Source: an optimization exercise on an open RTL-to-GDS flow (aim: small area, a short achievable clock period and few clock cycles per item). Production flows keep margins and buffers that such runs may drop. Where RTL was checked, it was by simulation tests only, not by an equivalence proof against the original. Not every run is shown, and edits may drop behaviour that the tests do not exercise. No functional check of the RTL was part of runs 2 to 14.

===== design/flow/run.sh =====
#!/bin/bash
# synth_recipe.tcl (not shown) runs the flow's synth.tcl, then flattens the netlist and writes it again
# the make line also repeats each setting of config.mk as NAME=value (left out here)
make -C /OpenROAD-flow-scripts/flow DESIGN_CONFIG=/design/flow/config.mk WORK_HOME=/design/flow/orfs CLKGATE_MAP_FILE= SYNTH_SCRIPT=/design/flow/synth_recipe.tcl finish

===== design/flow/config.mk =====
export PLATFORM = sky130hd
export DESIGN_NAME = gcd_coprocessor
export DESIGN_NICKNAME = gcd_coprocessor
export VERILOG_FILES = /design/flow/design.v
export SDC_FILE = /design/flow/constraint.sdc
export NUM_CORES = 4
export LEC_CHECK = 0
export CAP_MARGIN = 20
export CELL_PAD_IN_SITES_DETAIL_PLACEMENT = 1
export CELL_PAD_IN_SITES_GLOBAL_PLACEMENT = 2
export CORE_AREA = 10 10 170 170
export DIE_AREA = 0 0 180 180
export PLACE_DENSITY = 0.5
export SLEW_MARGIN = 20

===== design/flow/constraint.sdc =====
create_clock -name core_clock -period 5.0 [get_ports {clk}]
set_input_delay 1.0000 -clock core_clock [delete_from_list [all_inputs] [get_ports {clk}]]
set_output_delay 1.0000 -clock core_clock [all_outputs]
set_load 0.01 [all_outputs]

===== design/flow/design.v =====
module fifo #(parameter WIDTH = 8, parameter LOGDEPTH = 3) (
    input clk,
    input reset,
    input enq_val,
    input [WIDTH-1:0] enq_data,
    output enq_rdy,
    output deq_val,
    output [WIDTH-1:0] deq_data,
    input deq_rdy
);
localparam DEPTH = (1 << LOGDEPTH);
reg [WIDTH-1:0] buffer [0:DEPTH-1];
reg [LOGDEPTH-1:0] rptr, wptr;
reg full;
wire enq_fire;
wire deq_fire;
assign enq_fire = enq_val & enq_rdy;
assign deq_fire = deq_val & deq_rdy;
assign enq_rdy  = !full;
assign deq_val  = (rptr != wptr) || full;
assign deq_data = buffer[rptr];
always @(posedge clk or posedge reset) begin
  if (reset) begin
    rptr <= 0;
    wptr <= 0;
    full <= 1'b0;
  end else begin
    if (enq_fire) begin
      buffer[wptr] <= enq_data;
      wptr <= wptr + 1'b1;
    end
    if (deq_fire) begin
      rptr <= rptr + 1'b1;
    end
    if (enq_fire && !deq_fire) begin
      full <= ((wptr + 1'b1) == rptr);
    end else if (deq_fire && !enq_fire) begin
      full <= 1'b0;
    end
  end
end
endmodule
module gcd_datapath #( parameter W = 16 )
( 
	input [W-1:0] operands_bits_A,
	input [W-1:0] operands_bits_B,
	output [W-1:0] result_bits_data,
	input clk, reset,
	input B_mux_sel, A_en, B_en,
	input [1:0] A_mux_sel,
	output B_zero,
	output A_lt_B
);
reg [W-1:0] A_reg;
reg [W-1:0] B_reg;
wire [W-1:0] A_next;
wire [W-1:0] B_next;
wire [W-1:0] sub_out;
assign A_next
	= A_mux_sel == 0 ? operands_bits_A
	: A_mux_sel == 1 ? B_reg
	: A_mux_sel == 2 ? sub_out
	: {W{1'bx}};
assign B_next
	= B_mux_sel == 0 ? operands_bits_B
	: B_mux_sel == 1 ? A_reg
	: {W{1'bx}};
assign sub_out = A_reg - B_reg;
assign B_zero = (B_reg == 0) ? 1'b1 : 1'b0;
assign A_lt_B = (A_reg < B_reg) ? 1'b1 : 1'b0;
assign result_bits_data = A_reg;
always @ (posedge clk or posedge reset) begin
	if(reset) begin
		A_reg <= 0;
		B_reg <= 0;
	end else begin
		if (A_en) A_reg <= A_next;
		if (B_en) B_reg <= B_next;
	end
end
endmodule
module gcd_control
( 
	input clk, reset, operands_val, result_rdy,
	input B_zero, A_lt_B,
	output reg result_val, operands_rdy,
	output reg [1:0] A_mux_sel,
	output reg B_mux_sel, A_en, B_en
);
parameter CALC = 2'b00;
parameter IDLE = 2'b10;
parameter DONE = 2'b11;
reg [1:0] state;
reg [1:0] nextstate;
always @* begin
	nextstate = state; 
	A_en = 0;
	B_en = 0;
	result_val = 0;
	operands_rdy = 0;
	B_mux_sel = 0;
	A_mux_sel = 0;
	case (state)
		IDLE : begin
			operands_rdy = 1;
			if(operands_val == 1'b1) begin
				nextstate = CALC;
				A_en = 1;
				B_en = 1;
			end else begin
				nextstate = IDLE;
			end
		end
		CALC : begin
			if(A_lt_B == 1'b1) begin
				B_mux_sel = 1;
				A_mux_sel = 1;
				A_en = 1;
				B_en = 1;
				nextstate = CALC;
			end else if (B_zero == 1'b0) begin
				A_mux_sel = 2;
				A_en = 1;
				nextstate = CALC;
			end else begin
				nextstate = DONE;
			end
		end
		DONE : begin
      result_val = 1;
			if (result_rdy == 1'b1) begin
				nextstate = IDLE;
			end else begin
				nextstate = DONE;
			end
		end
	endcase
end
always @(posedge clk) begin
	if(reset)
		state <= IDLE;
	else
		state <= nextstate;
end
endmodule
module gcd_coprocessor #( parameter W = 16 ) (
  input clk,
  input reset,
  input operands_val,
  input [W-1:0] operands_bits_A,
  input [W-1:0] operands_bits_B,
  output operands_rdy,
  output result_val,
  output [W-1:0] result_bits,
  input result_rdy
);
  wire             req_deq_val, req_deq_rdy;
  wire [2*W-1:0]   req_deq_bits;
  wire             resp_deq_val;
  wire [W-1:0]     resp_deq_bits;
  wire [W-1:0] gcd_A, gcd_B;
  wire [W-1:0] gcd_result_bits;
  wire         B_zero, A_lt_B;
  wire [1:0]   A_mux_sel;
  wire         B_mux_sel, A_en, B_en;
  wire         gcd_result_val, gcd_result_rdy;
  fifo #( .WIDTH(2*W), .LOGDEPTH(2) ) req_fifo (
    .clk(clk),
    .reset(reset),
    .enq_val(operands_val),
    .enq_data({operands_bits_A, operands_bits_B}),
    .enq_rdy(operands_rdy),
    .deq_val(req_deq_val),
    .deq_data(req_deq_bits),
    .deq_rdy(req_deq_rdy)
  );
  assign gcd_A = req_deq_bits[2*W-1:W];
  assign gcd_B = req_deq_bits[W-1:0];
  gcd_datapath #( .W(W) ) datapath (
    .operands_bits_A(gcd_A),
    .operands_bits_B(gcd_B),
    .result_bits_data(gcd_result_bits),
    .clk(clk),
    .reset(reset),
    .B_mux_sel(B_mux_sel),
    .A_en(A_en),
    .B_en(B_en),
    .A_mux_sel(A_mux_sel),
    .B_zero(B_zero),
    .A_lt_B(A_lt_B)
  );
  gcd_control control (
    .clk(clk),
    .reset(reset),
    .operands_val(req_deq_val),
    .result_rdy(gcd_result_rdy),
    .B_zero(B_zero),
    .A_lt_B(A_lt_B),
    .result_val(gcd_result_val),
    .operands_rdy(req_deq_rdy),
    .A_mux_sel(A_mux_sel),
    .B_mux_sel(B_mux_sel),
    .A_en(A_en),
    .B_en(B_en)
  );
  fifo #( .WIDTH(W), .LOGDEPTH(2) ) resp_fifo (
    .clk(clk),
    .reset(reset),
    .enq_val(gcd_result_val),
    .enq_data(gcd_result_bits),
    .enq_rdy(gcd_result_rdy),
    .deq_val(result_val),
    .deq_data(result_bits),
    .deq_rdy(result_rdy)
  );
endmodule

==> run_1/m1.png <==
Scale: 3 px per µm.
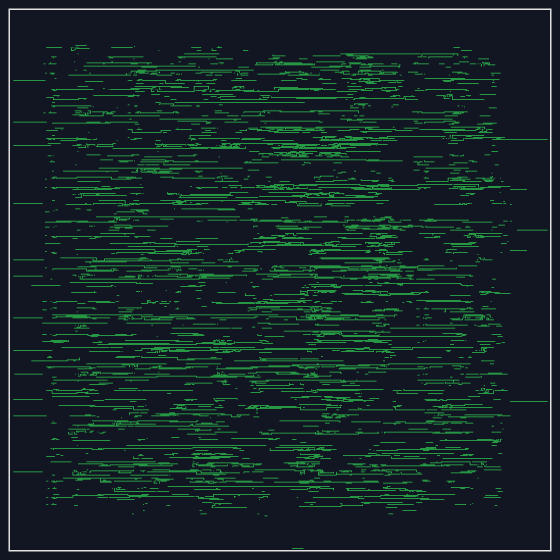
The wires run mostly horizontal. The layer carries 11500 µm of wire. The layer holds 45% of the routed length.

==> run_1/m2.png <==
Scale: 3 px per µm.
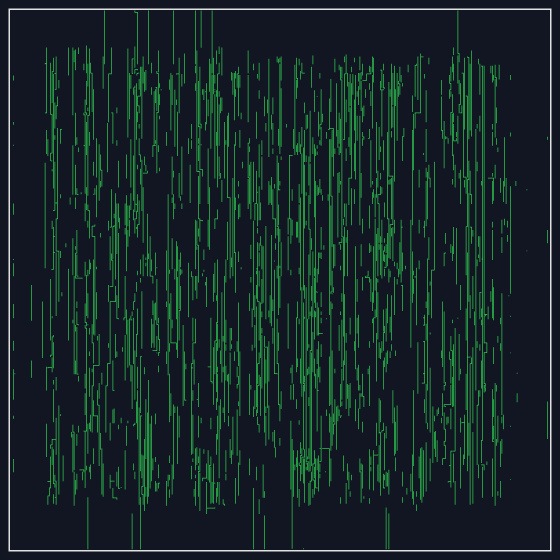
The layer holds 49% of the routed length. The layer carries 12500 µm of wire. The wires run mostly vertical. The longest straight run is 125 µm. 742 nets have wire on it.

==> run summary, run 1 <==
GRT Overall Usage=15.1%; total clock buffers created by CTS=26; Max Fanout on Critical Path=16; final slew viol count=0; Maximum Capacitance Violations=0; kind of path behind the tightest hold check=register to register; post-synth design cell area=10300 µm²; placed instance count=1117; antenna violations before repair=0; vias after detailed routing=6396; fraction of the yosys area taken by sequential cells=66.5%; Post-CTS Setup Bufs=0; Clk Tree Root Cell=sky130_fd_sc_hd__clkbuf_16; Clock Sink Count=236; Synth async-reset ratio=17.8%; Top Family by Delay on Critical Path=adder cells; end-of-flow core utilization=47.5%; width of the die=180 µm; DRC marker count from the first detailed-route iteration=601; Hold EP=req_fifo.full; number of nets with antenna violations after detailed routing=0; first-pass GRT wire length=40.0 mm; Min-Delay Startpoint=req_fifo.full; Clock Skews=12.5 ps; status=no timing/DRC/antenna violations; predominant post-synthesis flop cell=sky130_fd_sc_hd__edfxtp_1; Synth Net Count=836; mean number of vias per cell=5.50; Boundary Pins=54; Crit path buffers/inverters=2; residual DRC count=0; Slew HR=32.3%; top achievable clock speed=260 MHz; PostCTS Resize Cnt=0; TritonCTS clock tree=done; cells along the critical path=inv_1 > ha_1 > mux2i_1 > clkdlybuf4s50_1; gr ovfl total=0; placer's final routability congestion estimate=0.819; CTS hold repair buffers=0; vias in the first global route=6894; total of buffers placed on input and output ports=53; distinct cell type count after synthesis=63; Crit-path slowest cell=sky130_fd_sc_hd__ha_1
Testbench counts for the RTL of run 1, summed over its fixed seeds: cycles 62,215, items 512.
==> run_1/m3.png <==
Scale: 3 px per µm.
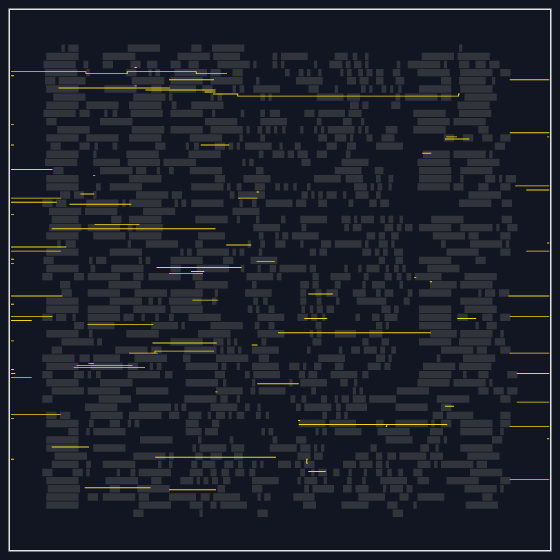
The wires run mostly horizontal. 62 nets have wire on it.

## run 1: kinds of logic (layout without fill, tap and decap cells)
group	after synthesis	count (layout)	share of synthesized area, %
buffers and inverters	87	158	3.43
xor gates and xnor gates	21	21	1.78
adders and majority gates	39	39	4.80
AOI/OAI and AO/OA	197	197	13.9
muxes	30	30	2.96
and+or+nand+nor	151	151	6.62
DFF	236	236	66.5
## run 1: layout make-up
class | instances | share of cell area (%)
timing repair buffer | 65 | 5.19
clock inverter | 12 | 0.680
clock buffer | 33 | 5.84
inverter | 48 | 1.51
multi-input combinational | 438 | 26.0
tap | 330 | 3.45
sequential | 236 | 57.3
## run 1: synth_stat cells (all sizes together), types with 7 or more instances
| library cell | instances | area (µm²) |
|---|---|---|
| edfxtp | 192 | 5770 |
| nor2 | 76 | 285 |
| a21oi | 74 | 385 |
| a222oi | 48 | 480 |
| inv | 47 | 176 |
| dfrtp | 42 | 1050 |
| ha | 38 | 475 |
| nand2 | 29 | 111 |
| o21ai | 27 | 139 |
| mux2i | 26 | 260 |
| clkbuf | 23 | 87.6 |
| buf | 16 | 86.3 |
| xnor2 | 14 | 123 |
| and3 | 11 | 68.8 |
| nand3 | 8 | 40.0 |
| a211oi | 7 | 65.1 |
| xor2 | 7 | 61.3 |
## run 1: placed cells by master, fill, tap and decap left out, drive strengths merged, types with 2 or more instances in the layout
cell type,instances
dfxtp,2
o21ai,27
ha,38
clkbuf,33
nor4,5
a221o,5
or3,2
nor2b,4
o21bai,2
and3,11
mux2,4
nor2,76
dfrtp,42
o211ai,3
o21a,4
clkdlybuf4s50,53
and4,3
nand2,29
a31oi,4
mux2i,26
xnor2,14
clkinv,10
edfxtp,192
nor3,2
o22ai,6
xor2,7
a21oi,74
a211oi,7
buf,12
o311ai,2
inv,48
nand3,8
a222oi,48
nand2b,5
nand4,3
## run 1: worst min-delay path, stage by stage (launching register included)
cell and delay (ps):
sky130_fd_sc_hd__dfrtp_1 380, sky130_fd_sc_hd__nand2_1 60, sky130_fd_sc_hd__o21ai_0 60
## run 1: per-layer routing
metal	share of wire (%)	track usage (%)	routed length, µm
met3	4.2	2.57	1060
met2	49	26.1	12500
met4	1.2	3.04	314
met5	0	0	0
met1	45	19.6	11500
## run 1: worst max path at each step
stage	from	endpoint	slack [ps]	cells past startpoint
6_report	resp_fifo.rptr[0]	result_bits[0]	1160	4
5_1_grt	resp_fifo.rptr[1]	result_bits[0]	970	4
4_1_cts	resp_fifo.rptr[0]	result_bits[0]	1040	4
3_5_place_dp	resp_fifo.rptr[1]	result_bits[0]	1620	4
3_3_place_gp	resp_fifo.rptr[1]	result_bits[12]	1770	4
2_1_floorplan	reset	req_fifo.buffer[0][0]	1690	2
## run 1: stage by stage
stage	instance area, µm²	hold slack (ps)
2_1_floorplan	10300	479
3_3_place_gp	11200	498
3_5_place_dp	11200	529
4_1_cts	12000	544
5_1_grt	12000	570
6_report	12000	529
## Run 2: what changed since run 1
==> design/flow/design.v (replaced) <==
module gcd_coprocessor #( parameter W = 16, parameter S = 2 ) (
  input clk,
  input reset,
  input operands_val,
  input [W-1:0] operands_bits_A,
  input [W-1:0] operands_bits_B,
  output operands_rdy,
  output result_val,
  output [W-1:0] result_bits,
  input result_rdy
);
  reg [W-1:0] A, B;
  reg [3:0]   k;       
  reg         busy;
  wire eq   = (A == B);
  wire kz   = (k == 4'd0);
  wire bz   = (B == {W{1'b0}});
  wire done = busy & eq & kz;
  assign result_val   = done;
  assign result_bits  = A;
  assign operands_rdy = ~busy | (done & result_rdy);
  wire load = operands_val & operands_rdy;
  wire [W:0] d1 = {1'b0, A} - {1'b0, B};
  wire [W:0] d2 = {1'b0, B} - {1'b0, A};
  wire agtb = ~d1[W];
  wire [W-1:0] dabs = agtb ? d1[W-1:0] : d2[W-1:0];
  function [W-1:0] shr_tz(input [W-1:0] x);
    integer i;
    reg stop;
    begin
      shr_tz = x;
      stop = 1'b0;
      for (i = 0; i < S; i = i + 1) begin
        if (!stop && !shr_tz[0]) shr_tz = shr_tz >> 1;
        else stop = 1'b1;
      end
    end
  endfunction
  wire both_even = ~A[0] & ~B[0];
  wire sub_step  = B[0] | bz;
  wire swap      = agtb | ~A[0];
  always @(posedge clk or posedge reset) begin
    if (reset) begin
      busy <= 1'b0;
    end else if (load) begin
      busy <= 1'b1;
    end else if (done & result_rdy) begin
      busy <= 1'b0;
    end
  end
  always @(posedge clk) begin
    if (load) begin
      A <= operands_bits_A;
      B <= operands_bits_B;
      k <= 4'd0;
    end else if (busy) begin
      if (eq) begin
        if (!kz) begin
          A <= A << 1;
          B <= B << 1;
          k <= k - 4'd1;
        end
      end else if (both_even) begin
        A <= A >> 1;
        B <= B >> 1;
        k <= k + 4'd1;
      end else if (sub_step) begin
        if (swap) A <= B;
        B <= shr_tz(dabs);
      end else begin
        B <= shr_tz(B);
      end
    end
  end
endmodule
--- a/design/flow/config.mk
+++ b/design/flow/config.mk
@@ -8,7 +8,7 @@
 export CAP_MARGIN = 20
 export CELL_PAD_IN_SITES_DETAIL_PLACEMENT = 1
 export CELL_PAD_IN_SITES_GLOBAL_PLACEMENT = 2
-export CORE_AREA = 10 10 170 170
-export DIE_AREA = 0 0 180 180
-export PLACE_DENSITY = 0.5
+export CORE_AREA = 5 5 65 65
+export DIE_AREA = 0 0 70 70
+export PLACE_DENSITY = 0.6
 export SLEW_MARGIN = 20
==> run summary, run 2 <==
Vert. Die Dim=70 µm; stage where the flow stopped=global placement without I/O; cell types occupying the most area after synthesis=sky130_fd_sc_hd__edfxtp_1 22%, sky130_fd_sc_hd__ha_1 9.7%, sky130_fd_sc_hd__nand2_1 6.2%; number of standard cells after synthesis=558; most used standard cells in the synthesized netlist=72 x sky130_fd_sc_hd__nand2_1, 45 x sky130_fd_sc_hd__a21oi_1, 39 x sky130_fd_sc_hd__inv_1, 34 x sky130_fd_sc_hd__ha_1, 34 x sky130_fd_sc_hd__o21ai_1; number of flip-flops and latches in the synthesized netlist=37; warning count from the yosys run=1; EDFF count, synth=32; status=stopped before the end; average size of a mapped cell=7.87 µm²; row cnt=21; dominant cell type by area after synthesis=sky130_fd_sc_hd__edfxtp_1; starting density of the core=129%; fraction of the yosys area taken by sequential cells=24.3% (-42 points); Tool Error=[ERROR GPL-0301] Utilization 240.917 % exceeds 100%.; Synth async-reset ratio=2.70% (-15 points); Synth Net Count=631 (-25%); post-synth design cell area=4390 µm² (-57%); most common cell in the synthesized netlist=sky130_fd_sc_hd__nand2_1; Yosys top cell area share=21.9% (-34 points); distinct cell type count after synthesis=64 (+1.6%); width of the die=70 µm (-61%); predominant post-synthesis flop cell=sky130_fd_sc_hd__edfxtp_1
run 2: logic make-up after synthesis:
| logic type | Yosys count | share of synthesized area, % |
|---|---|---|
| compound gates | 199 | 29.8 |
| xor+xnor | 17 | 3.39 |
| fa+ha+maj | 37 | 11.0 |
| buf+inv | 83 | 8.23 |
| flops | 37 | 24.3 |
| mux | 22 | 5.13 |
| simple gates | 163 | 18.1 |
## Run 3: what changed since run 2
==> design/flow/config.mk (replaced) <==
export PLATFORM = sky130hd
export DESIGN_NAME = gcd_coprocessor
export DESIGN_NICKNAME = gcd_coprocessor
export VERILOG_FILES = /design/flow/design.v
export SDC_FILE = /design/flow/constraint.sdc
export NUM_CORES = 4
export LEC_CHECK = 0
export CAP_MARGIN = 20
export CELL_PAD_IN_SITES_DETAIL_PLACEMENT = 0
export CELL_PAD_IN_SITES_GLOBAL_PLACEMENT = 0
export CORE_AREA = 5 5 95 95
export DIE_AREA = 0 0 100 100
export PLACE_DENSITY = 0.6
export SLEW_MARGIN = 20
==> run_3/m1.png <==
Scale: 4 px per µm.
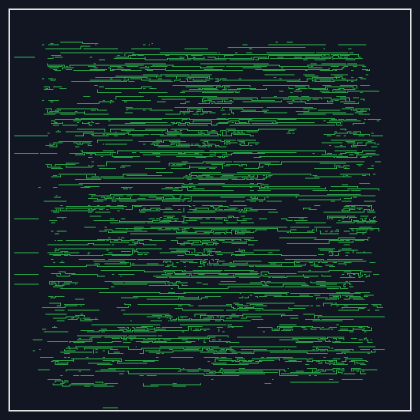
604 nets have wire on it. The longest straight run is 49.2 µm. The layer holds 44% of the routed length. The wires run mostly horizontal.

==> run_3/m3.png <==
Scale: 6 px per µm.
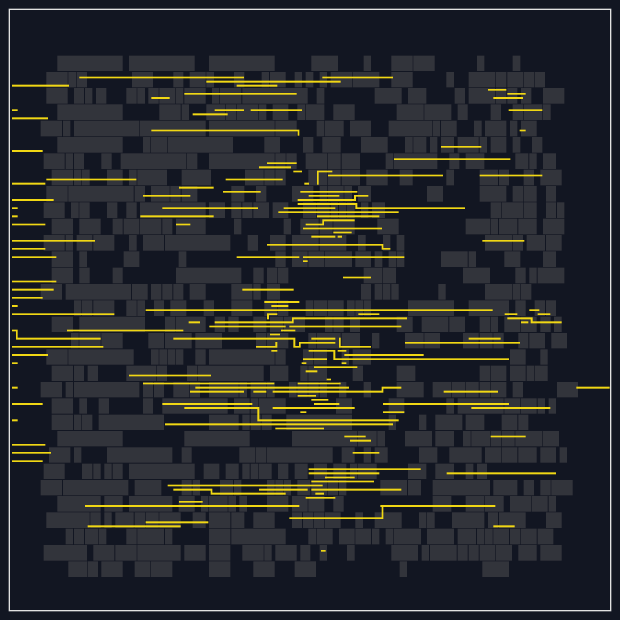
The layer carries 1470 µm of wire. The wires run mostly horizontal. 119 nets have wire on it.

==> run_3/clock_nets.png <==
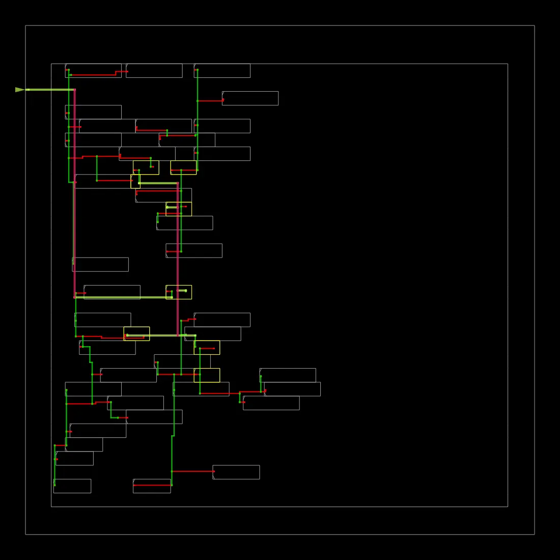
number of sequential cells in the layout: 37
Clock Sink Count: 37

==> run summary, run 3 <==
depth of the worst register-to-register path=11; required time of the worst setup path=4000 ps; warning count from the yosys run=1 (unchanged); post-synth design cell area=4390 µm² (unchanged); Post-DP HPWL=11.3 mm; die area=10000 µm²; number of flip-flops and latches in the synthesized netlist=37 (unchanged); residual DRC count=0; starting density of the core=56.3% (-72 points); maximum clock path buffer count=2; average size of a mapped cell=7.87 µm² (unchanged); end-of-flow core utilization=64.2%; Synth async-reset ratio=2.70% (unchanged); TritonCTS clock tree=done; width of the die=100 µm (+43%); placer's final routability congestion estimate=0.983; Clk Tree Root Cell=sky130_fd_sc_hd__clkbuf_8; vias after detailed routing=4491; most common cell in the synthesized netlist=sky130_fd_sc_hd__nand2_1; capturing element type of the critical path=primary output; type of the worst setup path=register to primary output; Yosys top cell area share=21.9% (unchanged); worst slack at placement=1170 ps; dominant cell type by area after synthesis=sky130_fd_sc_hd__edfxtp_1; Synth Net Count=631 (unchanged); Layout Area Growth over Synthesis=14.1%; row cnt=32 (+52%); registers with the most flip-flops=A x16, B x16, k x4; Worst-Margin Slew=774 ps; Critical Path End=operands_rdy; EDFF count, synth=32 (unchanged); CTS hold repair buffers=0; most used standard cells in the synthesized netlist=72 x sky130_fd_sc_hd__nand2_1, 45 x sky130_fd_sc_hd__a21oi_1, 39 x sky130_fd_sc_hd__inv_1, 34 x sky130_fd_sc_hd__ha_1, 34 x sky130_fd_sc_hd__o21ai_1; status=no timing/DRC/antenna violations; commonest non-fill, non-tap cell in the layout=sky130_fd_sc_hd__nand2_1; Post-CTS Setup Bufs=0; PostCTS Resize Cnt=0; start point of the critical path=B[0]; Final Hold Vio Count=0; worst reg2reg startpoint=B[0]; fraction of the yosys area taken by sequential cells=24.3% (unchanged); number of standard cells after synthesis=558 (unchanged); number of logic stages on the critical path including buffering=8; predominant post-synthesis flop cell=sky130_fd_sc_hd__edfxtp_1; distinct cell type count after synthesis=64 (unchanged); vias in the first global route=4084; cell types occupying the most area after synthesis=sky130_fd_sc_hd__edfxtp_1 22%, sky130_fd_sc_hd__ha_1 9.7%, sky130_fd_sc_hd__nand2_1 6.2%; final slew viol count=0; Vert. Die Dim=100 µm (+43%)
[run 3: tightest hold or removal path, stage by stage, from the launching register on]
cell                      delay, ps
sky130_fd_sc_hd__dfxtp_1        330
sky130_fd_sc_hd__o21ai_0         90
sky130_fd_sc_hd__a21oi_1         60
[run 3: layout make-up]
type	count	area [µm²]	area share, %
clock inverters	1	5.00	0.0998
multi-input cells	438	2970	59.2
clock buffers	7	96.3	1.92
repair buffers	62	598	11.9
well taps	102	128	2.54
inverters	41	154	3.07
flip-flops and latches	37	1070	21.3
[run 3: kinds of logic after synthesis]
family / count (synthesis) / synth area share [%]
AO/OA/AOI/OAI: 199 / 29.8
XOR/XNOR: 17 / 3.39
AND/OR/NAND/NOR: 163 / 18.1
adder cells (fa/ha/maj): 37 / 11.0
multiplexers: 22 / 5.13
buffers and inverters: 83 / 8.23
flip-flops: 37 / 24.3
[run 3: stage by stage]
| stage | area [µm²] | hold WS (ps) |
|---|---|---|
| floorplan | 4390 | 458 |
| global placement | 4910 | 482 |
| detailed placement | 4910 | 502 |
| CTS | 5010 | 516 |
| global route | 5010 | 580 |
| finish | 5010 | 527 |
[run 3: routing by layer]
| metal | track usage [%] | vias to the layer above |
|---|---|---|
| li1 | - | 2105 |
| met1 | 43.2 | 2090 |
| met2 | 44.2 | 266 |
| met3 | 3.75 | 30 |
| met4 | 5.70 | 0 |
| met5 | 0 | - |
[run 3: worst min path at each step]
stage	start	endpoint	depth (start not counted)
5_1_grt	k[3]	k[3]	2
3_3_place_gp	k[3]	k[3]	2
2_1_floorplan	k[3]	k[3]	2
3_5_place_dp	k[3]	k[3]	2
6_report	k[3]	k[3]	2
4_1_cts	k[3]	k[3]	2
## Run 4: what changed since run 3
--- a/design/flow/config.mk
+++ b/design/flow/config.mk
@@ -5,6 +5,7 @@
 export SDC_FILE = /design/flow/constraint.sdc
 export NUM_CORES = 4
 export LEC_CHECK = 0
+export ABC_AREA = 1
 export CAP_MARGIN = 20
 export CELL_PAD_IN_SITES_DETAIL_PLACEMENT = 0
 export CELL_PAD_IN_SITES_GLOBAL_PLACEMENT = 0
==> run summary, run 4 <==
first-pass GRT wire length=28.8 mm; dominant cell type by area after synthesis=sky130_fd_sc_hd__nand2_1; average size of a mapped cell=6.09 µm² (-23%); commonest non-fill, non-tap cell in the layout=sky130_fd_sc_hd__nand2_1; EDFF count, synth=32 (unchanged); warning count from the yosys run=1 (unchanged); Yosys top cell area share=20.3% (-1.6 points); PostCTS Resize Cnt=0 (unchanged); distinct cell type count after synthesis=42 (-34%); die area=10000 µm² (unchanged); CTS hold repair buffers=0 (unchanged); GRT Overall Usage=36.3%; number of flip-flops and latches in the synthesized netlist=37 (unchanged); Worst-Margin Slew=836 ps (+61.8 ps); type of the worst setup path=register to primary output; final slew viol count=0 (unchanged); Post-CTS Setup Bufs=0 (unchanged); TritonCTS clock tree=done; registers with the most flip-flops=A x16, B x16, k x4; Clock Sink Count=37 (unchanged); count of TritonRoute iterations in the first routing pass=6; final setup TNS=0 ps; number of standard cells after synthesis=829 (+49%); Boundary Pins=54; Final Hold Vio Count=0 (unchanged); most common cell in the synthesized netlist=sky130_fd_sc_hd__nand2_1; number of nets with antenna violations after detailed routing=0; pin count of the biggest net entering global routing=40; residual DRC count=0 (unchanged); width of the die=100 µm (unchanged); row cnt=32 (unchanged); kind of path behind the tightest hold check=register to register; Post-DP HPWL=14.3 mm (+26%); fraction of the yosys area taken by sequential cells=21.1% (-3.1 points); status=no timing/DRC/antenna violations; maximum clock path buffer count=2 (unchanged); most used standard cells in the synthesized netlist=273 x sky130_fd_sc_hd__nand2_1, 116 x sky130_fd_sc_hd__inv_1, 91 x sky130_fd_sc_hd__nand3_1, 41 x sky130_fd_sc_hd__a21oi_1, 40 x sky130_fd_sc_hd__nor2_1; cell types occupying the most area after synthesis=sky130_fd_sc_hd__nand2_1 20%, sky130_fd_sc_hd__edfxtp_1 19%, sky130_fd_sc_hd__nand3_1 9.0%; Vert. Die Dim=100 µm (unchanged); Clk Tree Root Cell=sky130_fd_sc_hd__clkbuf_8; Layout Area Growth over Synthesis=12.5%; starting density of the core=64.6% (+8.3 points); vias after detailed routing=5930 (+32%); biggest cell delay along the critical path=600 ps; vias in the first global route=5607 (+37%); Synth async-reset ratio=2.70% (unchanged); post-synth design cell area=5040 µm² (+15%); placer's final routability congestion estimate=1.02 (+4.3%); predominant post-synthesis flop cell=sky130_fd_sc_hd__edfxtp_1; Synth Net Count=902 (+43%); required time of the worst setup path=4000 ps (about the same)
-- run 4: final timing paths --
| path | from | endpoint | slack, ps | depth (start not counted) |
|---|---|---|---|---|
| min reg2reg | k[0] | k[0] | 550 | 1 |
| max reg2reg | B[0] | A[12] | 1200 | 9 |
| min in group asynchronous | reset | busy | 840 | 2 |
| min | k[0] | k[0] | 550 | 1 |
| max in group asynchronous | reset | busy | 4080 | 2 |
| max | B[0] | operands_rdy | 690 | 8 |
-- run 4: cells by family (layout without fill, tap and decap cells) --
family | Yosys count | after routing | share of synthesized area, %
simple gates | 455 | 455 | 39.0
xor+xnor | 16 | 16 | 2.78
flops | 37 | 37 | 21.1
fa+ha+maj | 37 | 37 | 9.62
buf+inv | 164 | 195 | 13.2
compound gates | 120 | 120 | 14.3
-- run 4: layer usage --
layer	share of wire [%]	GRT usage (%)	routed length, µm	vias up
li1	-	-	-	2767
met1	38	48.3	6970	2672
met2	45	59.6	8180	413
met3	12	6.18	2220	78
met4	4.3	12.8	783	0
met5	0	0	0	-
-- run 4: stage by stage --
stage | util, % | setup WS (ps) | hold slack (ps) | cell area, µm²
2_1_floorplan | - | 1570 | 478 | 5040
3_3_place_gp | 71.3 | 1200 | 498 | 5570
3_5_place_dp | 71.3 | 1110 | 530 | 5570
4_1_cts | 72.7 | 766 | 548 | 5670
5_1_grt | 72.7 | 514 | 586 | 5670
6_report | 72.7 | 689 | 548 | 5670
-- run 4: cell type report --
class	instances	area, µm²	area share [%]
inverter	128	485	8.56
clock inverter	2	13.8	0.243
sequential	37	1070	18.8
clock buffer	6	93.8	1.65
tap	102	128	2.25
multi-input combinational	628	3310	58.4
timing repair buffer	59	576	10.1
==> run_4/m2.png <==
Scale: 4 px per µm.
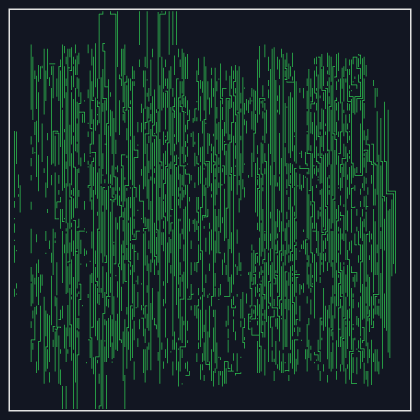
The layer carries 8180 µm of wire. The layer holds 45% of the routed length.

==> run_4/m3.png <==
Scale: 6 px per µm.
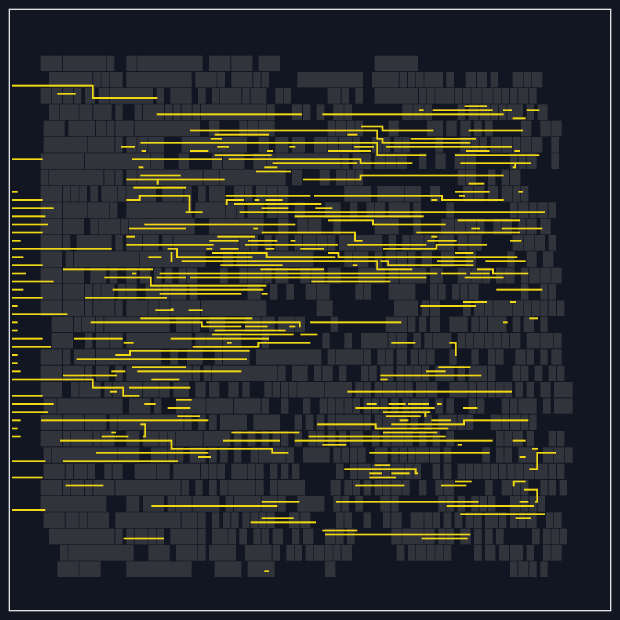
177 nets have wire on it. The layer carries 2220 µm of wire.

==> run_4/m4.png <==
Scale: 6 px per µm.
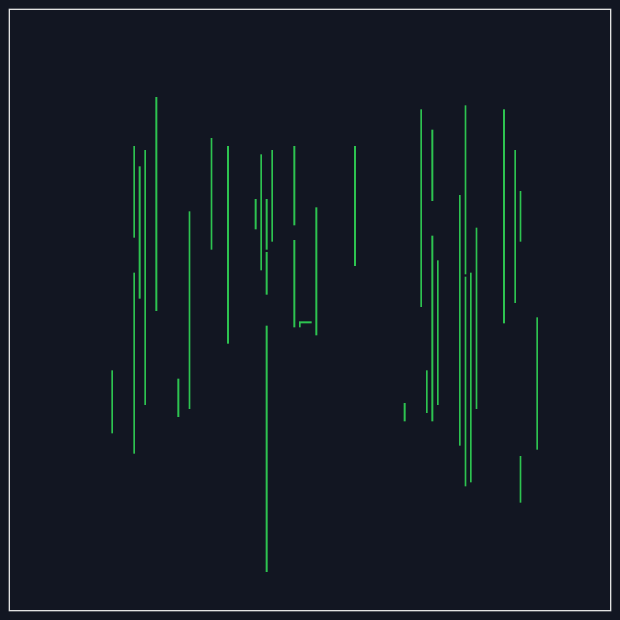
The longest straight run is 42.2 µm. 35 nets have wire on it.

## Run 5: what changed since run 4
--- a/design/flow/config.mk
+++ b/design/flow/config.mk
@@ -5,11 +5,12 @@
 export SDC_FILE = /design/flow/constraint.sdc
 export NUM_CORES = 4
 export LEC_CHECK = 0
-export ABC_AREA = 1
+export ABC_CLOCK_PERIOD_IN_PS = 2500
 export CAP_MARGIN = 20
 export CELL_PAD_IN_SITES_DETAIL_PLACEMENT = 0
 export CELL_PAD_IN_SITES_GLOBAL_PLACEMENT = 0
 export CORE_AREA = 5 5 95 95
 export DIE_AREA = 0 0 100 100
 export PLACE_DENSITY = 0.6
+export SETUP_SLACK_MARGIN = 2.5
 export SLEW_MARGIN = 20
==> run_5/clock_nets.png <==
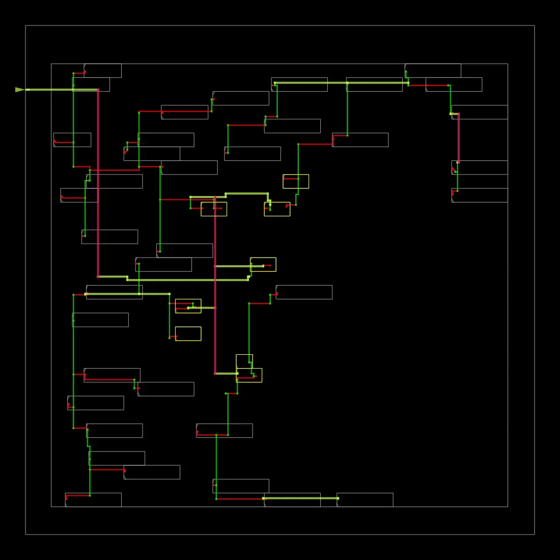
Clock Skews: 10.2 ps
total clock buffers created by CTS: 5
clock buffer instance count of the final layout: 7
latest clock arrival within the worst-skew pair: 310 ps

==> run_5/m2.png <==
Scale: 4 px per µm.
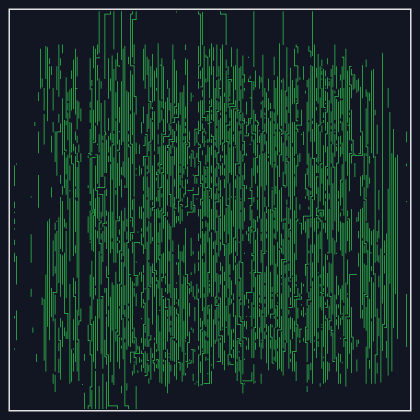
The longest straight run is 62.6 µm. 672 nets have wire on it.

==> run summary, run 5 <==
status=no timing/DRC/antenna violations; distinct cell type count after synthesis=64 (+52%); worst reg2reg startpoint=B[9]; number of nets with antenna violations after detailed routing=0 (unchanged); commonest non-fill, non-tap cell in the layout=sky130_fd_sc_hd__buf_4; register area=1070 µm² (unchanged); GRT Overall Usage=35.9% (-0.45 points); number of flip-flops and latches in the synthesized netlist=37 (unchanged); die area=10000 µm² (unchanged); count of TritonRoute iterations in the first routing pass=12 (+6); placer's final routability congestion estimate=1.06 (+3.6%); number of standard cells after synthesis=558 (-33%); worst-case hold slack=494 ps (-53.9 ps); row cnt=32 (unchanged); starting density of the core=56.3% (-8.3 points); Min-Delay Startpoint=k[3]; Final Hold Vio Count=0 (unchanged); CTS hold repair buffers=0 (unchanged); average size of a mapped cell=7.87 µm² (+29%); vias after detailed routing=5749 (-3.1%); cell area reported after detailed placement=4930 µm² (-11%); Yosys top cell area share=21.9% (+1.6 points); residual DRC count=0 (unchanged); r2r setup slk=1510 ps (+310 ps); dominant cell type by area after synthesis=sky130_fd_sc_hd__edfxtp_1; required time of the worst setup path=5150 ps (+1150 ps); cell types occupying the most area after synthesis=sky130_fd_sc_hd__edfxtp_1 22%, sky130_fd_sc_hd__ha_1 9.7%, sky130_fd_sc_hd__nand2_1 6.2%; post-synth design cell area=4390 µm² (-13%); Hold EP=k[3]; EDFF count, synth=32 (unchanged); Synth async-reset ratio=2.70% (unchanged); TritonCTS clock tree=done; vias in the first global route=4987 (-11%); Critical R2R Capture=B[8]; Boundary Pins=54 (unchanged); biggest cell delay along the critical path=780 ps (+180 ps); area of the multi-input gates=3660 µm² (+11%); Clk Tree Root Cell=sky130_fd_sc_hd__clkbuf_8; most used standard cells in the synthesized netlist=72 x sky130_fd_sc_hd__nand2_1, 45 x sky130_fd_sc_hd__a21oi_1, 39 x sky130_fd_sc_hd__inv_1, 34 x sky130_fd_sc_hd__ha_1, 34 x sky130_fd_sc_hd__o21ai_1; final slew viol count=0 (unchanged); registers with the most flip-flops=A x16, B x16, k x4; fraction of the yosys area taken by sequential cells=24.3% (+3.1 points); Vert. Die Dim=100 µm (unchanged); warning count from the yosys run=1 (unchanged); most common cell in the synthesized netlist=sky130_fd_sc_hd__nand2_1; type of the worst setup path=register to register
==> run_5/m1.png <==
Scale: 4 px per µm.
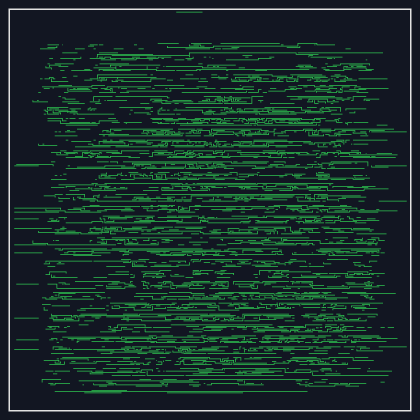
The layer carries 7220 µm of wire. The wires run mostly horizontal. 710 nets have wire on it.

[run 5: logic make-up after synthesis]
logic type	after synthesis	share of synthesized area, %
AO/OA/AOI/OAI	199	29.8
XOR/XNOR	17	3.39
adder cells (fa/ha/maj)	37	11.0
buffers and inverters	83	8.23
flip-flops	37	24.3
multiplexers	22	5.13
AND/OR/NAND/NOR	163	18.1
[run 5: critical path: cells and delay by family, from the launching register on]
family | cells | cell delay (ps)
simple gates | 1 | 130
buf+inv | 3 | 470
fa+ha+maj | 1 | 230
compound gates | 7 | 1250
flops | 1 | 460
xor+xnor | 1 | 780
[run 5: per-layer routing]
metal	GRT usage (%)	vias to the layer above	share of wire, %
met2	55.4	626	42
met1	47.3	2554	34
met4	19.5	0	9.9
li1	-	2324	-
met3	6.88	245	14
met5	0	-	0
[run 5: metrics by stage]
step / setup slack (ps) / instances
6_report: 1510 / 791
3_5_place_dp: 1120 / 677
5_1_grt: 1560 / 791
2_1_floorplan: 2010 / 558
3_3_place_gp: 1220 / 677
4_1_cts: 1900 / 757
[run 5: final cells by class]
cell class,count,area share [%]
Clock buffer,7,1.43
Multi-Input combinational cell,442,54.5
Inverter,41,2.44
Timing Repair Buffer,161,23.7
Tap cell,102,1.90
Clock inverter,1,0.130
Sequential cell,37,15.9
[run 5: worst max-delay path by stage]
| stage | from | slack [ps] | endpoint |
|---|---|---|---|
| after floorplan | A[13] | 2010 | operands_rdy |
| after detailed placement | B[10] | 1120 | operands_rdy |
| after CTS | B[10] | 1900 | result_val |
| after global placement | B[10] | 1220 | operands_rdy |
| final | B[9] | 1510 | B[8] |
| after global routing | B[11] | 1560 | B[8] |
[run 5: what timing repair did]
item,4_1_cts,5_1_grt
cloned,7,1
pin swaps,36,40
buffers inserted,65,33
endpoints found under the setup margin,71,72
gates resized for setup,112,54
## Run 6: what changed since run 5
==> design/flow/config.mk (replaced) <==
export PLATFORM = sky130hd
export DESIGN_NAME = gcd_coprocessor
export DESIGN_NICKNAME = gcd_coprocessor
export VERILOG_FILES = /design/flow/design.v
export SDC_FILE = /design/flow/constraint.sdc
export NUM_CORES = 4
export LEC_CHECK = 0
export ABC_CLOCK_PERIOD_IN_PS = 3500
export CAP_MARGIN = 20
export CELL_PAD_IN_SITES_DETAIL_PLACEMENT = 0
export CELL_PAD_IN_SITES_GLOBAL_PLACEMENT = 0
export CORE_AREA = 5 5 95 95
export DIE_AREA = 0 0 100 100
export PLACE_DENSITY = 0.6
export SETUP_SLACK_MARGIN = 1.5
export SLEW_MARGIN = 20
==> run_6/m2.png <==
Scale: 4 px per µm.
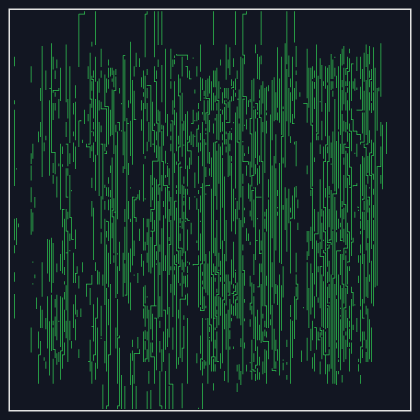
576 nets have wire on it. The layer carries 7050 µm of wire. The longest straight run is 54.7 µm.

==> run_6/m3.png <==
Scale: 6 px per µm.
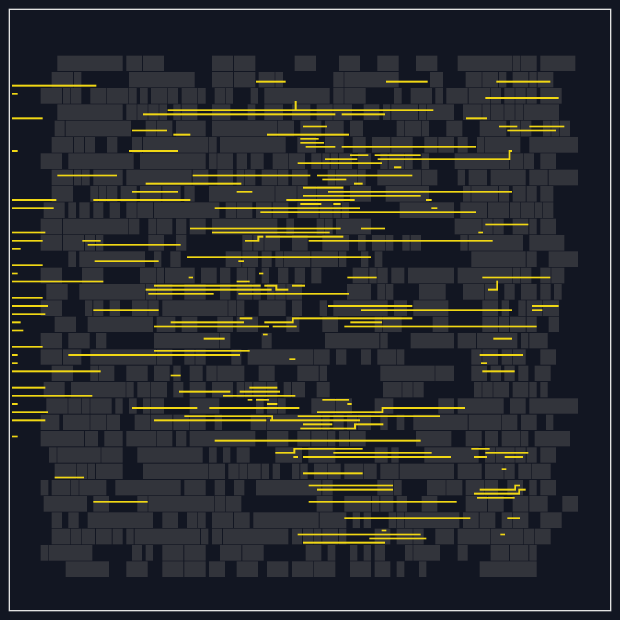
130 nets have wire on it. The layer holds 9.7% of the routed length. The layer carries 1530 µm of wire.

==> run summary, run 6 <==
Yosys top cell area share=21.9% (unchanged); number of flip-flops and latches in the synthesized netlist=37 (unchanged); setup slack of the critical path after layout=1550 ps (+36.4 ps); global routing usage on met3=4.45% (-2.4 points); Most Used Layer, Global Route=met2; average size of a mapped cell=7.87 µm² (unchanged); met1 Resource Use GR=45.8% (-1.6 points); row cnt=32 (unchanged); die area=10000 µm² (unchanged); count of TritonRoute iterations in the first routing pass=6 (-6); vias after detailed routing=4727 (-18%); placer's final routability congestion estimate=0.939 (-11%); distinct cell type count after synthesis=64 (unchanged); Vert. Die Dim=100 µm (unchanged); registers with the most flip-flops=A x16, B x16, k x4; commonest non-fill, non-tap cell in the layout=sky130_fd_sc_hd__nand2_1; number of nets with antenna violations after detailed routing=0 (unchanged); Clk Tree Root Cell=sky130_fd_sc_hd__clkbuf_8; warning count from the yosys run=1 (unchanged); Inserted Diodes=0; starting density of the core=56.3% (unchanged); Boundary Pins=54 (unchanged); latest clock arrival within the worst-skew pair=290 ps (-20 ps); status=no timing/DRC/antenna violations; most used standard cells in the synthesized netlist=72 x sky130_fd_sc_hd__nand2_1, 45 x sky130_fd_sc_hd__a21oi_1, 39 x sky130_fd_sc_hd__inv_1, 34 x sky130_fd_sc_hd__ha_1, 34 x sky130_fd_sc_hd__o21ai_1; CTS hold repair buffers=0 (unchanged); TritonCTS clock tree=done; GR met2 Demand/Resource=47.7% (-7.7 points); cell types occupying the most area after synthesis=sky130_fd_sc_hd__edfxtp_1 22%, sky130_fd_sc_hd__ha_1 9.7%, sky130_fd_sc_hd__nand2_1 6.2%; most common cell in the synthesized netlist=sky130_fd_sc_hd__nand2_1; Final Hold Vio Count=0 (unchanged); worst slack at placement=1130 ps (+8.74 ps); total clock buffers created by CTS=5 (unchanged); biggest cell delay along the critical path=440 ps (-340 ps); Synth async-reset ratio=2.70% (unchanged); GRT Overall Usage=30.8% (-5.1 points); register area=1070 µm² (unchanged); final slew viol count=0 (unchanged); dominant cell type by area after synthesis=sky130_fd_sc_hd__edfxtp_1; area of the multi-input gates=3300 µm² (-10%); required time of the worst setup path=5010 ps (-140 ps); type of the worst setup path=register to register; fraction of the yosys area taken by sequential cells=24.3% (unchanged)
==> run_6/m4.png <==
Scale: 6 px per µm.
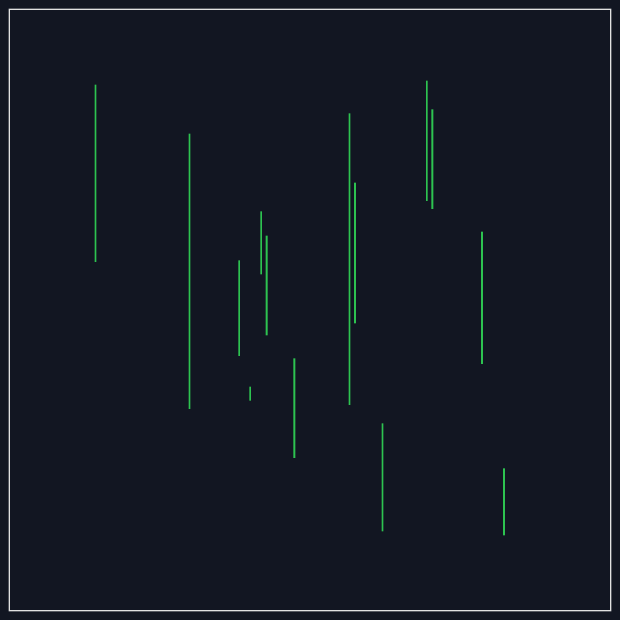
The layer holds 1.8% of the routed length. The wires run mostly vertical.

-- run 6: what timing repair did --
action | CTS | global route
setup endpoints to repair | 45 | 29
pin swaps | 4 | 5
setup buffers | 25 | 16
gates resized for setup | 32 | 30
-- run 6: path summary, 6_finish.rpt --
kind                       startpoint    to  slack, ps  cells past startpoint
max in group asynchronous       reset  busy       4070                      2
min in group asynchronous       reset  busy        840                      2
setup / recovery                 B[0]  B[2]       1550                     12
hold reg to reg                  k[3]  k[3]        510                      2
hold / removal                   k[3]  k[3]        510                      2
setup reg to reg                 B[0]  B[2]       1550                     12
-- run 6: kinds of logic after synthesis --
kind of cell	count (synthesis)	share of synthesized area, %
AO/OA/AOI/OAI	199	29.8
XOR/XNOR	17	3.39
buffers and inverters	83	8.23
multiplexers	22	5.13
adder cells (fa/ha/maj)	37	11.0
flip-flops	37	24.3
AND/OR/NAND/NOR	163	18.1
-- run 6: per-layer routing --
| layer | wire length [µm] | up-vias |
|---|---|---|
| met4 | 293 | 0 |
| met3 | 1530 | 32 |
| met1 | 6970 | 2218 |
| met5 | 0 | - |
| met2 | 7050 | 298 |
| li1 | - | 2179 |
-- run 6: layout make-up --
cell class,count,area share (%)
Timing Repair Buffer,102,16.0
Tap cell,102,2.27
Clock buffer,5,1.22
Sequential cell,37,18.9
Inverter,41,2.73
Multi-Input combinational cell,438,58.5
Clock inverter,3,0.311
-- run 6: worst max-delay path, delay by kind of cell, from the launching register on --
| family | cells | cell delay [ps] |
|---|---|---|
| AO/OA/AOI/OAI | 5 | 790 |
| XOR/XNOR | 1 | 280 |
| adder cells (fa/ha/maj) | 2 | 680 |
| buffers and inverters | 1 | 200 |
| flip-flops | 1 | 440 |
| multiplexers | 1 | 300 |
| AND/OR/NAND/NOR | 2 | 460 |
-- run 6: metrics by stage --
step | instance area [µm²] | hold slack [ps] | cells
global placement | 4910 | 480 | 679
floorplan | 4400 | 458 | 558
CTS | 5350 | 513 | 712
finish | 5630 | 515 | 728
detailed placement | 4910 | 501 | 679
global route | 5630 | 560 | 728
## Run 7: what changed since run 6
==> design/flow/design.v (replaced) <==
module gcd_coprocessor #( parameter W = 16 ) (
  input clk,
  input reset,
  input operands_val,
  input [W-1:0] operands_bits_A,
  input [W-1:0] operands_bits_B,
  output operands_rdy,
  output result_val,
  output [W-1:0] result_bits,
  input result_rdy
);
  reg [W-1:0] A, B;
  reg [3:0]   k;       
  reg         busy;
  wire [W-1:0] xab = A ^ B;
  wire eq   = ~|xab;
  wire kz   = (k == 4'd0);
  wire done = busy & eq & kz;
  assign result_val   = done;
  assign result_bits  = A;
  assign operands_rdy = ~busy | (done & result_rdy);
  wire load = operands_val & operands_rdy;
  wire both_even = ~A[0] & ~B[0];
  wire [W-1:0] X = B[0] ? A : {W{1'b0}};
  wire [W-1:0] y = B[0] ? xab : B;        
  wire [W:0]   d = {1'b0, X} - {1'b0, B};
  wire         neg = d[W];
  function [3:0] ctz(input [W-1:0] v);
    integer i;
    begin
      ctz = 4'd0;
      for (i = W - 1; i >= 0; i = i - 1)
        if (v[i]) ctz = i;
    end
  endfunction
  wire [3:0]   s = ctz(y);
  wire [W-1:0] f = d[W-1:0] ^ {W{neg}};   
  wire [W-1:0] bodd = (f >> s) | {{(W-1){1'b0}}, 1'b1};
  wire swap = B[0] & (~A[0] | ~neg);
  always @(posedge clk or posedge reset) begin
    if (reset) begin
      busy <= 1'b0;
    end else if (load) begin
      busy <= 1'b1;
    end else if (done & result_rdy) begin
      busy <= 1'b0;
    end
  end
  always @(posedge clk) begin
    if (load) begin
      A <= operands_bits_A;
      B <= (operands_bits_B == {W{1'b0}}) ? operands_bits_A : operands_bits_B;
      k <= 4'd0;
    end else if (busy) begin
      if (eq) begin
        if (!kz) begin
          A <= A << 1;
          B <= B << 1;
          k <= k - 4'd1;
        end
      end else if (both_even) begin
        A <= A >> 1;
        B <= B >> 1;
        k <= k + 4'd1;
      end else begin
        if (swap) A <= B;
        B <= bodd;
      end
    end
  end
endmodule
==> design/flow/config.mk (replaced) <==
export PLATFORM = sky130hd
export DESIGN_NAME = gcd_coprocessor
export DESIGN_NICKNAME = gcd_coprocessor
export VERILOG_FILES = /design/flow/design.v
export SDC_FILE = /design/flow/constraint.sdc
export NUM_CORES = 4
export LEC_CHECK = 0
export CAP_MARGIN = 20
export CELL_PAD_IN_SITES_DETAIL_PLACEMENT = 1
export CELL_PAD_IN_SITES_GLOBAL_PLACEMENT = 2
export CORE_AREA = 5 5 95 95
export DIE_AREA = 0 0 100 100
export PLACE_DENSITY = 0.5
export SETUP_SLACK_MARGIN = 1.5
export SLEW_MARGIN = 20
==> run summary, run 7 <==
warning count from the yosys run=1 (unchanged); row cnt=32 (unchanged); number of standard cells after synthesis=637; dominant cell type by area after synthesis=sky130_fd_sc_hd__edfxtp_1; most used standard cells in the synthesized netlist=54 x sky130_fd_sc_hd__nand2_1, 47 x sky130_fd_sc_hd__nor2_1, 43 x sky130_fd_sc_hd__o21ai_0, 40 x sky130_fd_sc_hd__xnor2_1, 38 x sky130_fd_sc_hd__clkbuf_1; cell types occupying the most area after synthesis=sky130_fd_sc_hd__edfxtp_1 19%, sky130_fd_sc_hd__xnor2_1 6.9%, sky130_fd_sc_hd__mux2i_1 6.1%; predominant post-synthesis flop cell=sky130_fd_sc_hd__edfxtp_1; post-synth design cell area=5050 µm²; Vert. Die Dim=100 µm (unchanged); fraction of the yosys area taken by sequential cells=21.1% (-3.1 points); most common cell in the synthesized netlist=sky130_fd_sc_hd__nand2_1; EDFF count, synth=32; distinct cell type count after synthesis=78 (+22%); stage where the flow stopped=global placement without I/O; status=stopped before the end; Synth async-reset ratio=2.70% (unchanged); width of the die=100 µm; average size of a mapped cell=7.93 µm² (+0.64%); Tool Error=[ERROR GPL-0301] Utilization 121.619 % exceeds 100%.; Synth Net Count=694; starting density of the core=64.7% (+8.4 points); Yosys top cell area share=19.0% (-2.8 points); number of flip-flops and latches in the synthesized netlist=37 (unchanged)
## run 7: cell count changes after synthesis, sizes merged, moves of 10 or more
cell / delta
a21oi: -11
mux2i: +10
clkbuf: +20
a211oi: +10
and2: +14
ha: -15
xnor2: +28
o211ai: -18
nand2: -19
nor2: +21
o21ai: -11
inv: -12
and3: +12
## run 7: logic make-up after synthesis
| group | Yosys count | synth area share [%] |
|---|---|---|
| and+or+nand+nor | 205 | 20.5 |
| AOI/OAI and AO/OA | 201 | 28.3 |
| buffers and inverters | 84 | 7.61 |
| xor gates and xnor gates | 52 | 9.02 |
| muxes | 37 | 8.01 |
| DFF | 37 | 21.1 |
| adders and majority gates | 21 | 5.50 |
## Run 8: what changed since run 7
--- a/design/flow/design.v
+++ b/design/flow/design.v
@@ -21,10 +21,9 @@
   assign operands_rdy = ~busy | (done & result_rdy);
   wire load = operands_val & operands_rdy;
   wire both_even = ~A[0] & ~B[0];
-  wire [W-1:0] X = B[0] ? A : {W{1'b0}};
+  wire [W:0]   d = {1'b0, A} - {1'b0, B};
+  wire         neg = d[W];
   wire [W-1:0] y = B[0] ? xab : B;        
-  wire [W:0]   d = {1'b0, X} - {1'b0, B};
-  wire         neg = d[W];
   function [3:0] ctz(input [W-1:0] v);
     integer i;
     begin
@@ -35,7 +34,8 @@
   endfunction
   wire [3:0]   s = ctz(y);
   wire [W-1:0] f = d[W-1:0] ^ {W{neg}};   
-  wire [W-1:0] bodd = (f >> s) | {{(W-1){1'b0}}, 1'b1};
+  wire [W-1:0] g = B[0] ? f : B;
+  wire [W-1:0] bodd = (g >> s) | {{(W-1){1'b0}}, 1'b1};
   wire swap = B[0] & (~A[0] | ~neg);
   always @(posedge clk or posedge reset) begin
     if (reset) begin
==> design/flow/config.mk (replaced) <==
export PLATFORM = sky130hd
export DESIGN_NAME = gcd_coprocessor
export DESIGN_NICKNAME = gcd_coprocessor
export VERILOG_FILES = /design/flow/design.v
export SDC_FILE = /design/flow/constraint.sdc
export NUM_CORES = 4
export LEC_CHECK = 0
export CAP_MARGIN = 20
export CELL_PAD_IN_SITES_DETAIL_PLACEMENT = 0
export CELL_PAD_IN_SITES_GLOBAL_PLACEMENT = 1
export CORE_AREA = 5 5 115 115
export DIE_AREA = 0 0 120 120
export PLACE_DENSITY = 0.5
export SETUP_SLACK_MARGIN = 1.5
export SLEW_MARGIN = 20
==> run_8/clock_nets.png <==
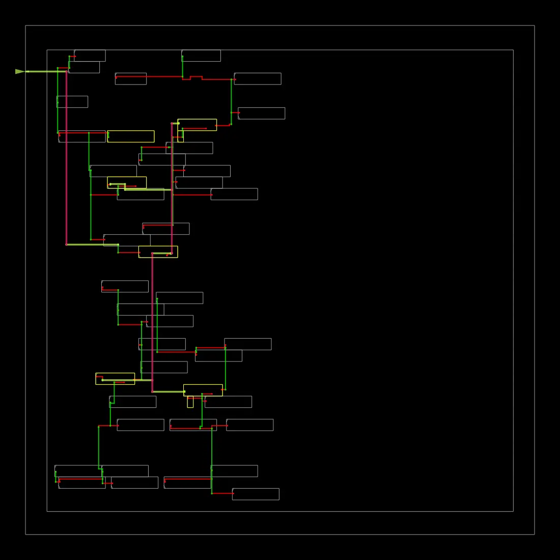
Clock Skews: 6.39 ps
clock buffer instance count of the final layout: 6
latest clock arrival within the worst-skew pair: 290 ps

==> run_8/m2.png <==
Scale: 4 px per µm.
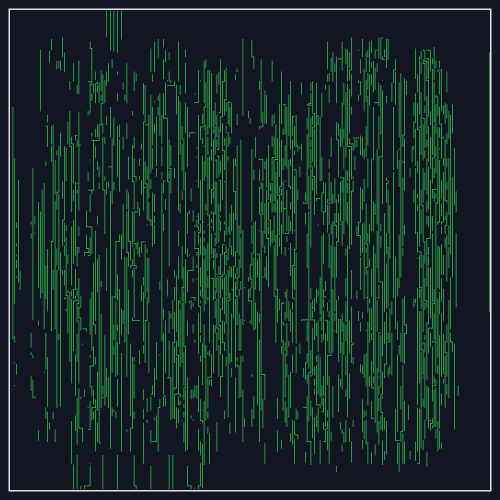
The longest straight run is 64.8 µm. 693 nets have wire on it. The wires run mostly vertical.

==> run_8/m3.png <==
Scale: 4 px per µm.
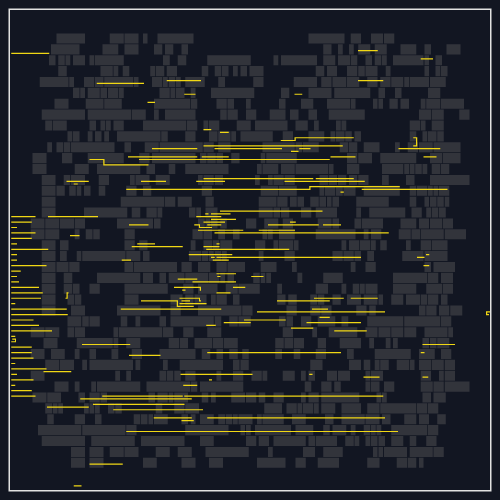
The layer carries 1410 µm of wire. 118 nets have wire on it. The longest straight run is 67.6 µm. The layer holds 6.9% of the routed length.

==> run summary, run 8 <==
Max Fanout on Critical Path=6; Synth Net Count=698 (+0.58%); most used standard cells in the synthesized netlist=79 x sky130_fd_sc_hd__a21oi_1, 61 x sky130_fd_sc_hd__nor2_1, 54 x sky130_fd_sc_hd__nand2_1, 40 x sky130_fd_sc_hd__o21ai_0, 32 x sky130_fd_sc_hd__edfxtp_1; worst slack at placement=791 ps; predominant post-synthesis flop cell=sky130_fd_sc_hd__edfxtp_1; Final Net Count=798; dominant combinational cell family by area after synthesis=compound AO/OA/AOI/OAI gates; row cnt=40 (+25%); Post-Layout Cell Count=889; status=no timing/DRC/antenna violations; warning count from the yosys run=1 (unchanged); average size of a mapped cell=7.53 µm² (-5.0%); dominant cell type by area after synthesis=sky130_fd_sc_hd__edfxtp_1; post-synthesis xor/xnor area fraction=4.30% (-4.7 points); mux cell area share after synthesis=7.29% (-0.72 points); EDFF count, synth=32 (unchanged); most common cell in the synthesized netlist=sky130_fd_sc_hd__a21oi_1; fin crit share=70.5%; Synth async-reset ratio=2.70% (unchanged); type of the worst setup path=register to register; Synth Area in Simple Gates=21.6% (+1.1 points); RSZ-0062 raised after global routing=true; post-synth design cell area=4820 µm² (-4.4%); Slew HR=54.7%; width of the die=120 µm (+20%); number of standard cells after synthesis=641 (+0.63%); Vert. Die Dim=120 µm (+20%); Yosys top cell area share=19.9% (+0.88 points); cell types occupying the most area after synthesis=sky130_fd_sc_hd__edfxtp_1 20%, sky130_fd_sc_hd__a21oi_1 8.2%, sky130_fd_sc_hd__mux2i_1 5.2%; distinct cell type count after synthesis=79 (+1.3%); starting density of the core=40.3% (-24 points); adder and majority gate portion of the synthesized area=5.76% (+0.26 points); post-synthesis compound-gate area fraction=32.8% (+4.5 points); number of flip-flops and latches in the synthesized netlist=37 (unchanged); fraction of the yosys area taken by sequential cells=22.1% (+0.98 points); vias in the first global route=5225
-- run 8: changes by cell type after synthesis, moves of 4 or more --
| cell | delta |
|---|---|
| sky130_fd_sc_hd__a21o_1 | +6 |
| sky130_fd_sc_hd__xnor2_1 | -29 |
| sky130_fd_sc_hd__a221oi_1 | -6 |
| sky130_fd_sc_hd__and2_1 | -11 |
| sky130_fd_sc_hd__clkbuf_1 | -9 |
| sky130_fd_sc_hd__o22ai_1 | -7 |
| sky130_fd_sc_hd__nor3_1 | +4 |
| sky130_fd_sc_hd__nor2_1 | +14 |
| sky130_fd_sc_hd__mux2i_1 | -6 |
| sky130_fd_sc_hd__a21oi_1 | +43 |
| sky130_fd_sc_hd__buf_1 | +5 |
-- run 8: repair_timing --
item / in CTS / in global routing
pin swaps: 12 / 47
buffers inserted: 43 / 27
gates cloned: 0 / 1
resized for setup: 75 / 70
endpoints found under the setup margin: 50 / 48
-- run 8: cells by family after synthesis --
family,after synthesis
flip-flops,37
XOR/XNOR,22
buffers and inverters,74
AND/OR/NAND/NOR,217
AO/OA/AOI/OAI,240
adder cells (fa/ha/maj),21
multiplexers,30
-- run 8: cell type report --
class,instances,area [µm²],area share (%)
Multi-Input combinational cell,531,4060,59.7
Timing Repair Buffer,136,1210,17.9
Tap cell,147,184,2.71
Inverter,30,116,1.71
Clock inverter,2,33.8,0.497
Clock buffer,6,129,1.90
Sequential cell,37,1070,15.7
-- run 8: final timing paths --
path / from / endpoint / slack, ps
min in group asynchronous: reset / busy / 850
max reg2reg: A[8] / B[6] / 1480
min reg2reg: k[3] / k[3] / 490
max in group asynchronous: reset / busy / 4060
max: A[8] / B[6] / 1480
min: k[3] / k[3] / 490
-- run 8: per-stage QoR --
stage	hold slack [ps]	instance area [µm²]
after detailed placement	487	5480
after global routing	518	6800
final	491	6800
after global placement	482	5480
after CTS	496	6320
after floorplan	458	4850
-- run 8: critical path, delay by kind of cell (launching register included) --
kind | cells | cell delay (ps)
AND/OR/NAND/NOR | 2 | 330
multiplexers | 1 | 570
adder cells (fa/ha/maj) | 1 | 370
AO/OA/AOI/OAI | 6 | 1310
buffers and inverters | 1 | 120
flip-flops | 1 | 530
-- run 8: per-layer routing --
layer	global-route usage, %	routed length [µm]	vias to the layer above
li1	-	-	2613
met1	36.7	8930	2704
met2	42.7	9290	232
met3	4.38	1410	43
met4	11.1	740	0
met5	0	0	-
## Run 9: what changed since run 8
--- a/design/flow/config.mk
+++ b/design/flow/config.mk
@@ -13,3 +13,4 @@
 export PLACE_DENSITY = 0.5
 export SETUP_SLACK_MARGIN = 1.5
 export SLEW_MARGIN = 20
+export TNS_END_PERCENT = 5
==> run_9/m1.png <==
Scale: 4 px per µm.
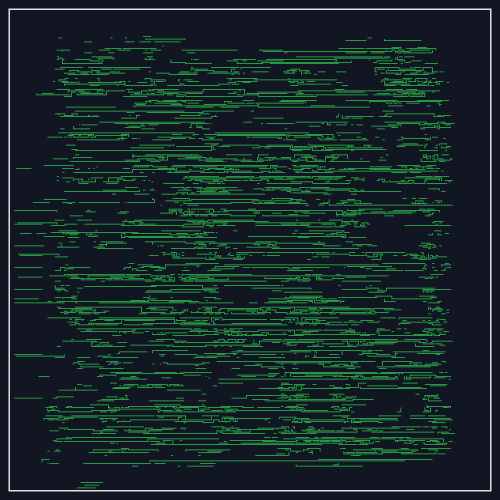
The layer holds 42% of the routed length. The longest straight run is 63.9 µm.

==> run_9/m2.png <==
Scale: 4 px per µm.
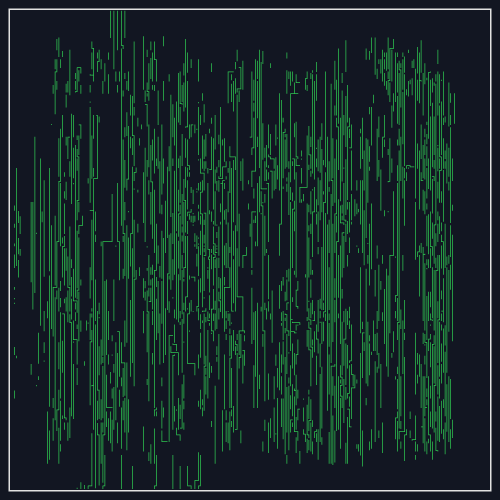
The wires run mostly vertical. The longest straight run is 62.7 µm. The layer carries 9050 µm of wire. 667 nets have wire on it. The layer holds 46% of the routed length.

==> run_9/m4.png <==
Scale: 6 px per µm.
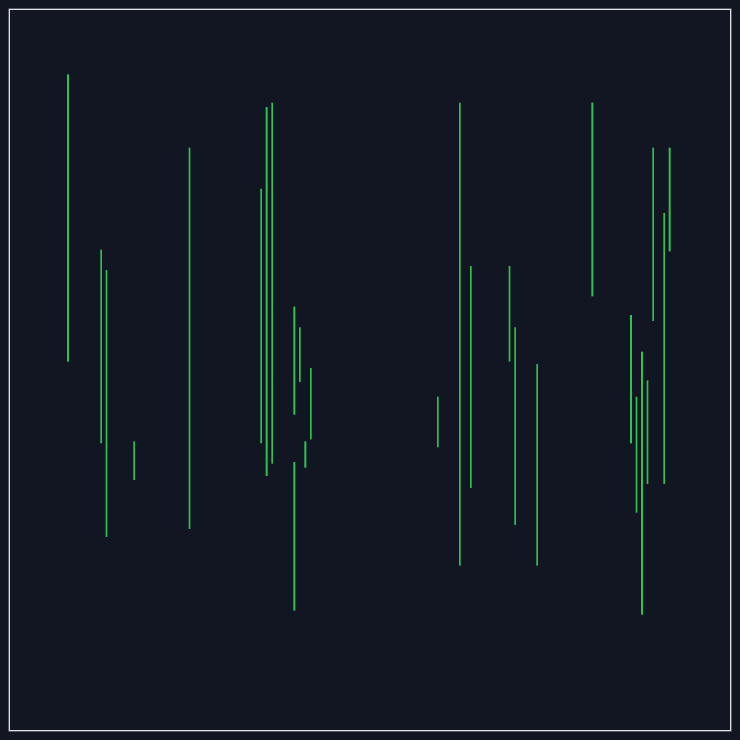
The layer holds 4.3% of the routed length. 26 nets have wire on it. The longest straight run is 76.8 µm. The layer carries 849 µm of wire. The wires run mostly vertical.

==> run summary, run 9 <==
Synth async-reset ratio=2.70% (unchanged); most common cell in the synthesized netlist=sky130_fd_sc_hd__a21oi_1; critical path launch point type=register; RSZ-0062 raised after global routing=true; distinct cell type count after synthesis=79 (unchanged); Synth Area in Simple Gates=21.6% (unchanged); row cnt=40 (unchanged); vias in the first global route=5303 (+1.5%); Final Net Count=775 (-2.9%); mux cell area share after synthesis=7.29% (unchanged); type of the worst setup path=register to register; EDFF count, synth=32 (unchanged); average size of a mapped cell=7.53 µm² (unchanged); latest clock arrival within the worst-skew pair=290 ps (about the same); starting density of the core=40.3% (unchanged); placer's final routability congestion estimate=0.904; pin count of the biggest net entering global routing=54; warning count from the yosys run=1 (unchanged); Slew HR=55.2% (+0.47 points); cell types occupying the most area after synthesis=sky130_fd_sc_hd__edfxtp_1 20%, sky130_fd_sc_hd__a21oi_1 8.2%, sky130_fd_sc_hd__mux2i_1 5.2%; final setup TNS=0 ps; fin crit share=71.8% (+1.4 points); predominant post-synthesis flop cell=sky130_fd_sc_hd__edfxtp_1; most used standard cells in the synthesized netlist=79 x sky130_fd_sc_hd__a21oi_1, 61 x sky130_fd_sc_hd__nor2_1, 54 x sky130_fd_sc_hd__nand2_1, 40 x sky130_fd_sc_hd__o21ai_0, 32 x sky130_fd_sc_hd__edfxtp_1; status=no timing/DRC/antenna violations; Clock Skews=8.66 ps (+2.27 ps); post-synthesis xor/xnor area fraction=4.30% (unchanged); Max Fanout on Critical Path=4 (-2); fraction of the yosys area taken by sequential cells=22.1% (unchanged); number of flip-flops and latches in the synthesized netlist=37 (unchanged); filler cell count=1155; dominant combinational cell family by area after synthesis=compound AO/OA/AOI/OAI gates; dominant cell type by area after synthesis=sky130_fd_sc_hd__edfxtp_1; H-tree levels=2; width of the die=120 µm (unchanged); post-synth design cell area=4820 µm² (unchanged); number of standard cells after synthesis=641 (unchanged); Yosys top cell area share=19.9% (unchanged); worst-case hold slack=504 ps (+13.2 ps); Vert. Die Dim=120 µm (unchanged); max reg flops=16; required time of the worst setup path=5010 ps; maximum clock path buffer count=2
run 9: cell types whose count changed in the layout (fill, tap and decap cells not counted), sizes merged:
cell,previous run,this run
clkdlybuf4s15,1,0
buf,82,60
clkinv,1,2
clkbuf,8,6
bufinv,1,0
bufbuf,0,1
and2,7,6
dlygate4sd2,0,2
run 9: worst paths after layout:
check,from,endpoint,slack [ps],cells after the start
max,B[0],B[3],1410,12
min,k[3],k[3],500,2
max reg2reg,B[0],B[3],1410,12
min reg2reg,k[3],k[3],500,2
max in group asynchronous,reset,busy,4060,2
min in group asynchronous,reset,busy,850,2
run 9: per-layer routing:
metal	up-vias	track usage [%]	part of all wire (%)	wire [µm]
li1	2573	-	-	-
met1	2643	35.6	42	8390
met2	254	43.7	46	9050
met3	56	4.90	7.9	1560
met4	0	10.8	4.3	849
met5	-	0	0	0
run 9: final cells by class:
cell class | instances | area, µm² | share of cell area (%)
inverters | 30 | 116 | 1.81
clock inverters | 2 | 8.76 | 0.137
well taps | 147 | 184 | 2.87
multi-input cells | 530 | 3850 | 60.1
clock buffers | 6 | 139 | 2.17
flip-flops and latches | 37 | 1070 | 16.6
repair buffers | 114 | 1050 | 16.3
run 9: through the flow:
| stage | setup slack [ps] | instance area [µm²] | util [%] | cells |
|---|---|---|---|---|
| 2_1_floorplan | 1340 | 4840 | - | 641 |
| 3_3_place_gp | 792 | 5450 | 45.6 | 808 |
| 3_5_place_dp | 735 | 5450 | 45.6 | 808 |
| 4_1_cts | 1400 | 6160 | 51.5 | 850 |
| 5_1_grt | 1270 | 6410 | 53.6 | 866 |
| 6_report | 1410 | 6410 | 53.6 | 866 |
run 9: critical path: stages, from the launching register on:
cell and delay [ps]:
sky130_fd_sc_hd__edfxtp_1 460, sky130_fd_sc_hd__ha_2 270, sky130_fd_sc_hd__fa_2 360, sky130_fd_sc_hd__nand2b_4 170
sky130_fd_sc_hd__a21oi_4 220, sky130_fd_sc_hd__o221ai_1 230, sky130_fd_sc_hd__nand3_1 200, sky130_fd_sc_hd__xor2_2 270
sky130_fd_sc_hd__mux4_2 300, sky130_fd_sc_hd__nor2_1 50, sky130_fd_sc_hd__nor4_1 460, sky130_fd_sc_hd__or2_2 230
sky130_fd_sc_hd__a32oi_1 100
run 9: logic make-up (layout without fill, tap and decap cells):
group / Yosys count / in the layout
AOI/OAI and AO/OA: 240 / 240
and+or+nand+nor: 217 / 217
buffers and inverters: 74 / 152
DFF: 37 / 37
muxes: 30 / 30
xor gates and xnor gates: 22 / 22
adders and majority gates: 21 / 21
run 9: repair_timing:
action / CTS / global route
resized for setup: 61 / 26
endpoints found under the setup margin: 50 / 49
endpoints found under the hold margin: 0 / 0
gates cloned: 1 / 0
setup buffers: 33 / 16
pin swaps: 8 / 8
## Run 10: what changed since run 9
--- a/design/flow/config.mk
+++ b/design/flow/config.mk
@@ -11,6 +11,6 @@
 export CORE_AREA = 5 5 115 115
 export DIE_AREA = 0 0 120 120
 export PLACE_DENSITY = 0.5
-export SETUP_SLACK_MARGIN = 1.5
+export SETUP_SLACK_MARGIN = 1.0
 export SLEW_MARGIN = 20
 export TNS_END_PERCENT = 5
==> run_10/clock_nets.png <==
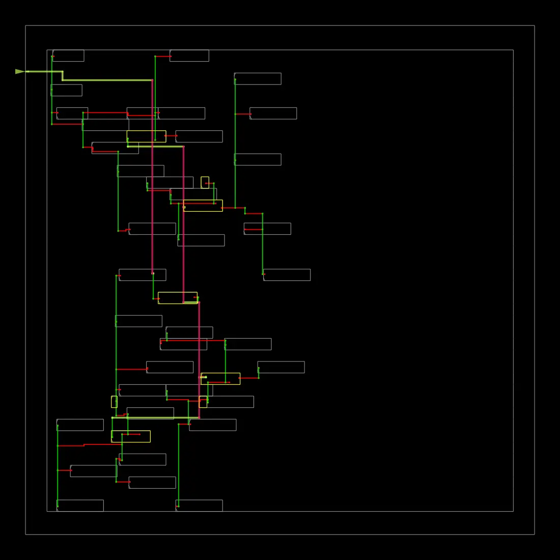
Clock Skews: 3.79 ps

==> run_10/m3.png <==
Scale: 4 px per µm.
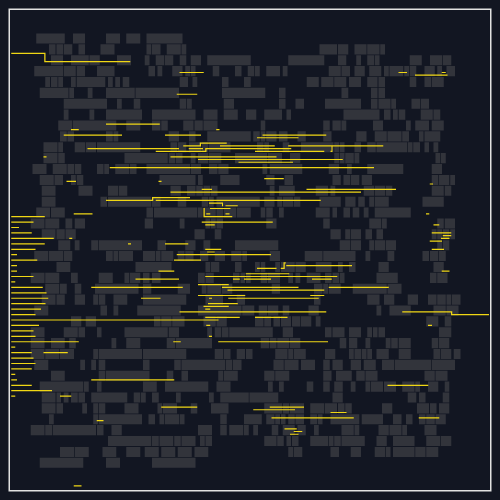
The layer holds 6.9% of the routed length. The wires run mostly horizontal. 108 nets have wire on it. The layer carries 1300 µm of wire.

==> run summary, run 10 <==
status=no timing/DRC/antenna violations; RSZ-0062 raised after global routing=true; biggest cell delay along the critical path=550 ps (+90 ps); Post-Layout Cell Count=834 (-3.7%); vias in the first global route=4970 (-6.3%); final setup TNS=0 ps (unchanged); global routing usage on met3=3.82% (-1.1 points); H-tree levels=2 (unchanged); Crit path buffers/inverters=3 (+3); width of the die=120 µm (unchanged); critical path's most frequent cell=sky130_fd_sc_hd__nand3_1; Final Net Count=743 (-4.1%); pin count of the biggest net entering global routing=54 (unchanged); Max Fanout on Critical Path=15 (+11); latest clock arrival within the worst-skew pair=280 ps (about the same); required time of the worst setup path=4000 ps (-1010 ps); cell area reported after detailed placement=5470 µm² (+0.28%); average size of a mapped cell=7.53 µm² (unchanged); worst-case hold slack=489 ps (-14.5 ps); Top Family by Delay on Critical Path=buffers and inverters; starting density of the core=40.3% (unchanged); Hold Path Cell Cnt=2 (unchanged); max reg flops=16 (unchanged); placer's final routability congestion estimate=0.880 (-2.7%); dominant cell type by area after synthesis=sky130_fd_sc_hd__edfxtp_1; GR met2 Demand/Resource=40.7% (-3.1 points); depth of the worst register-to-register path=12 (unchanged); type of the worst setup path=register to primary output; EDFF count, synth=32 (unchanged); fin crit share=77.5% (+5.7 points); Layout Cell Area excl Fill=5880 µm² (-8.3%); maximum clock path buffer count=2 (unchanged); most used standard cells in the synthesized netlist=79 x sky130_fd_sc_hd__a21oi_1, 61 x sky130_fd_sc_hd__nor2_1, 54 x sky130_fd_sc_hd__nand2_1, 40 x sky130_fd_sc_hd__o21ai_0, 32 x sky130_fd_sc_hd__edfxtp_1; cell types occupying the most area after synthesis=sky130_fd_sc_hd__edfxtp_1 20%, sky130_fd_sc_hd__a21oi_1 8.2%, sky130_fd_sc_hd__mux2i_1 5.2%; Yosys top cell area share=19.9% (unchanged); distinct cell type count after synthesis=79 (unchanged); Slew HR=50.7% (-4.5 points)
==> run_10/m1.png <==
Scale: 4 px per µm.
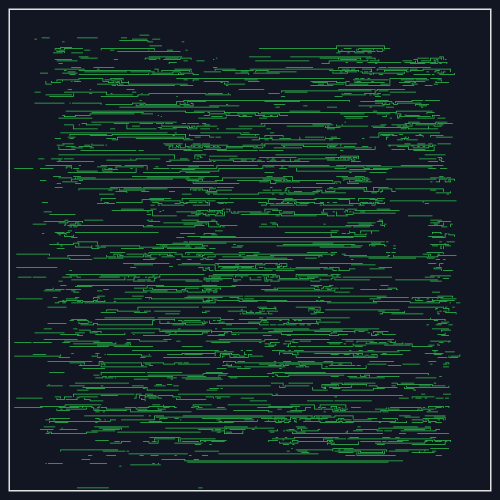
The layer carries 8340 µm of wire. 707 nets have wire on it. The longest straight run is 54.5 µm.

run 10: cell types whose count changed in the layout (fill, tap and decap cells not counted), sizes merged:
| cell | change |
|---|---|
| buf | -31 |
| clkdlybuf4s50 | +2 |
| dlygate4sd2 | -2 |
| bufbuf | -1 |
| clkinvlp | -1 |
| inv | +1 |
run 10: metal layers:
layer  vias to the layer above  part of all wire [%]  routed length (µm)
met5                         -                     0                   0
met4                         0                   3.9                 740
met3                        41                   6.8                1300
met1                      2503                    44                8340
li1                       2506                     -                   -
met2                       214                    45                8660
run 10: worst max path at each step:
stage	from	to	slack, ps	cells after the start
after floorplan	B[13]	A[0]	1000	14
after detailed placement	B[12]	B[12]	650	13
after CTS	B[14]	B[12]	960	13
after global routing	B[5]	operands_rdy	970	10
final	A[9]	operands_rdy	1120	9
after global placement	B[12]	B[12]	780	13
run 10: timing repair:
item,4_1_cts,5_1_grt
gates resized for setup,11,26
pin swaps,2,2
hold buffers,0,0
buffers inserted,5,9
endpoints found under the setup margin,14,25
run 10: cells by family (layout without fill, tap and decap cells):
family	after synthesis	count (layout)	synth area share [%]
AO/OA/AOI/OAI	240	240	32.8
AND/OR/NAND/NOR	217	217	21.6
buffers and inverters	74	120	6.17
flip-flops	37	37	22.1
multiplexers	30	30	7.29
XOR/XNOR	22	22	4.30
adder cells (fa/ha/maj)	21	21	5.76
run 10: final cells by class:
cell class / instances / area [µm²]
Clock buffer: 6 / 129
Timing Repair Buffer: 82 / 764
Multi-Input combinational cell: 530 / 3610
Clock inverter: 2 / 10.0
Fill cell: 1206 / 6080
Tap cell: 147 / 184
Inverter: 30 / 113
Sequential cell: 37 / 1070
run 10: metrics by stage:
| step | utilization [%] | worst slack, ps |
|---|---|---|
| 5_1_grt | 49.2 | 969 |
| 3_3_place_gp | 45.7 | 779 |
| 4_1_cts | 47.6 | 964 |
| 3_5_place_dp | 45.7 | 654 |
| 6_report | 49.2 | 1120 |
| 2_1_floorplan | - | 1000 |
run 10: worst reg2reg max path, cell delays in order (launching register included):
cell and delay [ps]:
sky130_fd_sc_hd__edfxtp_1 370, sky130_fd_sc_hd__inv_1 130, sky130_fd_sc_hd__ha_1 270, sky130_fd_sc_hd__fa_1 410, sky130_fd_sc_hd__nand2b_1 230, sky130_fd_sc_hd__a21oi_4 270
sky130_fd_sc_hd__o21ai_4 160, sky130_fd_sc_hd__a31oi_4 200, sky130_fd_sc_hd__xor3_1 370, sky130_fd_sc_hd__mux4_2 540, sky130_fd_sc_hd__a221o_1 370, sky130_fd_sc_hd__o211a_1 250
sky130_fd_sc_hd__o22ai_2 110
==> run_10/m4.png <==
Scale: 6 px per µm.
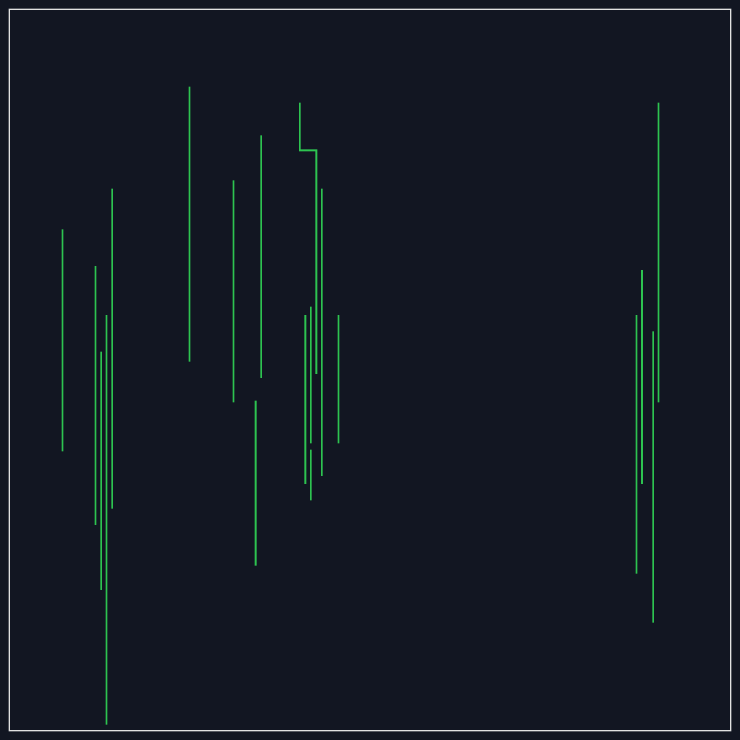

## Run 11: what changed since run 10
--- a/design/flow/config.mk
+++ b/design/flow/config.mk
@@ -11,6 +11,6 @@
 export CORE_AREA = 5 5 115 115
 export DIE_AREA = 0 0 120 120
 export PLACE_DENSITY = 0.5
-export SETUP_SLACK_MARGIN = 1.0
+export SETUP_SLACK_MARGIN = 0.5
 export SLEW_MARGIN = 20
 export TNS_END_PERCENT = 5
==> run_11/m4.png <==
Scale: 6 px per µm.
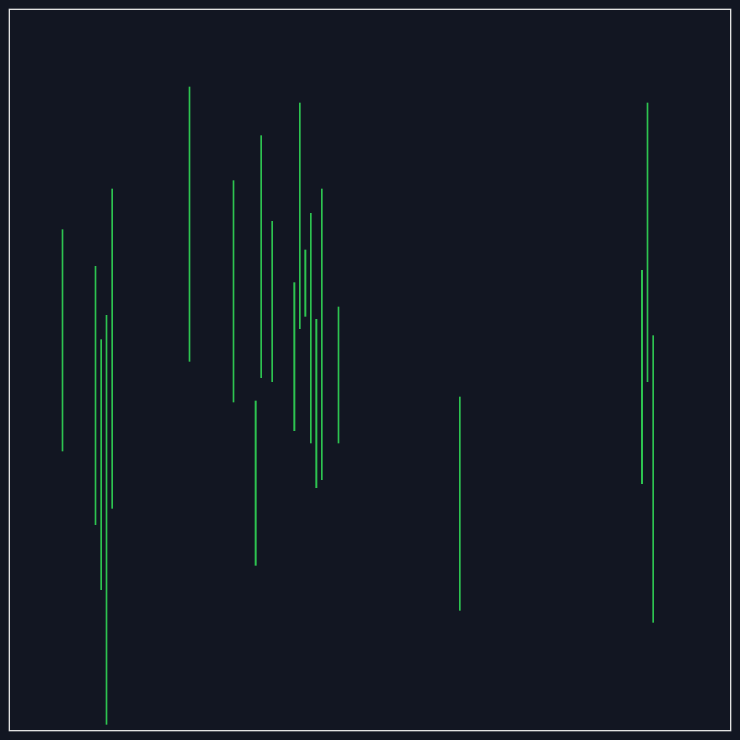
The layer carries 792 µm of wire. The longest straight run is 68.0 µm. The wires run mostly vertical. 20 nets have wire on it. The layer holds 4.2% of the routed length.

==> run_11/m2.png <==
Scale: 4 px per µm.
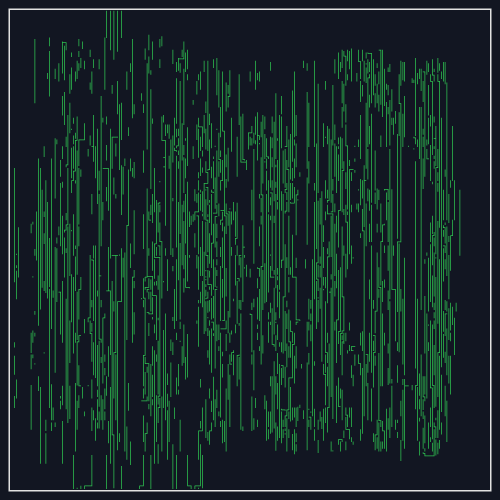
The layer carries 8470 µm of wire. The longest straight run is 62.2 µm. The layer holds 45% of the routed length.

==> run summary, run 11 <==
pin count of the biggest net entering global routing=54 (unchanged); Clock Skews=3.40 ps (-0.385 ps); register area=1070 µm² (unchanged); status=no timing/DRC/antenna violations; placer's final routability congestion estimate=0.880 (unchanged); depth of the worst register-to-register path=11 (-1); width of the die=120 µm (unchanged); maximum clock path buffer count=2 (unchanged); Hold Path Cell Cnt=2 (unchanged); most used standard cells in the synthesized netlist=79 x sky130_fd_sc_hd__a21oi_1, 61 x sky130_fd_sc_hd__nor2_1, 54 x sky130_fd_sc_hd__nand2_1, 40 x sky130_fd_sc_hd__o21ai_0, 32 x sky130_fd_sc_hd__edfxtp_1; RSZ-0062 raised after global routing=false; Slew HR=49.5% (-1.2 points); type of the worst setup path=register to register; biggest cell delay along the critical path=570 ps (+20 ps); fin crit share=84.7% (+7.2 points); starting density of the core=40.3% (unchanged); filler cell count=1230 (+2.0%); max reg flops=16 (unchanged); latest clock arrival within the worst-skew pair=280 ps (about the same); vias in the first global route=4929 (-0.82%); cell types occupying the most area after synthesis=sky130_fd_sc_hd__edfxtp_1 20%, sky130_fd_sc_hd__a21oi_1 8.2%, sky130_fd_sc_hd__mux2i_1 5.2%; Final Net Count=729 (-1.9%); H-tree levels=2 (unchanged); worst-case hold slack=490 ps (+0.142 ps); final setup TNS=0 ps (unchanged); Max Fanout on Critical Path=10 (-5); average size of a mapped cell=7.53 µm² (unchanged)
==> run_11/m3.png <==
Scale: 4 px per µm.
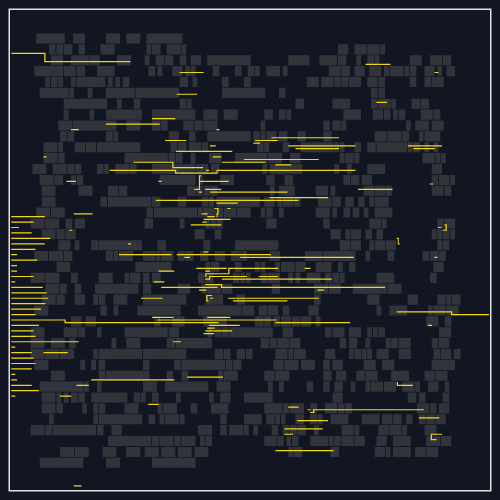
The longest straight run is 40.7 µm. 100 nets have wire on it. The layer holds 5.9% of the routed length.

run 11: cell type report:
class,instances,area share (%)
Tap cell,147,3.28
Clock buffer,6,2.30
Timing Repair Buffer,68,11.5
Sequential cell,37,19.0
Inverter,30,2.01
Multi-Input combinational cell,530,61.8
Clock inverter,2,0.178
run 11: logic make-up after synthesis:
group	count (synthesis)	synth area share, %
flip-flops	37	22.1
XOR/XNOR	22	4.30
adder cells (fa/ha/maj)	21	5.76
buffers and inverters	74	6.17
AND/OR/NAND/NOR	217	21.6
multiplexers	30	7.29
AO/OA/AOI/OAI	240	32.8
run 11: critical path, delay by kind of cell (launching register included):
| family | cells | cell delay [ps] |
|---|---|---|
| fa+ha+maj | 1 | 480 |
| buf+inv | 1 | 110 |
| flops | 1 | 570 |
| xor+xnor | 1 | 430 |
| simple gates | 1 | 330 |
| compound gates | 6 | 1610 |
| mux | 1 | 540 |
run 11: what timing repair did:
item,4_1_cts,5_1_grt
setup buffers,0,0
gates resized for setup,0,3
endpoints found under the hold margin,0,0
endpoints found under the setup margin,0,1
hold buffers,0,0
run 11: per-stage QoR:
step / utilization (%) / worst slack, ps / cells / instance area, µm²
global route: 46.9 / 557 / 820 / 5610
floorplan: - / 1000 / 641 / 4820
detailed placement: 45.7 / 654 / 812 / 5470
CTS: 46.9 / 625 / 820 / 5610
finish: 46.9 / 763 / 820 / 5610
global placement: 45.7 / 779 / 812 / 5470
run 11: worst max-delay path by stage:
stage | end | from | cells past startpoint | slack, ps
after global placement | B[12] | B[12] | 13 | 780
after CTS | B[12] | B[12] | 13 | 630
after detailed placement | B[12] | B[12] | 13 | 650
final | register | B[10] | 11 | 760
after global routing | B[9] | B[10] | 11 | 560
after floorplan | A[0] | B[13] | 14 | 1000
run 11: metal layers:
layer,GRT usage [%],up-vias,routed length (µm)
met5,0,-,0
met4,10.9,0,792
met3,3.06,45,1100
met2,40.6,208,8470
met1,34.3,2496,8440
li1,-,2473,-
==> run_11/clock_nets.png <==
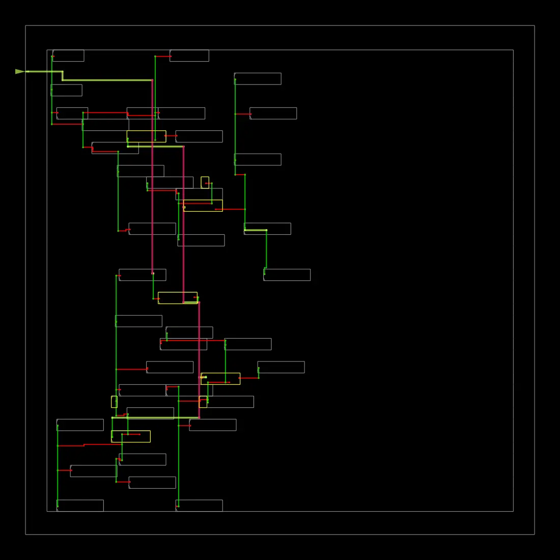

## Run 12: what changed since run 11
--- a/design/flow/design.v
+++ b/design/flow/design.v
@@ -32,11 +32,14 @@
         if (v[i]) ctz = i;
     end
   endfunction
-  wire [3:0]   s = ctz(y);
+  wire [3:0]   tz = ctz(y);
+  wire         big = tz[3];
+  wire [2:0]   s = big ? 3'd7 : tz[2:0];
   wire [W-1:0] f = d[W-1:0] ^ {W{neg}};   
   wire [W-1:0] g = B[0] ? f : B;
-  wire [W-1:0] bodd = (g >> s) | {{(W-1){1'b0}}, 1'b1};
-  wire swap = B[0] & (~A[0] | ~neg);
+  wire [W-1:0] bodd = (g >> s) | {{(W-1){1'b0}}, B[0] & neg};
+  wire         flip = B[0] & A[0] & neg & big;
+  wire swap = B[0] & (~A[0] | ~neg | big);
   always @(posedge clk or posedge reset) begin
     if (reset) begin
       busy <= 1'b0;
@@ -64,7 +67,7 @@
         k <= k + 4'd1;
       end else begin
         if (swap) A <= B;
-        B <= bodd;
+        B <= flip ? A : bodd;
       end
     end
   end
--- a/design/flow/config.mk
+++ b/design/flow/config.mk
@@ -11,6 +11,6 @@
 export CORE_AREA = 5 5 115 115
 export DIE_AREA = 0 0 120 120
 export PLACE_DENSITY = 0.5
-export SETUP_SLACK_MARGIN = 0.5
+export SETUP_SLACK_MARGIN = 1.0
 export SLEW_MARGIN = 20
 export TNS_END_PERCENT = 5
==> run_12/clock_nets.png <==
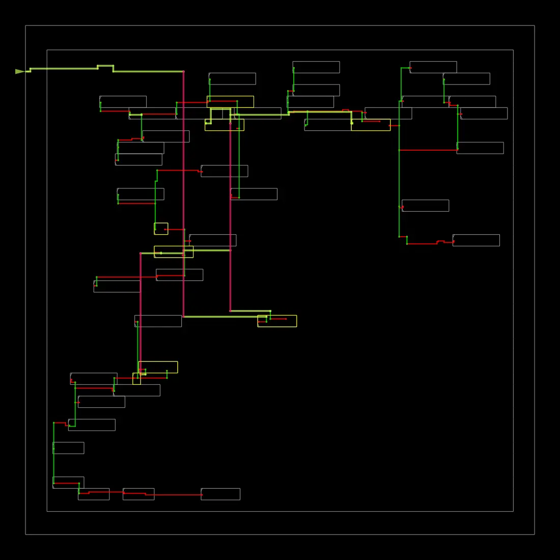
clock buffer instance count of the final layout: 5
Clock Skews: 8.33 ps
latest clock arrival within the worst-skew pair: 300 ps

==> run_12/m4.png <==
Scale: 6 px per µm.
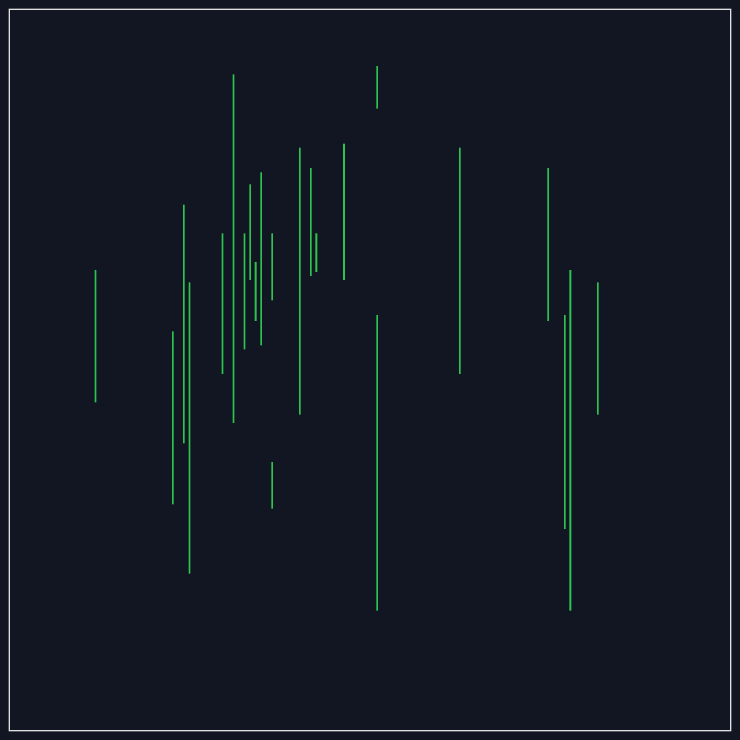
The wires run mostly vertical. The layer holds 3.0% of the routed length. The layer carries 632 µm of wire. 22 nets have wire on it. The longest straight run is 57.8 µm.

==> run summary, run 12 <==
average size of a mapped cell=7.60 µm² (+0.92%); r2r setup slk=1070 ps; fin crit share=78.7% (-6.0 points); starting density of the core=41.2% (+0.88 points); critical path's most frequent cell=sky130_fd_sc_hd__and3_1; Hold Path Cell Cnt=2 (unchanged); Slew HR=45.5% (-4.0 points); placer's final routability congestion estimate=0.976 (+11%); type of the worst setup path=register to primary output; Top Family by Delay on Critical Path=simple AND/OR/NAND/NOR gates; CTS hold repair buffers=0 (unchanged); depth of the worst register-to-register path=14 (+3); end-of-flow core utilization=49.3% (+2.3 points); cells along the critical path=inv_1 > ha_1 > and4_1 > and2_1 > and3_1 > and3_1 > clkdlybuf4s50_1; status=no timing/DRC/antenna violations; pin count of the biggest net entering global routing=32 (-41%); maximum clock path buffer count=2 (unchanged); gr ovfl total=0; width of the die=120 µm (unchanged); Hold EP=k[3]; Avg WL per Cell=25.2 µm; Final Net Count=745 (+2.2%); number of endpoints failing setup at the final stage=0; RSZ-0062 raised after global routing=true; H-tree levels=2 (unchanged); Max Fanout on Critical Path=10 (unchanged); final setup TNS=0 ps (unchanged); CTS clock-pin slew for the worst setup and hold paths=60 ps; predominant post-synthesis flop cell=sky130_fd_sc_hd__edfxtp_1; vias in the first global route=5276 (+7.0%); vias after detailed routing=5627; biggest cell delay along the critical path=530 ps (-40 ps); cell types occupying the most area after synthesis=sky130_fd_sc_hd__edfxtp_1 19%, sky130_fd_sc_hd__ha_1 5.3%, sky130_fd_sc_hd__nand2_1 5.0%; filler cell count=1187 (-3.5%); Clock Sink Count=37; fraction of the yosys area taken by sequential cells=21.6%; worst-case hold slack=536 ps (+46.3 ps); Crit path buffers/inverters=2 (+1); most used standard cells in the synthesized netlist=66 x sky130_fd_sc_hd__nand2_1, 49 x sky130_fd_sc_hd__nor2_1, 48 x sky130_fd_sc_hd__a21oi_1, 38 x sky130_fd_sc_hd__o21ai_0, 36 x sky130_fd_sc_hd__clkbuf_1
==> run_12/m1.png <==
Scale: 4 px per µm.
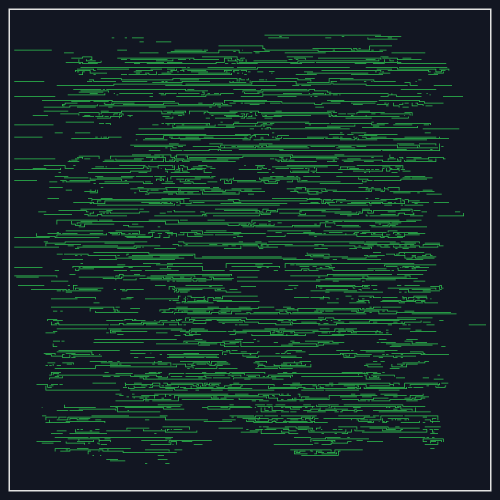
The wires run mostly horizontal. 692 nets have wire on it. The longest straight run is 36.8 µm. The layer carries 9070 µm of wire.

## run 12: per-stage QoR
stage	worst slack (ps)	instances	instance area (µm²)
floorplan	1140	649	4940
global placement	907	817	5590
finish	1060	834	5890
detailed placement	897	817	5590
global route	923	834	5890
CTS	1000	825	5780
## run 12: routing by layer
| layer | global-route usage (%) | part of all wire (%) |
|---|---|---|
| met3 | 6.36 | 9.4 |
| met4 | 11.1 | 3.0 |
| met1 | 39.9 | 43 |
| met2 | 43.4 | 44 |
| met5 | 0 | 0 |
## run 12: cells by family after synthesis
| kind of cell | after synthesis | synth area share, % |
|---|---|---|
| DFF | 37 | 21.6 |
| AOI/OAI and AO/OA | 244 | 35.6 |
| buffers and inverters | 84 | 6.73 |
| xor gates and xnor gates | 20 | 3.55 |
| adders and majority gates | 23 | 6.14 |
| muxes | 17 | 4.04 |
| and+or+nand+nor | 224 | 22.4 |
## run 12: worst max-delay path by stage
stage               from            to  slack, ps  depth (start not counted)
floorplan           B[0]          A[0]       1140                         11
global placement    A[0]          B[6]        910                         13
detailed placement  A[0]          B[3]        900                         13
CTS                 B[0]  operands_rdy       1000                          8
global route        B[7]          B[3]        920                         11
finish              B[8]    result_val       1060                          7
## run 12: area by class of cell
class | instances | area (µm²) | area share, %
clock buffer | 5 | 125 | 2.12
tap | 147 | 184 | 3.12
inverter | 35 | 131 | 2.23
timing repair buffer | 79 | 726 | 12.3
multi-input combinational | 528 | 3620 | 61.4
sequential | 37 | 1070 | 18.1
clock inverter | 3 | 43.8 | 0.743
## run 12: worst reg2reg max path, stage by stage, from the launching register on
cell,delay (ps)
sky130_fd_sc_hd__edfxtp_1,480
sky130_fd_sc_hd__inv_1,180
sky130_fd_sc_hd__ha_1,190
sky130_fd_sc_hd__inv_1,50
sky130_fd_sc_hd__fa_1,420
sky130_fd_sc_hd__a211oi_2,240
sky130_fd_sc_hd__o211ai_1,240
sky130_fd_sc_hd__buf_4,220
sky130_fd_sc_hd__a31oi_1,320
sky130_fd_sc_hd__xor2_1,150
sky130_fd_sc_hd__xnor2_1,440
sky130_fd_sc_hd__a22oi_1,140
sky130_fd_sc_hd__o31ai_1,210
sky130_fd_sc_hd__nand2_1,170
sky130_fd_sc_hd__a31o_1,240
## run 12: timing repair
item	in CTS	in global routing
pin swaps	0	2
endpoints found under the setup margin	9	33
hold endpoints to repair	0	0
buffers inserted	0	9
resized for setup	3	12
cloned	0	0
## Run 13: what changed since run 12
==> design/flow/design.v (replaced) <==
module gcd_coprocessor #( parameter W = 16 ) (
  input clk,
  input reset,
  input operands_val,
  input [W-1:0] operands_bits_A,
  input [W-1:0] operands_bits_B,
  output operands_rdy,
  output result_val,
  output [W-1:0] result_bits,
  input result_rdy
);
  function [3:0] ctz(input [W-1:0] v);
    integer i;
    begin
      ctz = 4'd0;
      for (i = W - 1; i >= 0; i = i - 1)
        if (v[i]) ctz = i;
    end
  endfunction
  reg [W-1:0] A, B;
  reg [3:0]   k;       
  reg         fin;     
  reg         busy;
  wire [W-1:0] xab = A ^ B;
  wire eq   = ~|xab;
  wire bz   = ~|B;
  wire kz   = (k == 4'd0);
  wire stop = eq | fin;
  wire done = busy & stop & kz;
  assign result_val   = done;
  assign result_bits  = A;
  assign operands_rdy = ~busy | (done & result_rdy);
  wire load = operands_val & operands_rdy;
  wire both_even = ~A[0] & ~B[0];
  wire         sub = B[0] | bz;
  wire [W:0]   d = {1'b0, A} - {1'b0, B};
  wire         neg = d[W];
  wire [W-1:0] y = sub ? xab : B;         
  wire [3:0]   s = both_even ? 4'd1 : ctz(y);
  wire [W-1:0] f = d[W-1:0] ^ {W{neg}};   
  wire [W-1:0] g = sub ? f : B;
  wire [W-1:0] bnext = (g >> s) | {{(W-1){1'b0}}, sub & neg};
  wire swap = B[0] & (~A[0] | ~neg);
  always @(posedge clk or posedge reset) begin
    if (reset) begin
      busy <= 1'b0;
    end else if (load) begin
      busy <= 1'b1;
    end else if (done & result_rdy) begin
      busy <= 1'b0;
    end
  end
  always @(posedge clk) begin
    if (load) begin
      A   <= operands_bits_A;
      B   <= operands_bits_B;
      k   <= 4'd0;
      fin <= 1'b0;
    end else if (busy) begin
      if (stop) begin
        if (!kz) begin
          A   <= A << 1;
          k   <= k - 4'd1;
          fin <= 1'b1;
        end
      end else begin
        if (both_even) begin
          A <= A >> 1;
          k <= k + 4'd1;
        end else if (swap) begin
          A <= B;
        end
        B <= bnext;
      end
    end
  end
endmodule
==> run summary, run 13 <==
count of TritonRoute iterations in the first routing pass=5; Final Net Count=711 (-4.6%); final setup TNS=0 ps (unchanged); Max Fanout on Critical Path=6 (-4); worst-case hold slack=521 ps (-15.3 ps); CTS clock-pin slew for the worst setup and hold paths=60 ps (about the same); Maximum Capacitance Violations=0; predominant post-synthesis flop cell=sky130_fd_sc_hd__edfxtp_1; H-tree levels=2 (unchanged); DRC marker count from the first detailed-route iteration=414; Boundary Pins=54; start point of the critical path=B[0]; post-synth design cell area=4630 µm²; row cnt=40; gr ovfl total=0 (unchanged); maximum clock path buffer count=2 (unchanged); GRT Overall Usage=23.2%; placer's final routability congestion estimate=0.932 (-4.5%); vias in the first global route=4713 (-11%); Layout Area Growth over Synthesis=23.9%; average size of a mapped cell=7.77 µm² (+2.3%); Clk Tree Root Cell=sky130_fd_sc_hd__clkbuf_16; starting density of the core=38.7% (-2.5 points); most used standard cells in the synthesized netlist=71 x sky130_fd_sc_hd__nand2_1, 60 x sky130_fd_sc_hd__nor2_1, 59 x sky130_fd_sc_hd__o21ai_0, 35 x sky130_fd_sc_hd__a21oi_1, 32 x sky130_fd_sc_hd__edfxtp_1; Slew HR=61.2% (+16 points); critical path's most frequent cell=sky130_fd_sc_hd__buf_4; cell types occupying the most area after synthesis=sky130_fd_sc_hd__edfxtp_1 21%, sky130_fd_sc_hd__o21ai_0 6.4%, sky130_fd_sc_hd__nand2_1 5.8%; distinct cell type count after synthesis=86; number of endpoints failing setup at the final stage=0 (unchanged); Avg WL per Cell=21.3 µm (-15%); Synth Net Count=653; total clock buffers created by CTS=5; number of flip-flops and latches in the synthesized netlist=38; number of standard cells after synthesis=596; Yosys top cell area share=20.8%; fraction of the yosys area taken by sequential cells=23.5% (+1.8 points); Crit-path slowest cell=sky130_fd_sc_hd__edfxtp_1; Vert. Die Dim=120 µm; RSZ-0062 raised after global routing=true; commonest cells after routing, fill and taps aside=70 x sky130_fd_sc_hd__nand2_1, 60 x sky130_fd_sc_hd__nor2_1, 57 x sky130_fd_sc_hd__o21ai_0; width of the die=120 µm (unchanged); fin crit share=78.7% (about the same); type of the worst setup path=register to register; vias after detailed routing=4921 (-13%); cells along the critical path=ha_1 > fa_1 > nor2b_2 > o31a_1 > buf_4 > o211a_1 > nor2_4 > buf_4 > xnor2_1 > a211oi_1 > nor3_1 > a311oi_1 > a21o_1 > o311a_1; CTS hold repair buffers=0 (unchanged); final slew viol count=0; registers with the most flip-flops=A x16, B x16, k x4; pin count of the biggest net entering global routing=38 (+19%); end-of-flow core utilization=47.9% (-1.3 points); Top Family by Delay on Critical Path=compound AO/OA/AOI/OAI gates; Crit path buffers/inverters=2 (unchanged); biggest cell delay along the critical path=500 ps (-30 ps); status=no timing/DRC/antenna violations
-- run 13: stage by stage --
step | std cells | area, µm² | worst slack [ps]
detailed placement | 764 | 5220 | 545
global placement | 764 | 5220 | 457
CTS | 774 | 5420 | 960
floorplan | 596 | 4630 | 1480
global route | 802 | 5740 | 929
finish | 802 | 5740 | 1060
-- run 13: logic make-up after synthesis --
group,Yosys count,share of synthesized area (%)
xor gates and xnor gates,21,3.97
muxes,16,3.78
and+or+nand+nor,211,22.5
adders and majority gates,21,6.00
AOI/OAI and AO/OA,217,33.5
DFF,38,23.5
buffers and inverters,72,6.84
-- run 13: path summary, 6_finish.rpt --
kind / endpoint / slack, ps / cells after the start
max: B[3] / 1060 / 14
min: k[3] / 520 / 2
max reg2reg: B[3] / 1060 / 14
min reg2reg: k[3] / 520 / 2
max in group asynchronous: busy / 4070 / 2
min in group asynchronous: busy / 840 / 2
-- run 13: worst register-to-register path: cells and delay by family, from the launching register on --
family | cells | cell delay [ps]
xor gates and xnor gates | 1 | 150
AOI/OAI and AO/OA | 6 | 1700
adders and majority gates | 2 | 710
and+or+nand+nor | 3 | 390
buffers and inverters | 2 | 320
DFF | 1 | 500
-- run 13: area by class of cell --
type	count	area, µm²
Tap cell	147	184
Clock buffer	8	168
Inverter	32	120
Fill cell	1230	6230
Timing Repair Buffer	90	808
Sequential cell	38	1090
Multi-Input combinational cell	487	3370
-- run 13: layer usage --
layer  share of wire (%)  global-route usage (%)  wire length, µm
met5                   0                       0                0
met4                 2.6                    7.52              438
met3                 6.4                    4.38             1090
met2                  46                    36.6             7810
met1                  45                    31.9             7770
-- run 13: timing repair --
| action | in CTS | in global routing |
|---|---|---|
| buffers inserted | 2 | 27 |
| pin swaps | 0 | 5 |
| resized for setup | 6 | 23 |
| setup endpoints to repair | 18 | 16 |
| cloned | 0 | 1 |
| hold endpoints to repair | 0 | 0 |
==> run_13/clock_nets.png <==
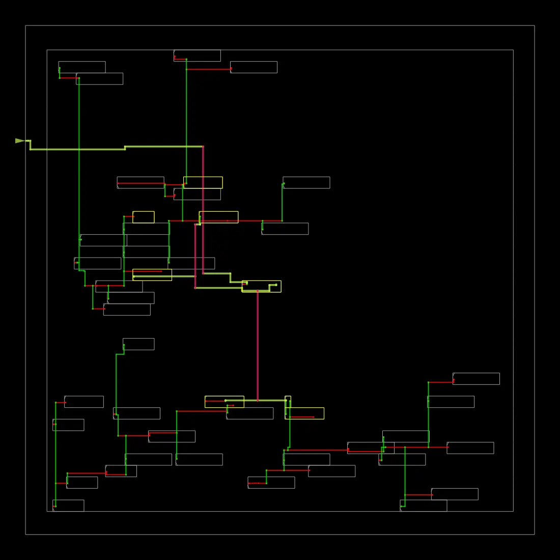
Clock Skews: 6.50 ps
Clock Sink Count: 38
number of sequential cells in the layout: 38
latest clock arrival within the worst-skew pair: 290 ps

==> run_13/m1.png <==
Scale: 4 px per µm.
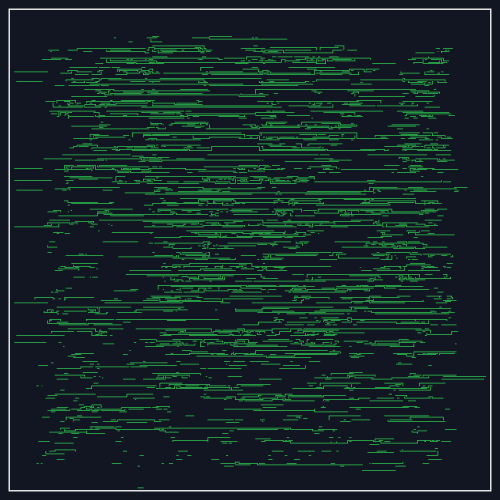
The layer carries 7770 µm of wire. The longest straight run is 58.9 µm. 673 nets have wire on it.

==> run_13/m4.png <==
Scale: 6 px per µm.
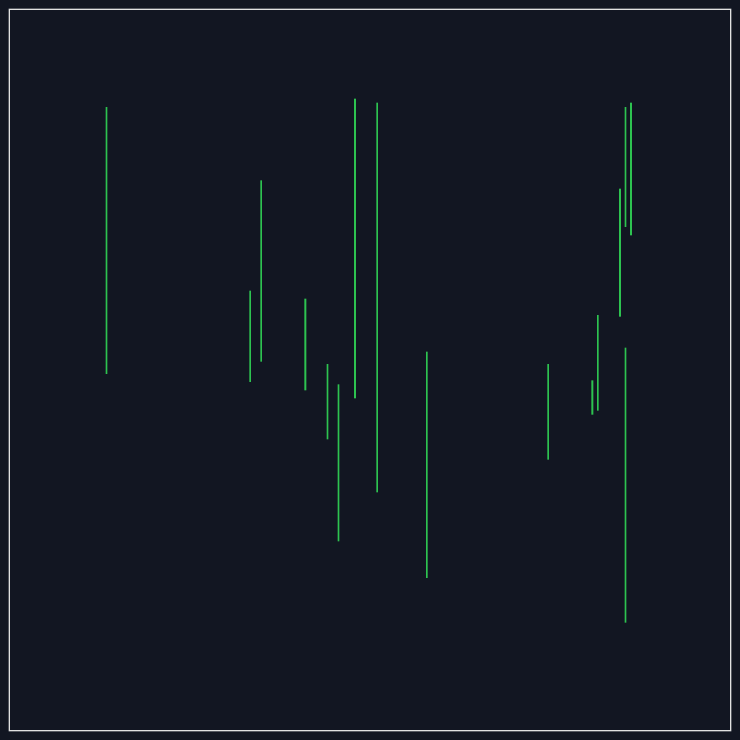
The wires run mostly vertical. The longest straight run is 64.6 µm. 15 nets have wire on it. The layer holds 2.6% of the routed length.

## Run 14: what changed since run 13
==> design/flow/flow/run.sh (new file) <==
#!/bin/bash
# The standard layout (standard.sh on all ORFS steps), with the port
# buffers that global placement inserts made the smallest buffer cell
# (sky130_fd_sc_hd__buf_1) instead of the delay buffer buffer_ports picks by
# itself. Every input and output port still gets its own buffer.
set -euo pipefail
export BUFFER_PORTS_ARGS="-buffer_cell sky130_fd_sc_hd__buf_1"
bash standard.sh > run_standard.log 2>&1
==> design/flow/standard.sh (new file) <==
#!/bin/bash
# synth_recipe.tcl (not shown) runs the flow's synth.tcl, then flattens the netlist and writes it again
# the make line also repeats each setting of config.mk as NAME=value (left out here)
make -C /OpenROAD-flow-scripts/flow DESIGN_CONFIG=/design/flow/config.mk WORK_HOME=/design/flow/orfs CLKGATE_MAP_FILE= SYNTH_SCRIPT=/design/flow/synth_recipe.tcl "${@:-finish}"
removed: design/flow/run.sh
==> run summary, run 14 <==
distinct cell type count after synthesis=86 (unchanged); placer's final routability congestion estimate=0.925 (-0.68%); register area=1090 µm² (unchanged); final setup TNS=0 ps (unchanged); Post-Layout Cell Count=782 (-2.5%); total clock buffers created by CTS=5 (unchanged); fin crit share=77.9% (-0.88 points); width of the die=120 µm (unchanged); filler cell count=1259 (+2.4%); H-tree levels=2 (unchanged); Clock Sink Count=38 (unchanged); cell types occupying the most area after synthesis=sky130_fd_sc_hd__edfxtp_1 21%, sky130_fd_sc_hd__o21ai_0 6.4%, sky130_fd_sc_hd__nand2_1 5.8%; number of endpoints failing setup at the final stage=0 (unchanged); commonest cells after routing, fill and taps aside=70 x sky130_fd_sc_hd__nand2_1, 59 x sky130_fd_sc_hd__nor2_1, 58 x sky130_fd_sc_hd__o21ai_0; Final Net Count=691 (-2.8%); DRC marker count from the first detailed-route iteration=508 (+23%); vias in the first global route=4419 (-6.2%); placed instance count=765 (+0.13%); final slew viol count=0 (unchanged); type of the worst setup path=register to register; row cnt=40 (unchanged); status=no timing/DRC/antenna violations; gr ovfl total=0 (unchanged); pin count of the biggest net entering global routing=52 (+37%); count of TritonRoute iterations in the first routing pass=5 (unchanged); CTS hold repair buffers=0 (unchanged)
==> run 14: cell counts after synthesis <==
No cell type changed its count.
==> run 14: area by class of cell <==
| class | count | area share, % |
|---|---|---|
| Timing Repair Buffer | 71 | 6.48 |
| Inverter | 32 | 2.33 |
| Multi-Input combinational cell | 486 | 63.7 |
| Clock inverter | 1 | 0.0971 |
| Clock buffer | 7 | 2.77 |
| Sequential cell | 38 | 21.1 |
| Tap cell | 147 | 3.57 |
==> run 14: kinds of logic after synthesis <==
| group | after synthesis | synth area share (%) |
|---|---|---|
| compound gates | 217 | 33.5 |
| flops | 38 | 23.5 |
| buf+inv | 72 | 6.84 |
| xor+xnor | 21 | 3.97 |
| fa+ha+maj | 21 | 6.00 |
| mux | 16 | 3.78 |
| simple gates | 211 | 22.5 |
==> run 14: final timing paths <==
kind / startpoint / endpoint / slack, ps / depth (start not counted)
setup / recovery: B[14] / B[6] / 1110 / 12
max in group asynchronous: reset / busy / 4420 / 2
hold reg to reg: k[3] / k[3] / 520 / 2
hold / removal: reset / busy / 490 / 2
min in group core_clock: k[3] / k[3] / 520 / 2
setup reg to reg: B[14] / B[6] / 1110 / 12
==> run 14: metal layers <==
layer	GRT usage, %	vias to the layer above	part of all wire (%)
met5	0	-	0
met4	6.87	0	2.5
met3	3.58	25	6.0
met2	36.8	200	46
met1	31.4	2254	46
li1	-	2319	-
==> run 14: repair_timing <==
item | 4_1_cts | 5_1_grt
pin swaps | 0 | 2
resized for setup | 4 | 8
buffers inserted | 0 | 9
gates cloned | 0 | 0
setup endpoints to repair | 16 | 10
==> run 14: per-stage QoR <==
stage | hold slack [ps] | utilization [%] | cell area, µm² | setup slack [ps]
6_report | 494 | 43.1 | 5150 | 1110
5_1_grt | 495 | 43.1 | 5150 | 940
4_1_cts | 488 | 42.3 | 5060 | 1040
3_5_place_dp | 511 | 40.9 | 4890 | 481
3_3_place_gp | 502 | 40.9 | 4890 | 364
2_1_floorplan | 471 | - | 4630 | 1480
==> run 14: worst max-delay path: stages (launching register included) <==
cell and delay [ps]:
sky130_fd_sc_hd__edfxtp_1 440, sky130_fd_sc_hd__inv_1 150, sky130_fd_sc_hd__ha_1 520, sky130_fd_sc_hd__nand2b_1 130, sky130_fd_sc_hd__a311oi_1 310, sky130_fd_sc_hd__o221ai_1 190, sky130_fd_sc_hd__a211oi_2 400, sky130_fd_sc_hd__nand2b_4 350
sky130_fd_sc_hd__nand2_1 120, sky130_fd_sc_hd__o221a_2 370, sky130_fd_sc_hd__o21ai_0 460, sky130_fd_sc_hd__a221oi_1 170, sky130_fd_sc_hd__o31ai_1 110
==> run_14/m1.png <==
Scale: 4 px per µm.
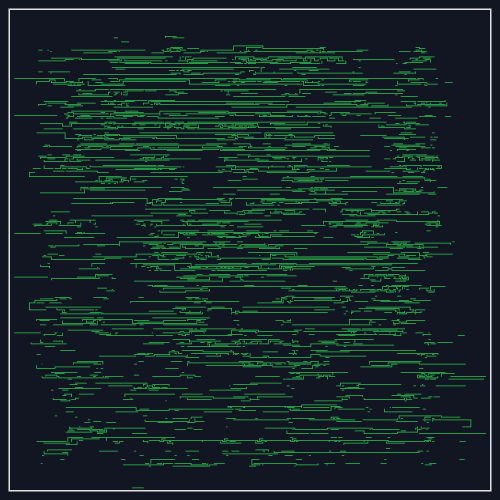
The layer holds 46% of the routed length. The wires run mostly horizontal.

==> run_14/m2.png <==
Scale: 4 px per µm.
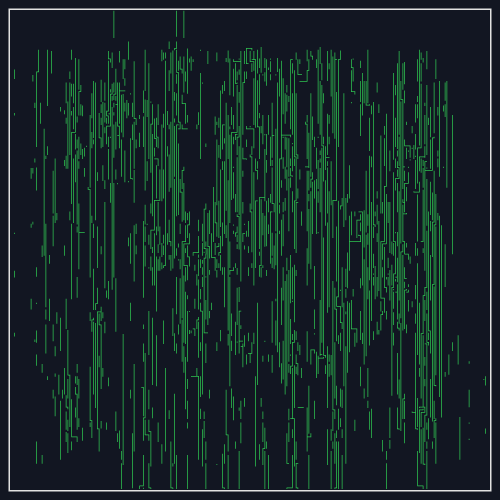
The layer carries 7660 µm of wire. 574 nets have wire on it.

==> run_14/clock_nets.png <==
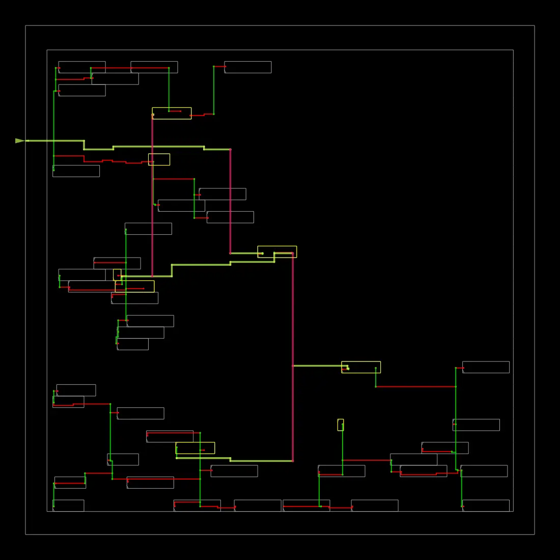
latest clock arrival within the worst-skew pair: 300 ps
Clock Skews: 12.1 ps
clock buffer instance count of the final layout: 7


## Gallery

Metal 4.
panel A
Scale: 6 px per µm.
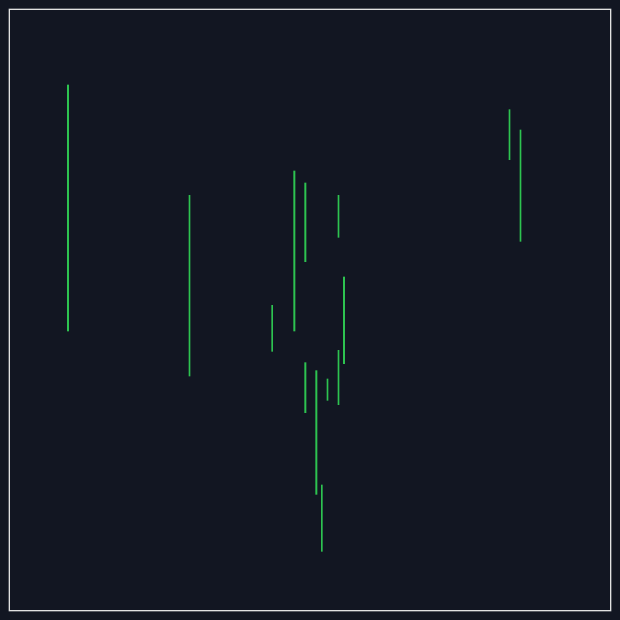
panel B
Scale: 4 px per µm.
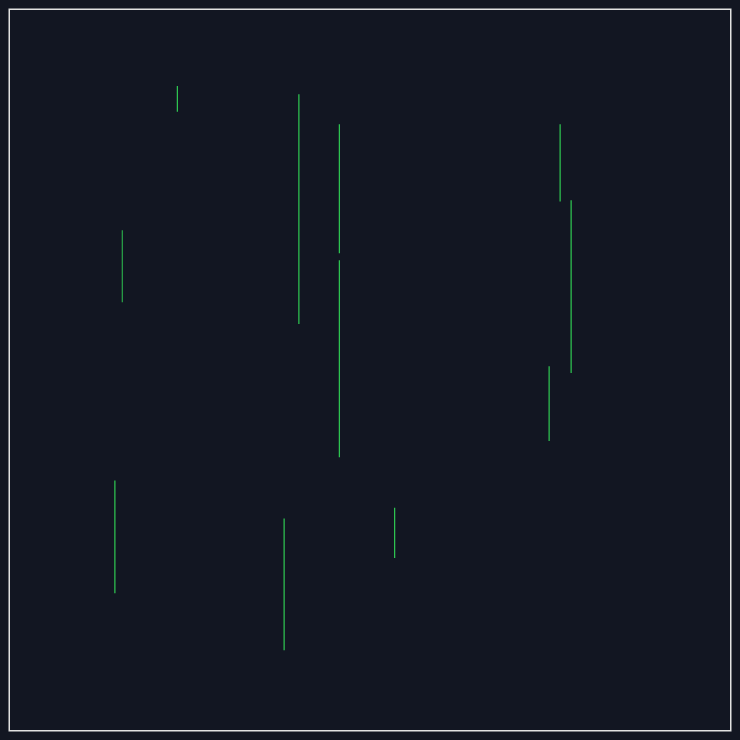
panel C
Scale: 6 px per µm.
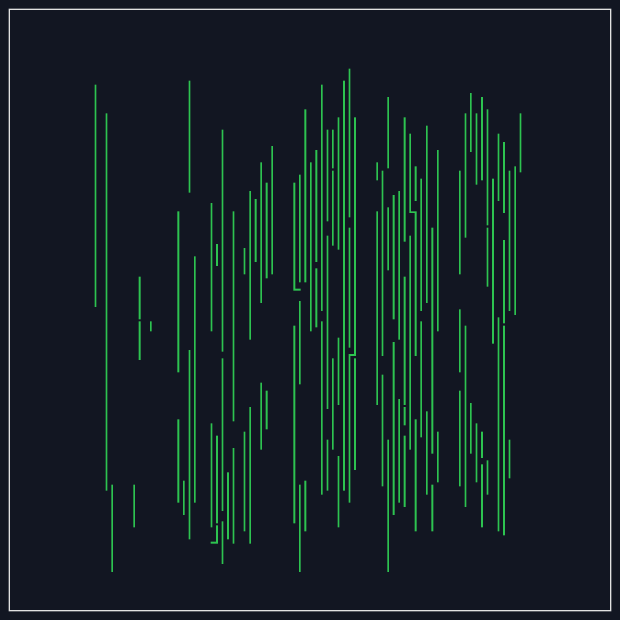
panel D
Scale: 6 px per µm.
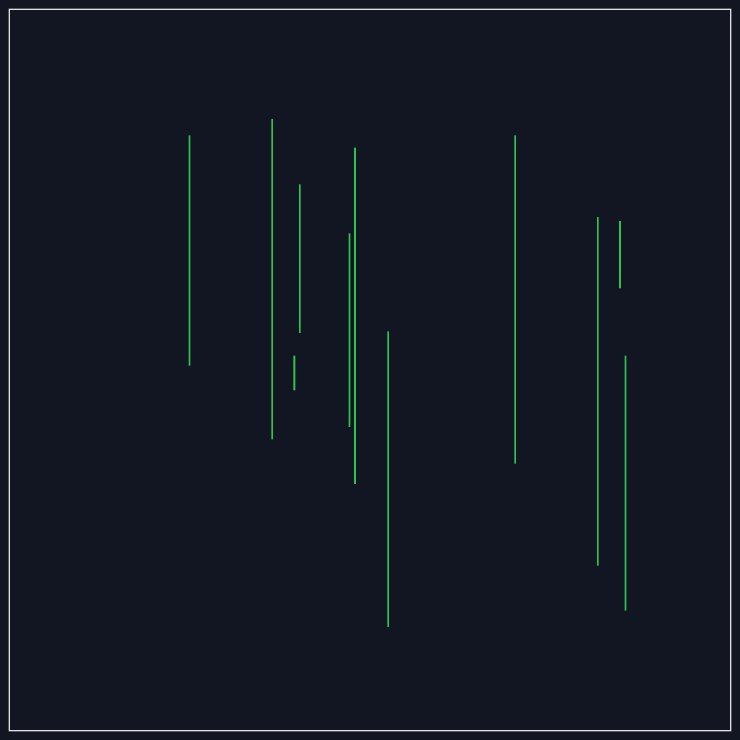
panel E
Scale: 6 px per µm.
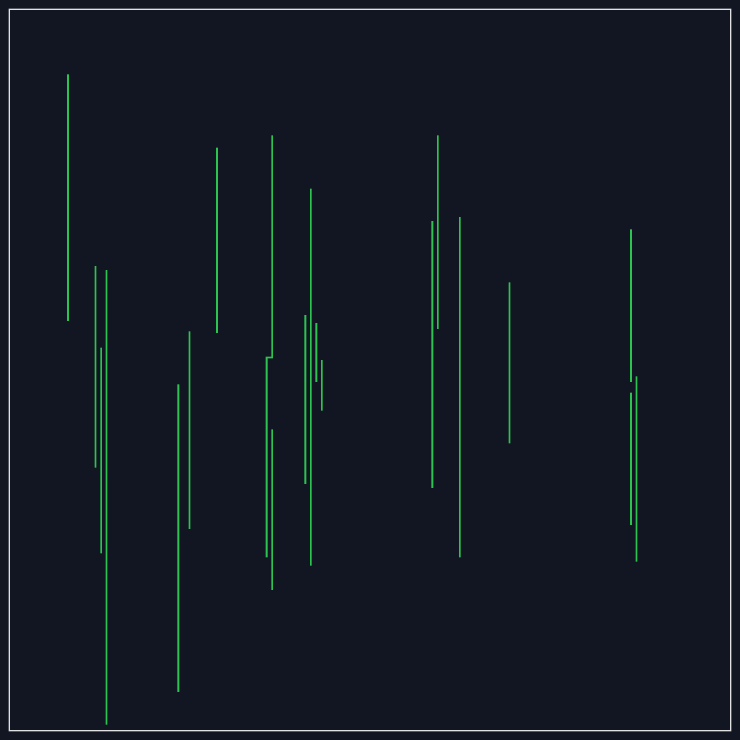
panel B -> run 1
panel A -> run 3
panel D -> run 14
panel C -> run 5
panel E -> run 8
Of these, largest die: panel B

Key to panel D:
The layer carries 423 µm of wire. The layer holds 2.5% of the routed length. The longest straight run is 57.8 µm. The wires run mostly vertical.


## Gallery

Metal 2.
Scale: 4 px per µm.
(a)
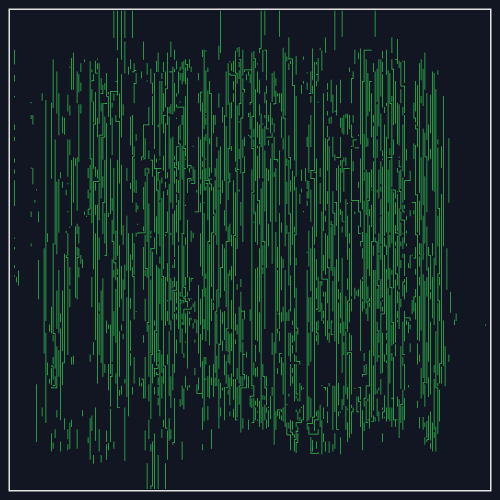
(b)
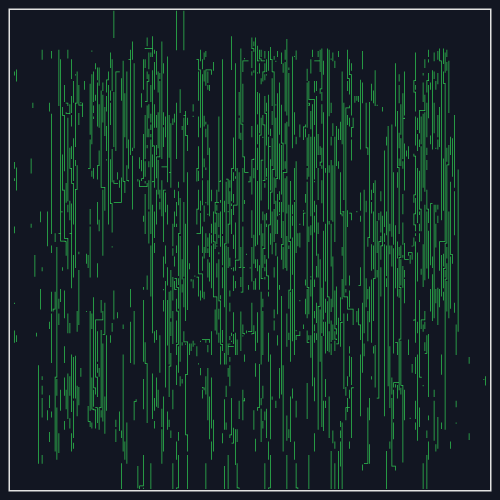
(c)
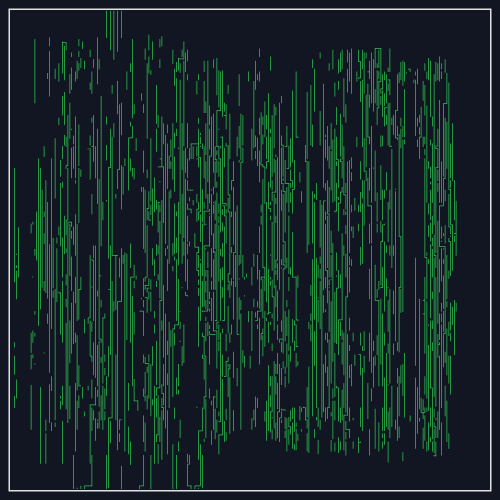
(d)
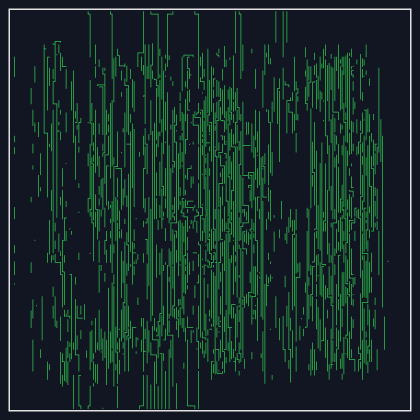
run 10 -> (c)
run 3 -> (d)
run 13 -> (b)
run 12 -> (a)
- smallest die: (d)

port drivers added, routing unchanged:
Ports are ideal in the flow. The routed layouts listed here were re-timed in OpenROAD.
Step 1: set_driving_cell puts a clkbuf_16 on clk and a buf_2 on each other input, an assumption about the parent block.
Step 2 times the ports against the registers' clock, not the clock port: input delays grow and output delays shrink by t, the midpoint of the rising clock arrivals with the driver on.
Slacks: ideal / step 1 / step 2; pairs: ideal / step 1.
run	shift t [ns]	setup slack, ns	worst setup path at the end	latest minus earliest clock arrival (ns)	worst register clock-pin slew, ns
run 1	0.571	1.161 / 1.113 / 1.684	register to output	0.014 / 0.014	0.06 / 0.06
run 3	0.311	0.832 / 0.803 / 1.114	register to output	0.006 / 0.006	0.08 / 0.08
run 4	0.324	0.689 / 0.660 / 0.984	register to output	0.011 / 0.011	0.09 / 0.09
run 5	0.335	1.511 / 1.511 / 1.511	register to register	0.010 / 0.010	0.09 / 0.09
run 6	0.317	1.547 / 1.547 / 1.547	register to register	0.004 / 0.004	0.08 / 0.08
run 8	0.315	1.476 / 1.476 / 1.476	register to register	0.007 / 0.006	0.06 / 0.06
run 9	0.318	1.408 / 1.405 / 1.408	register to register	0.008 / 0.009	0.06 / 0.06
run 10	0.316	1.123 / 1.089 / 1.155	register to register	0.004 / 0.004	0.06 / 0.06
run 11	0.316	0.763 / 0.736 / 0.763	register to register	0.004 / 0.003	0.06 / 0.06
run 12	0.343	1.064 / 1.021 / 1.068	register to register	0.009 / 0.009	0.07 / 0.07
run 13	0.320	1.064 / 1.064 / 1.064	register to register	0.006 / 0.006	0.06 / 0.06
run 14	0.333	1.107 / 1.107 / 1.107	register to register	0.012 / 0.012	0.06 / 0.06
After both steps setup and hold are still met in every run listed.
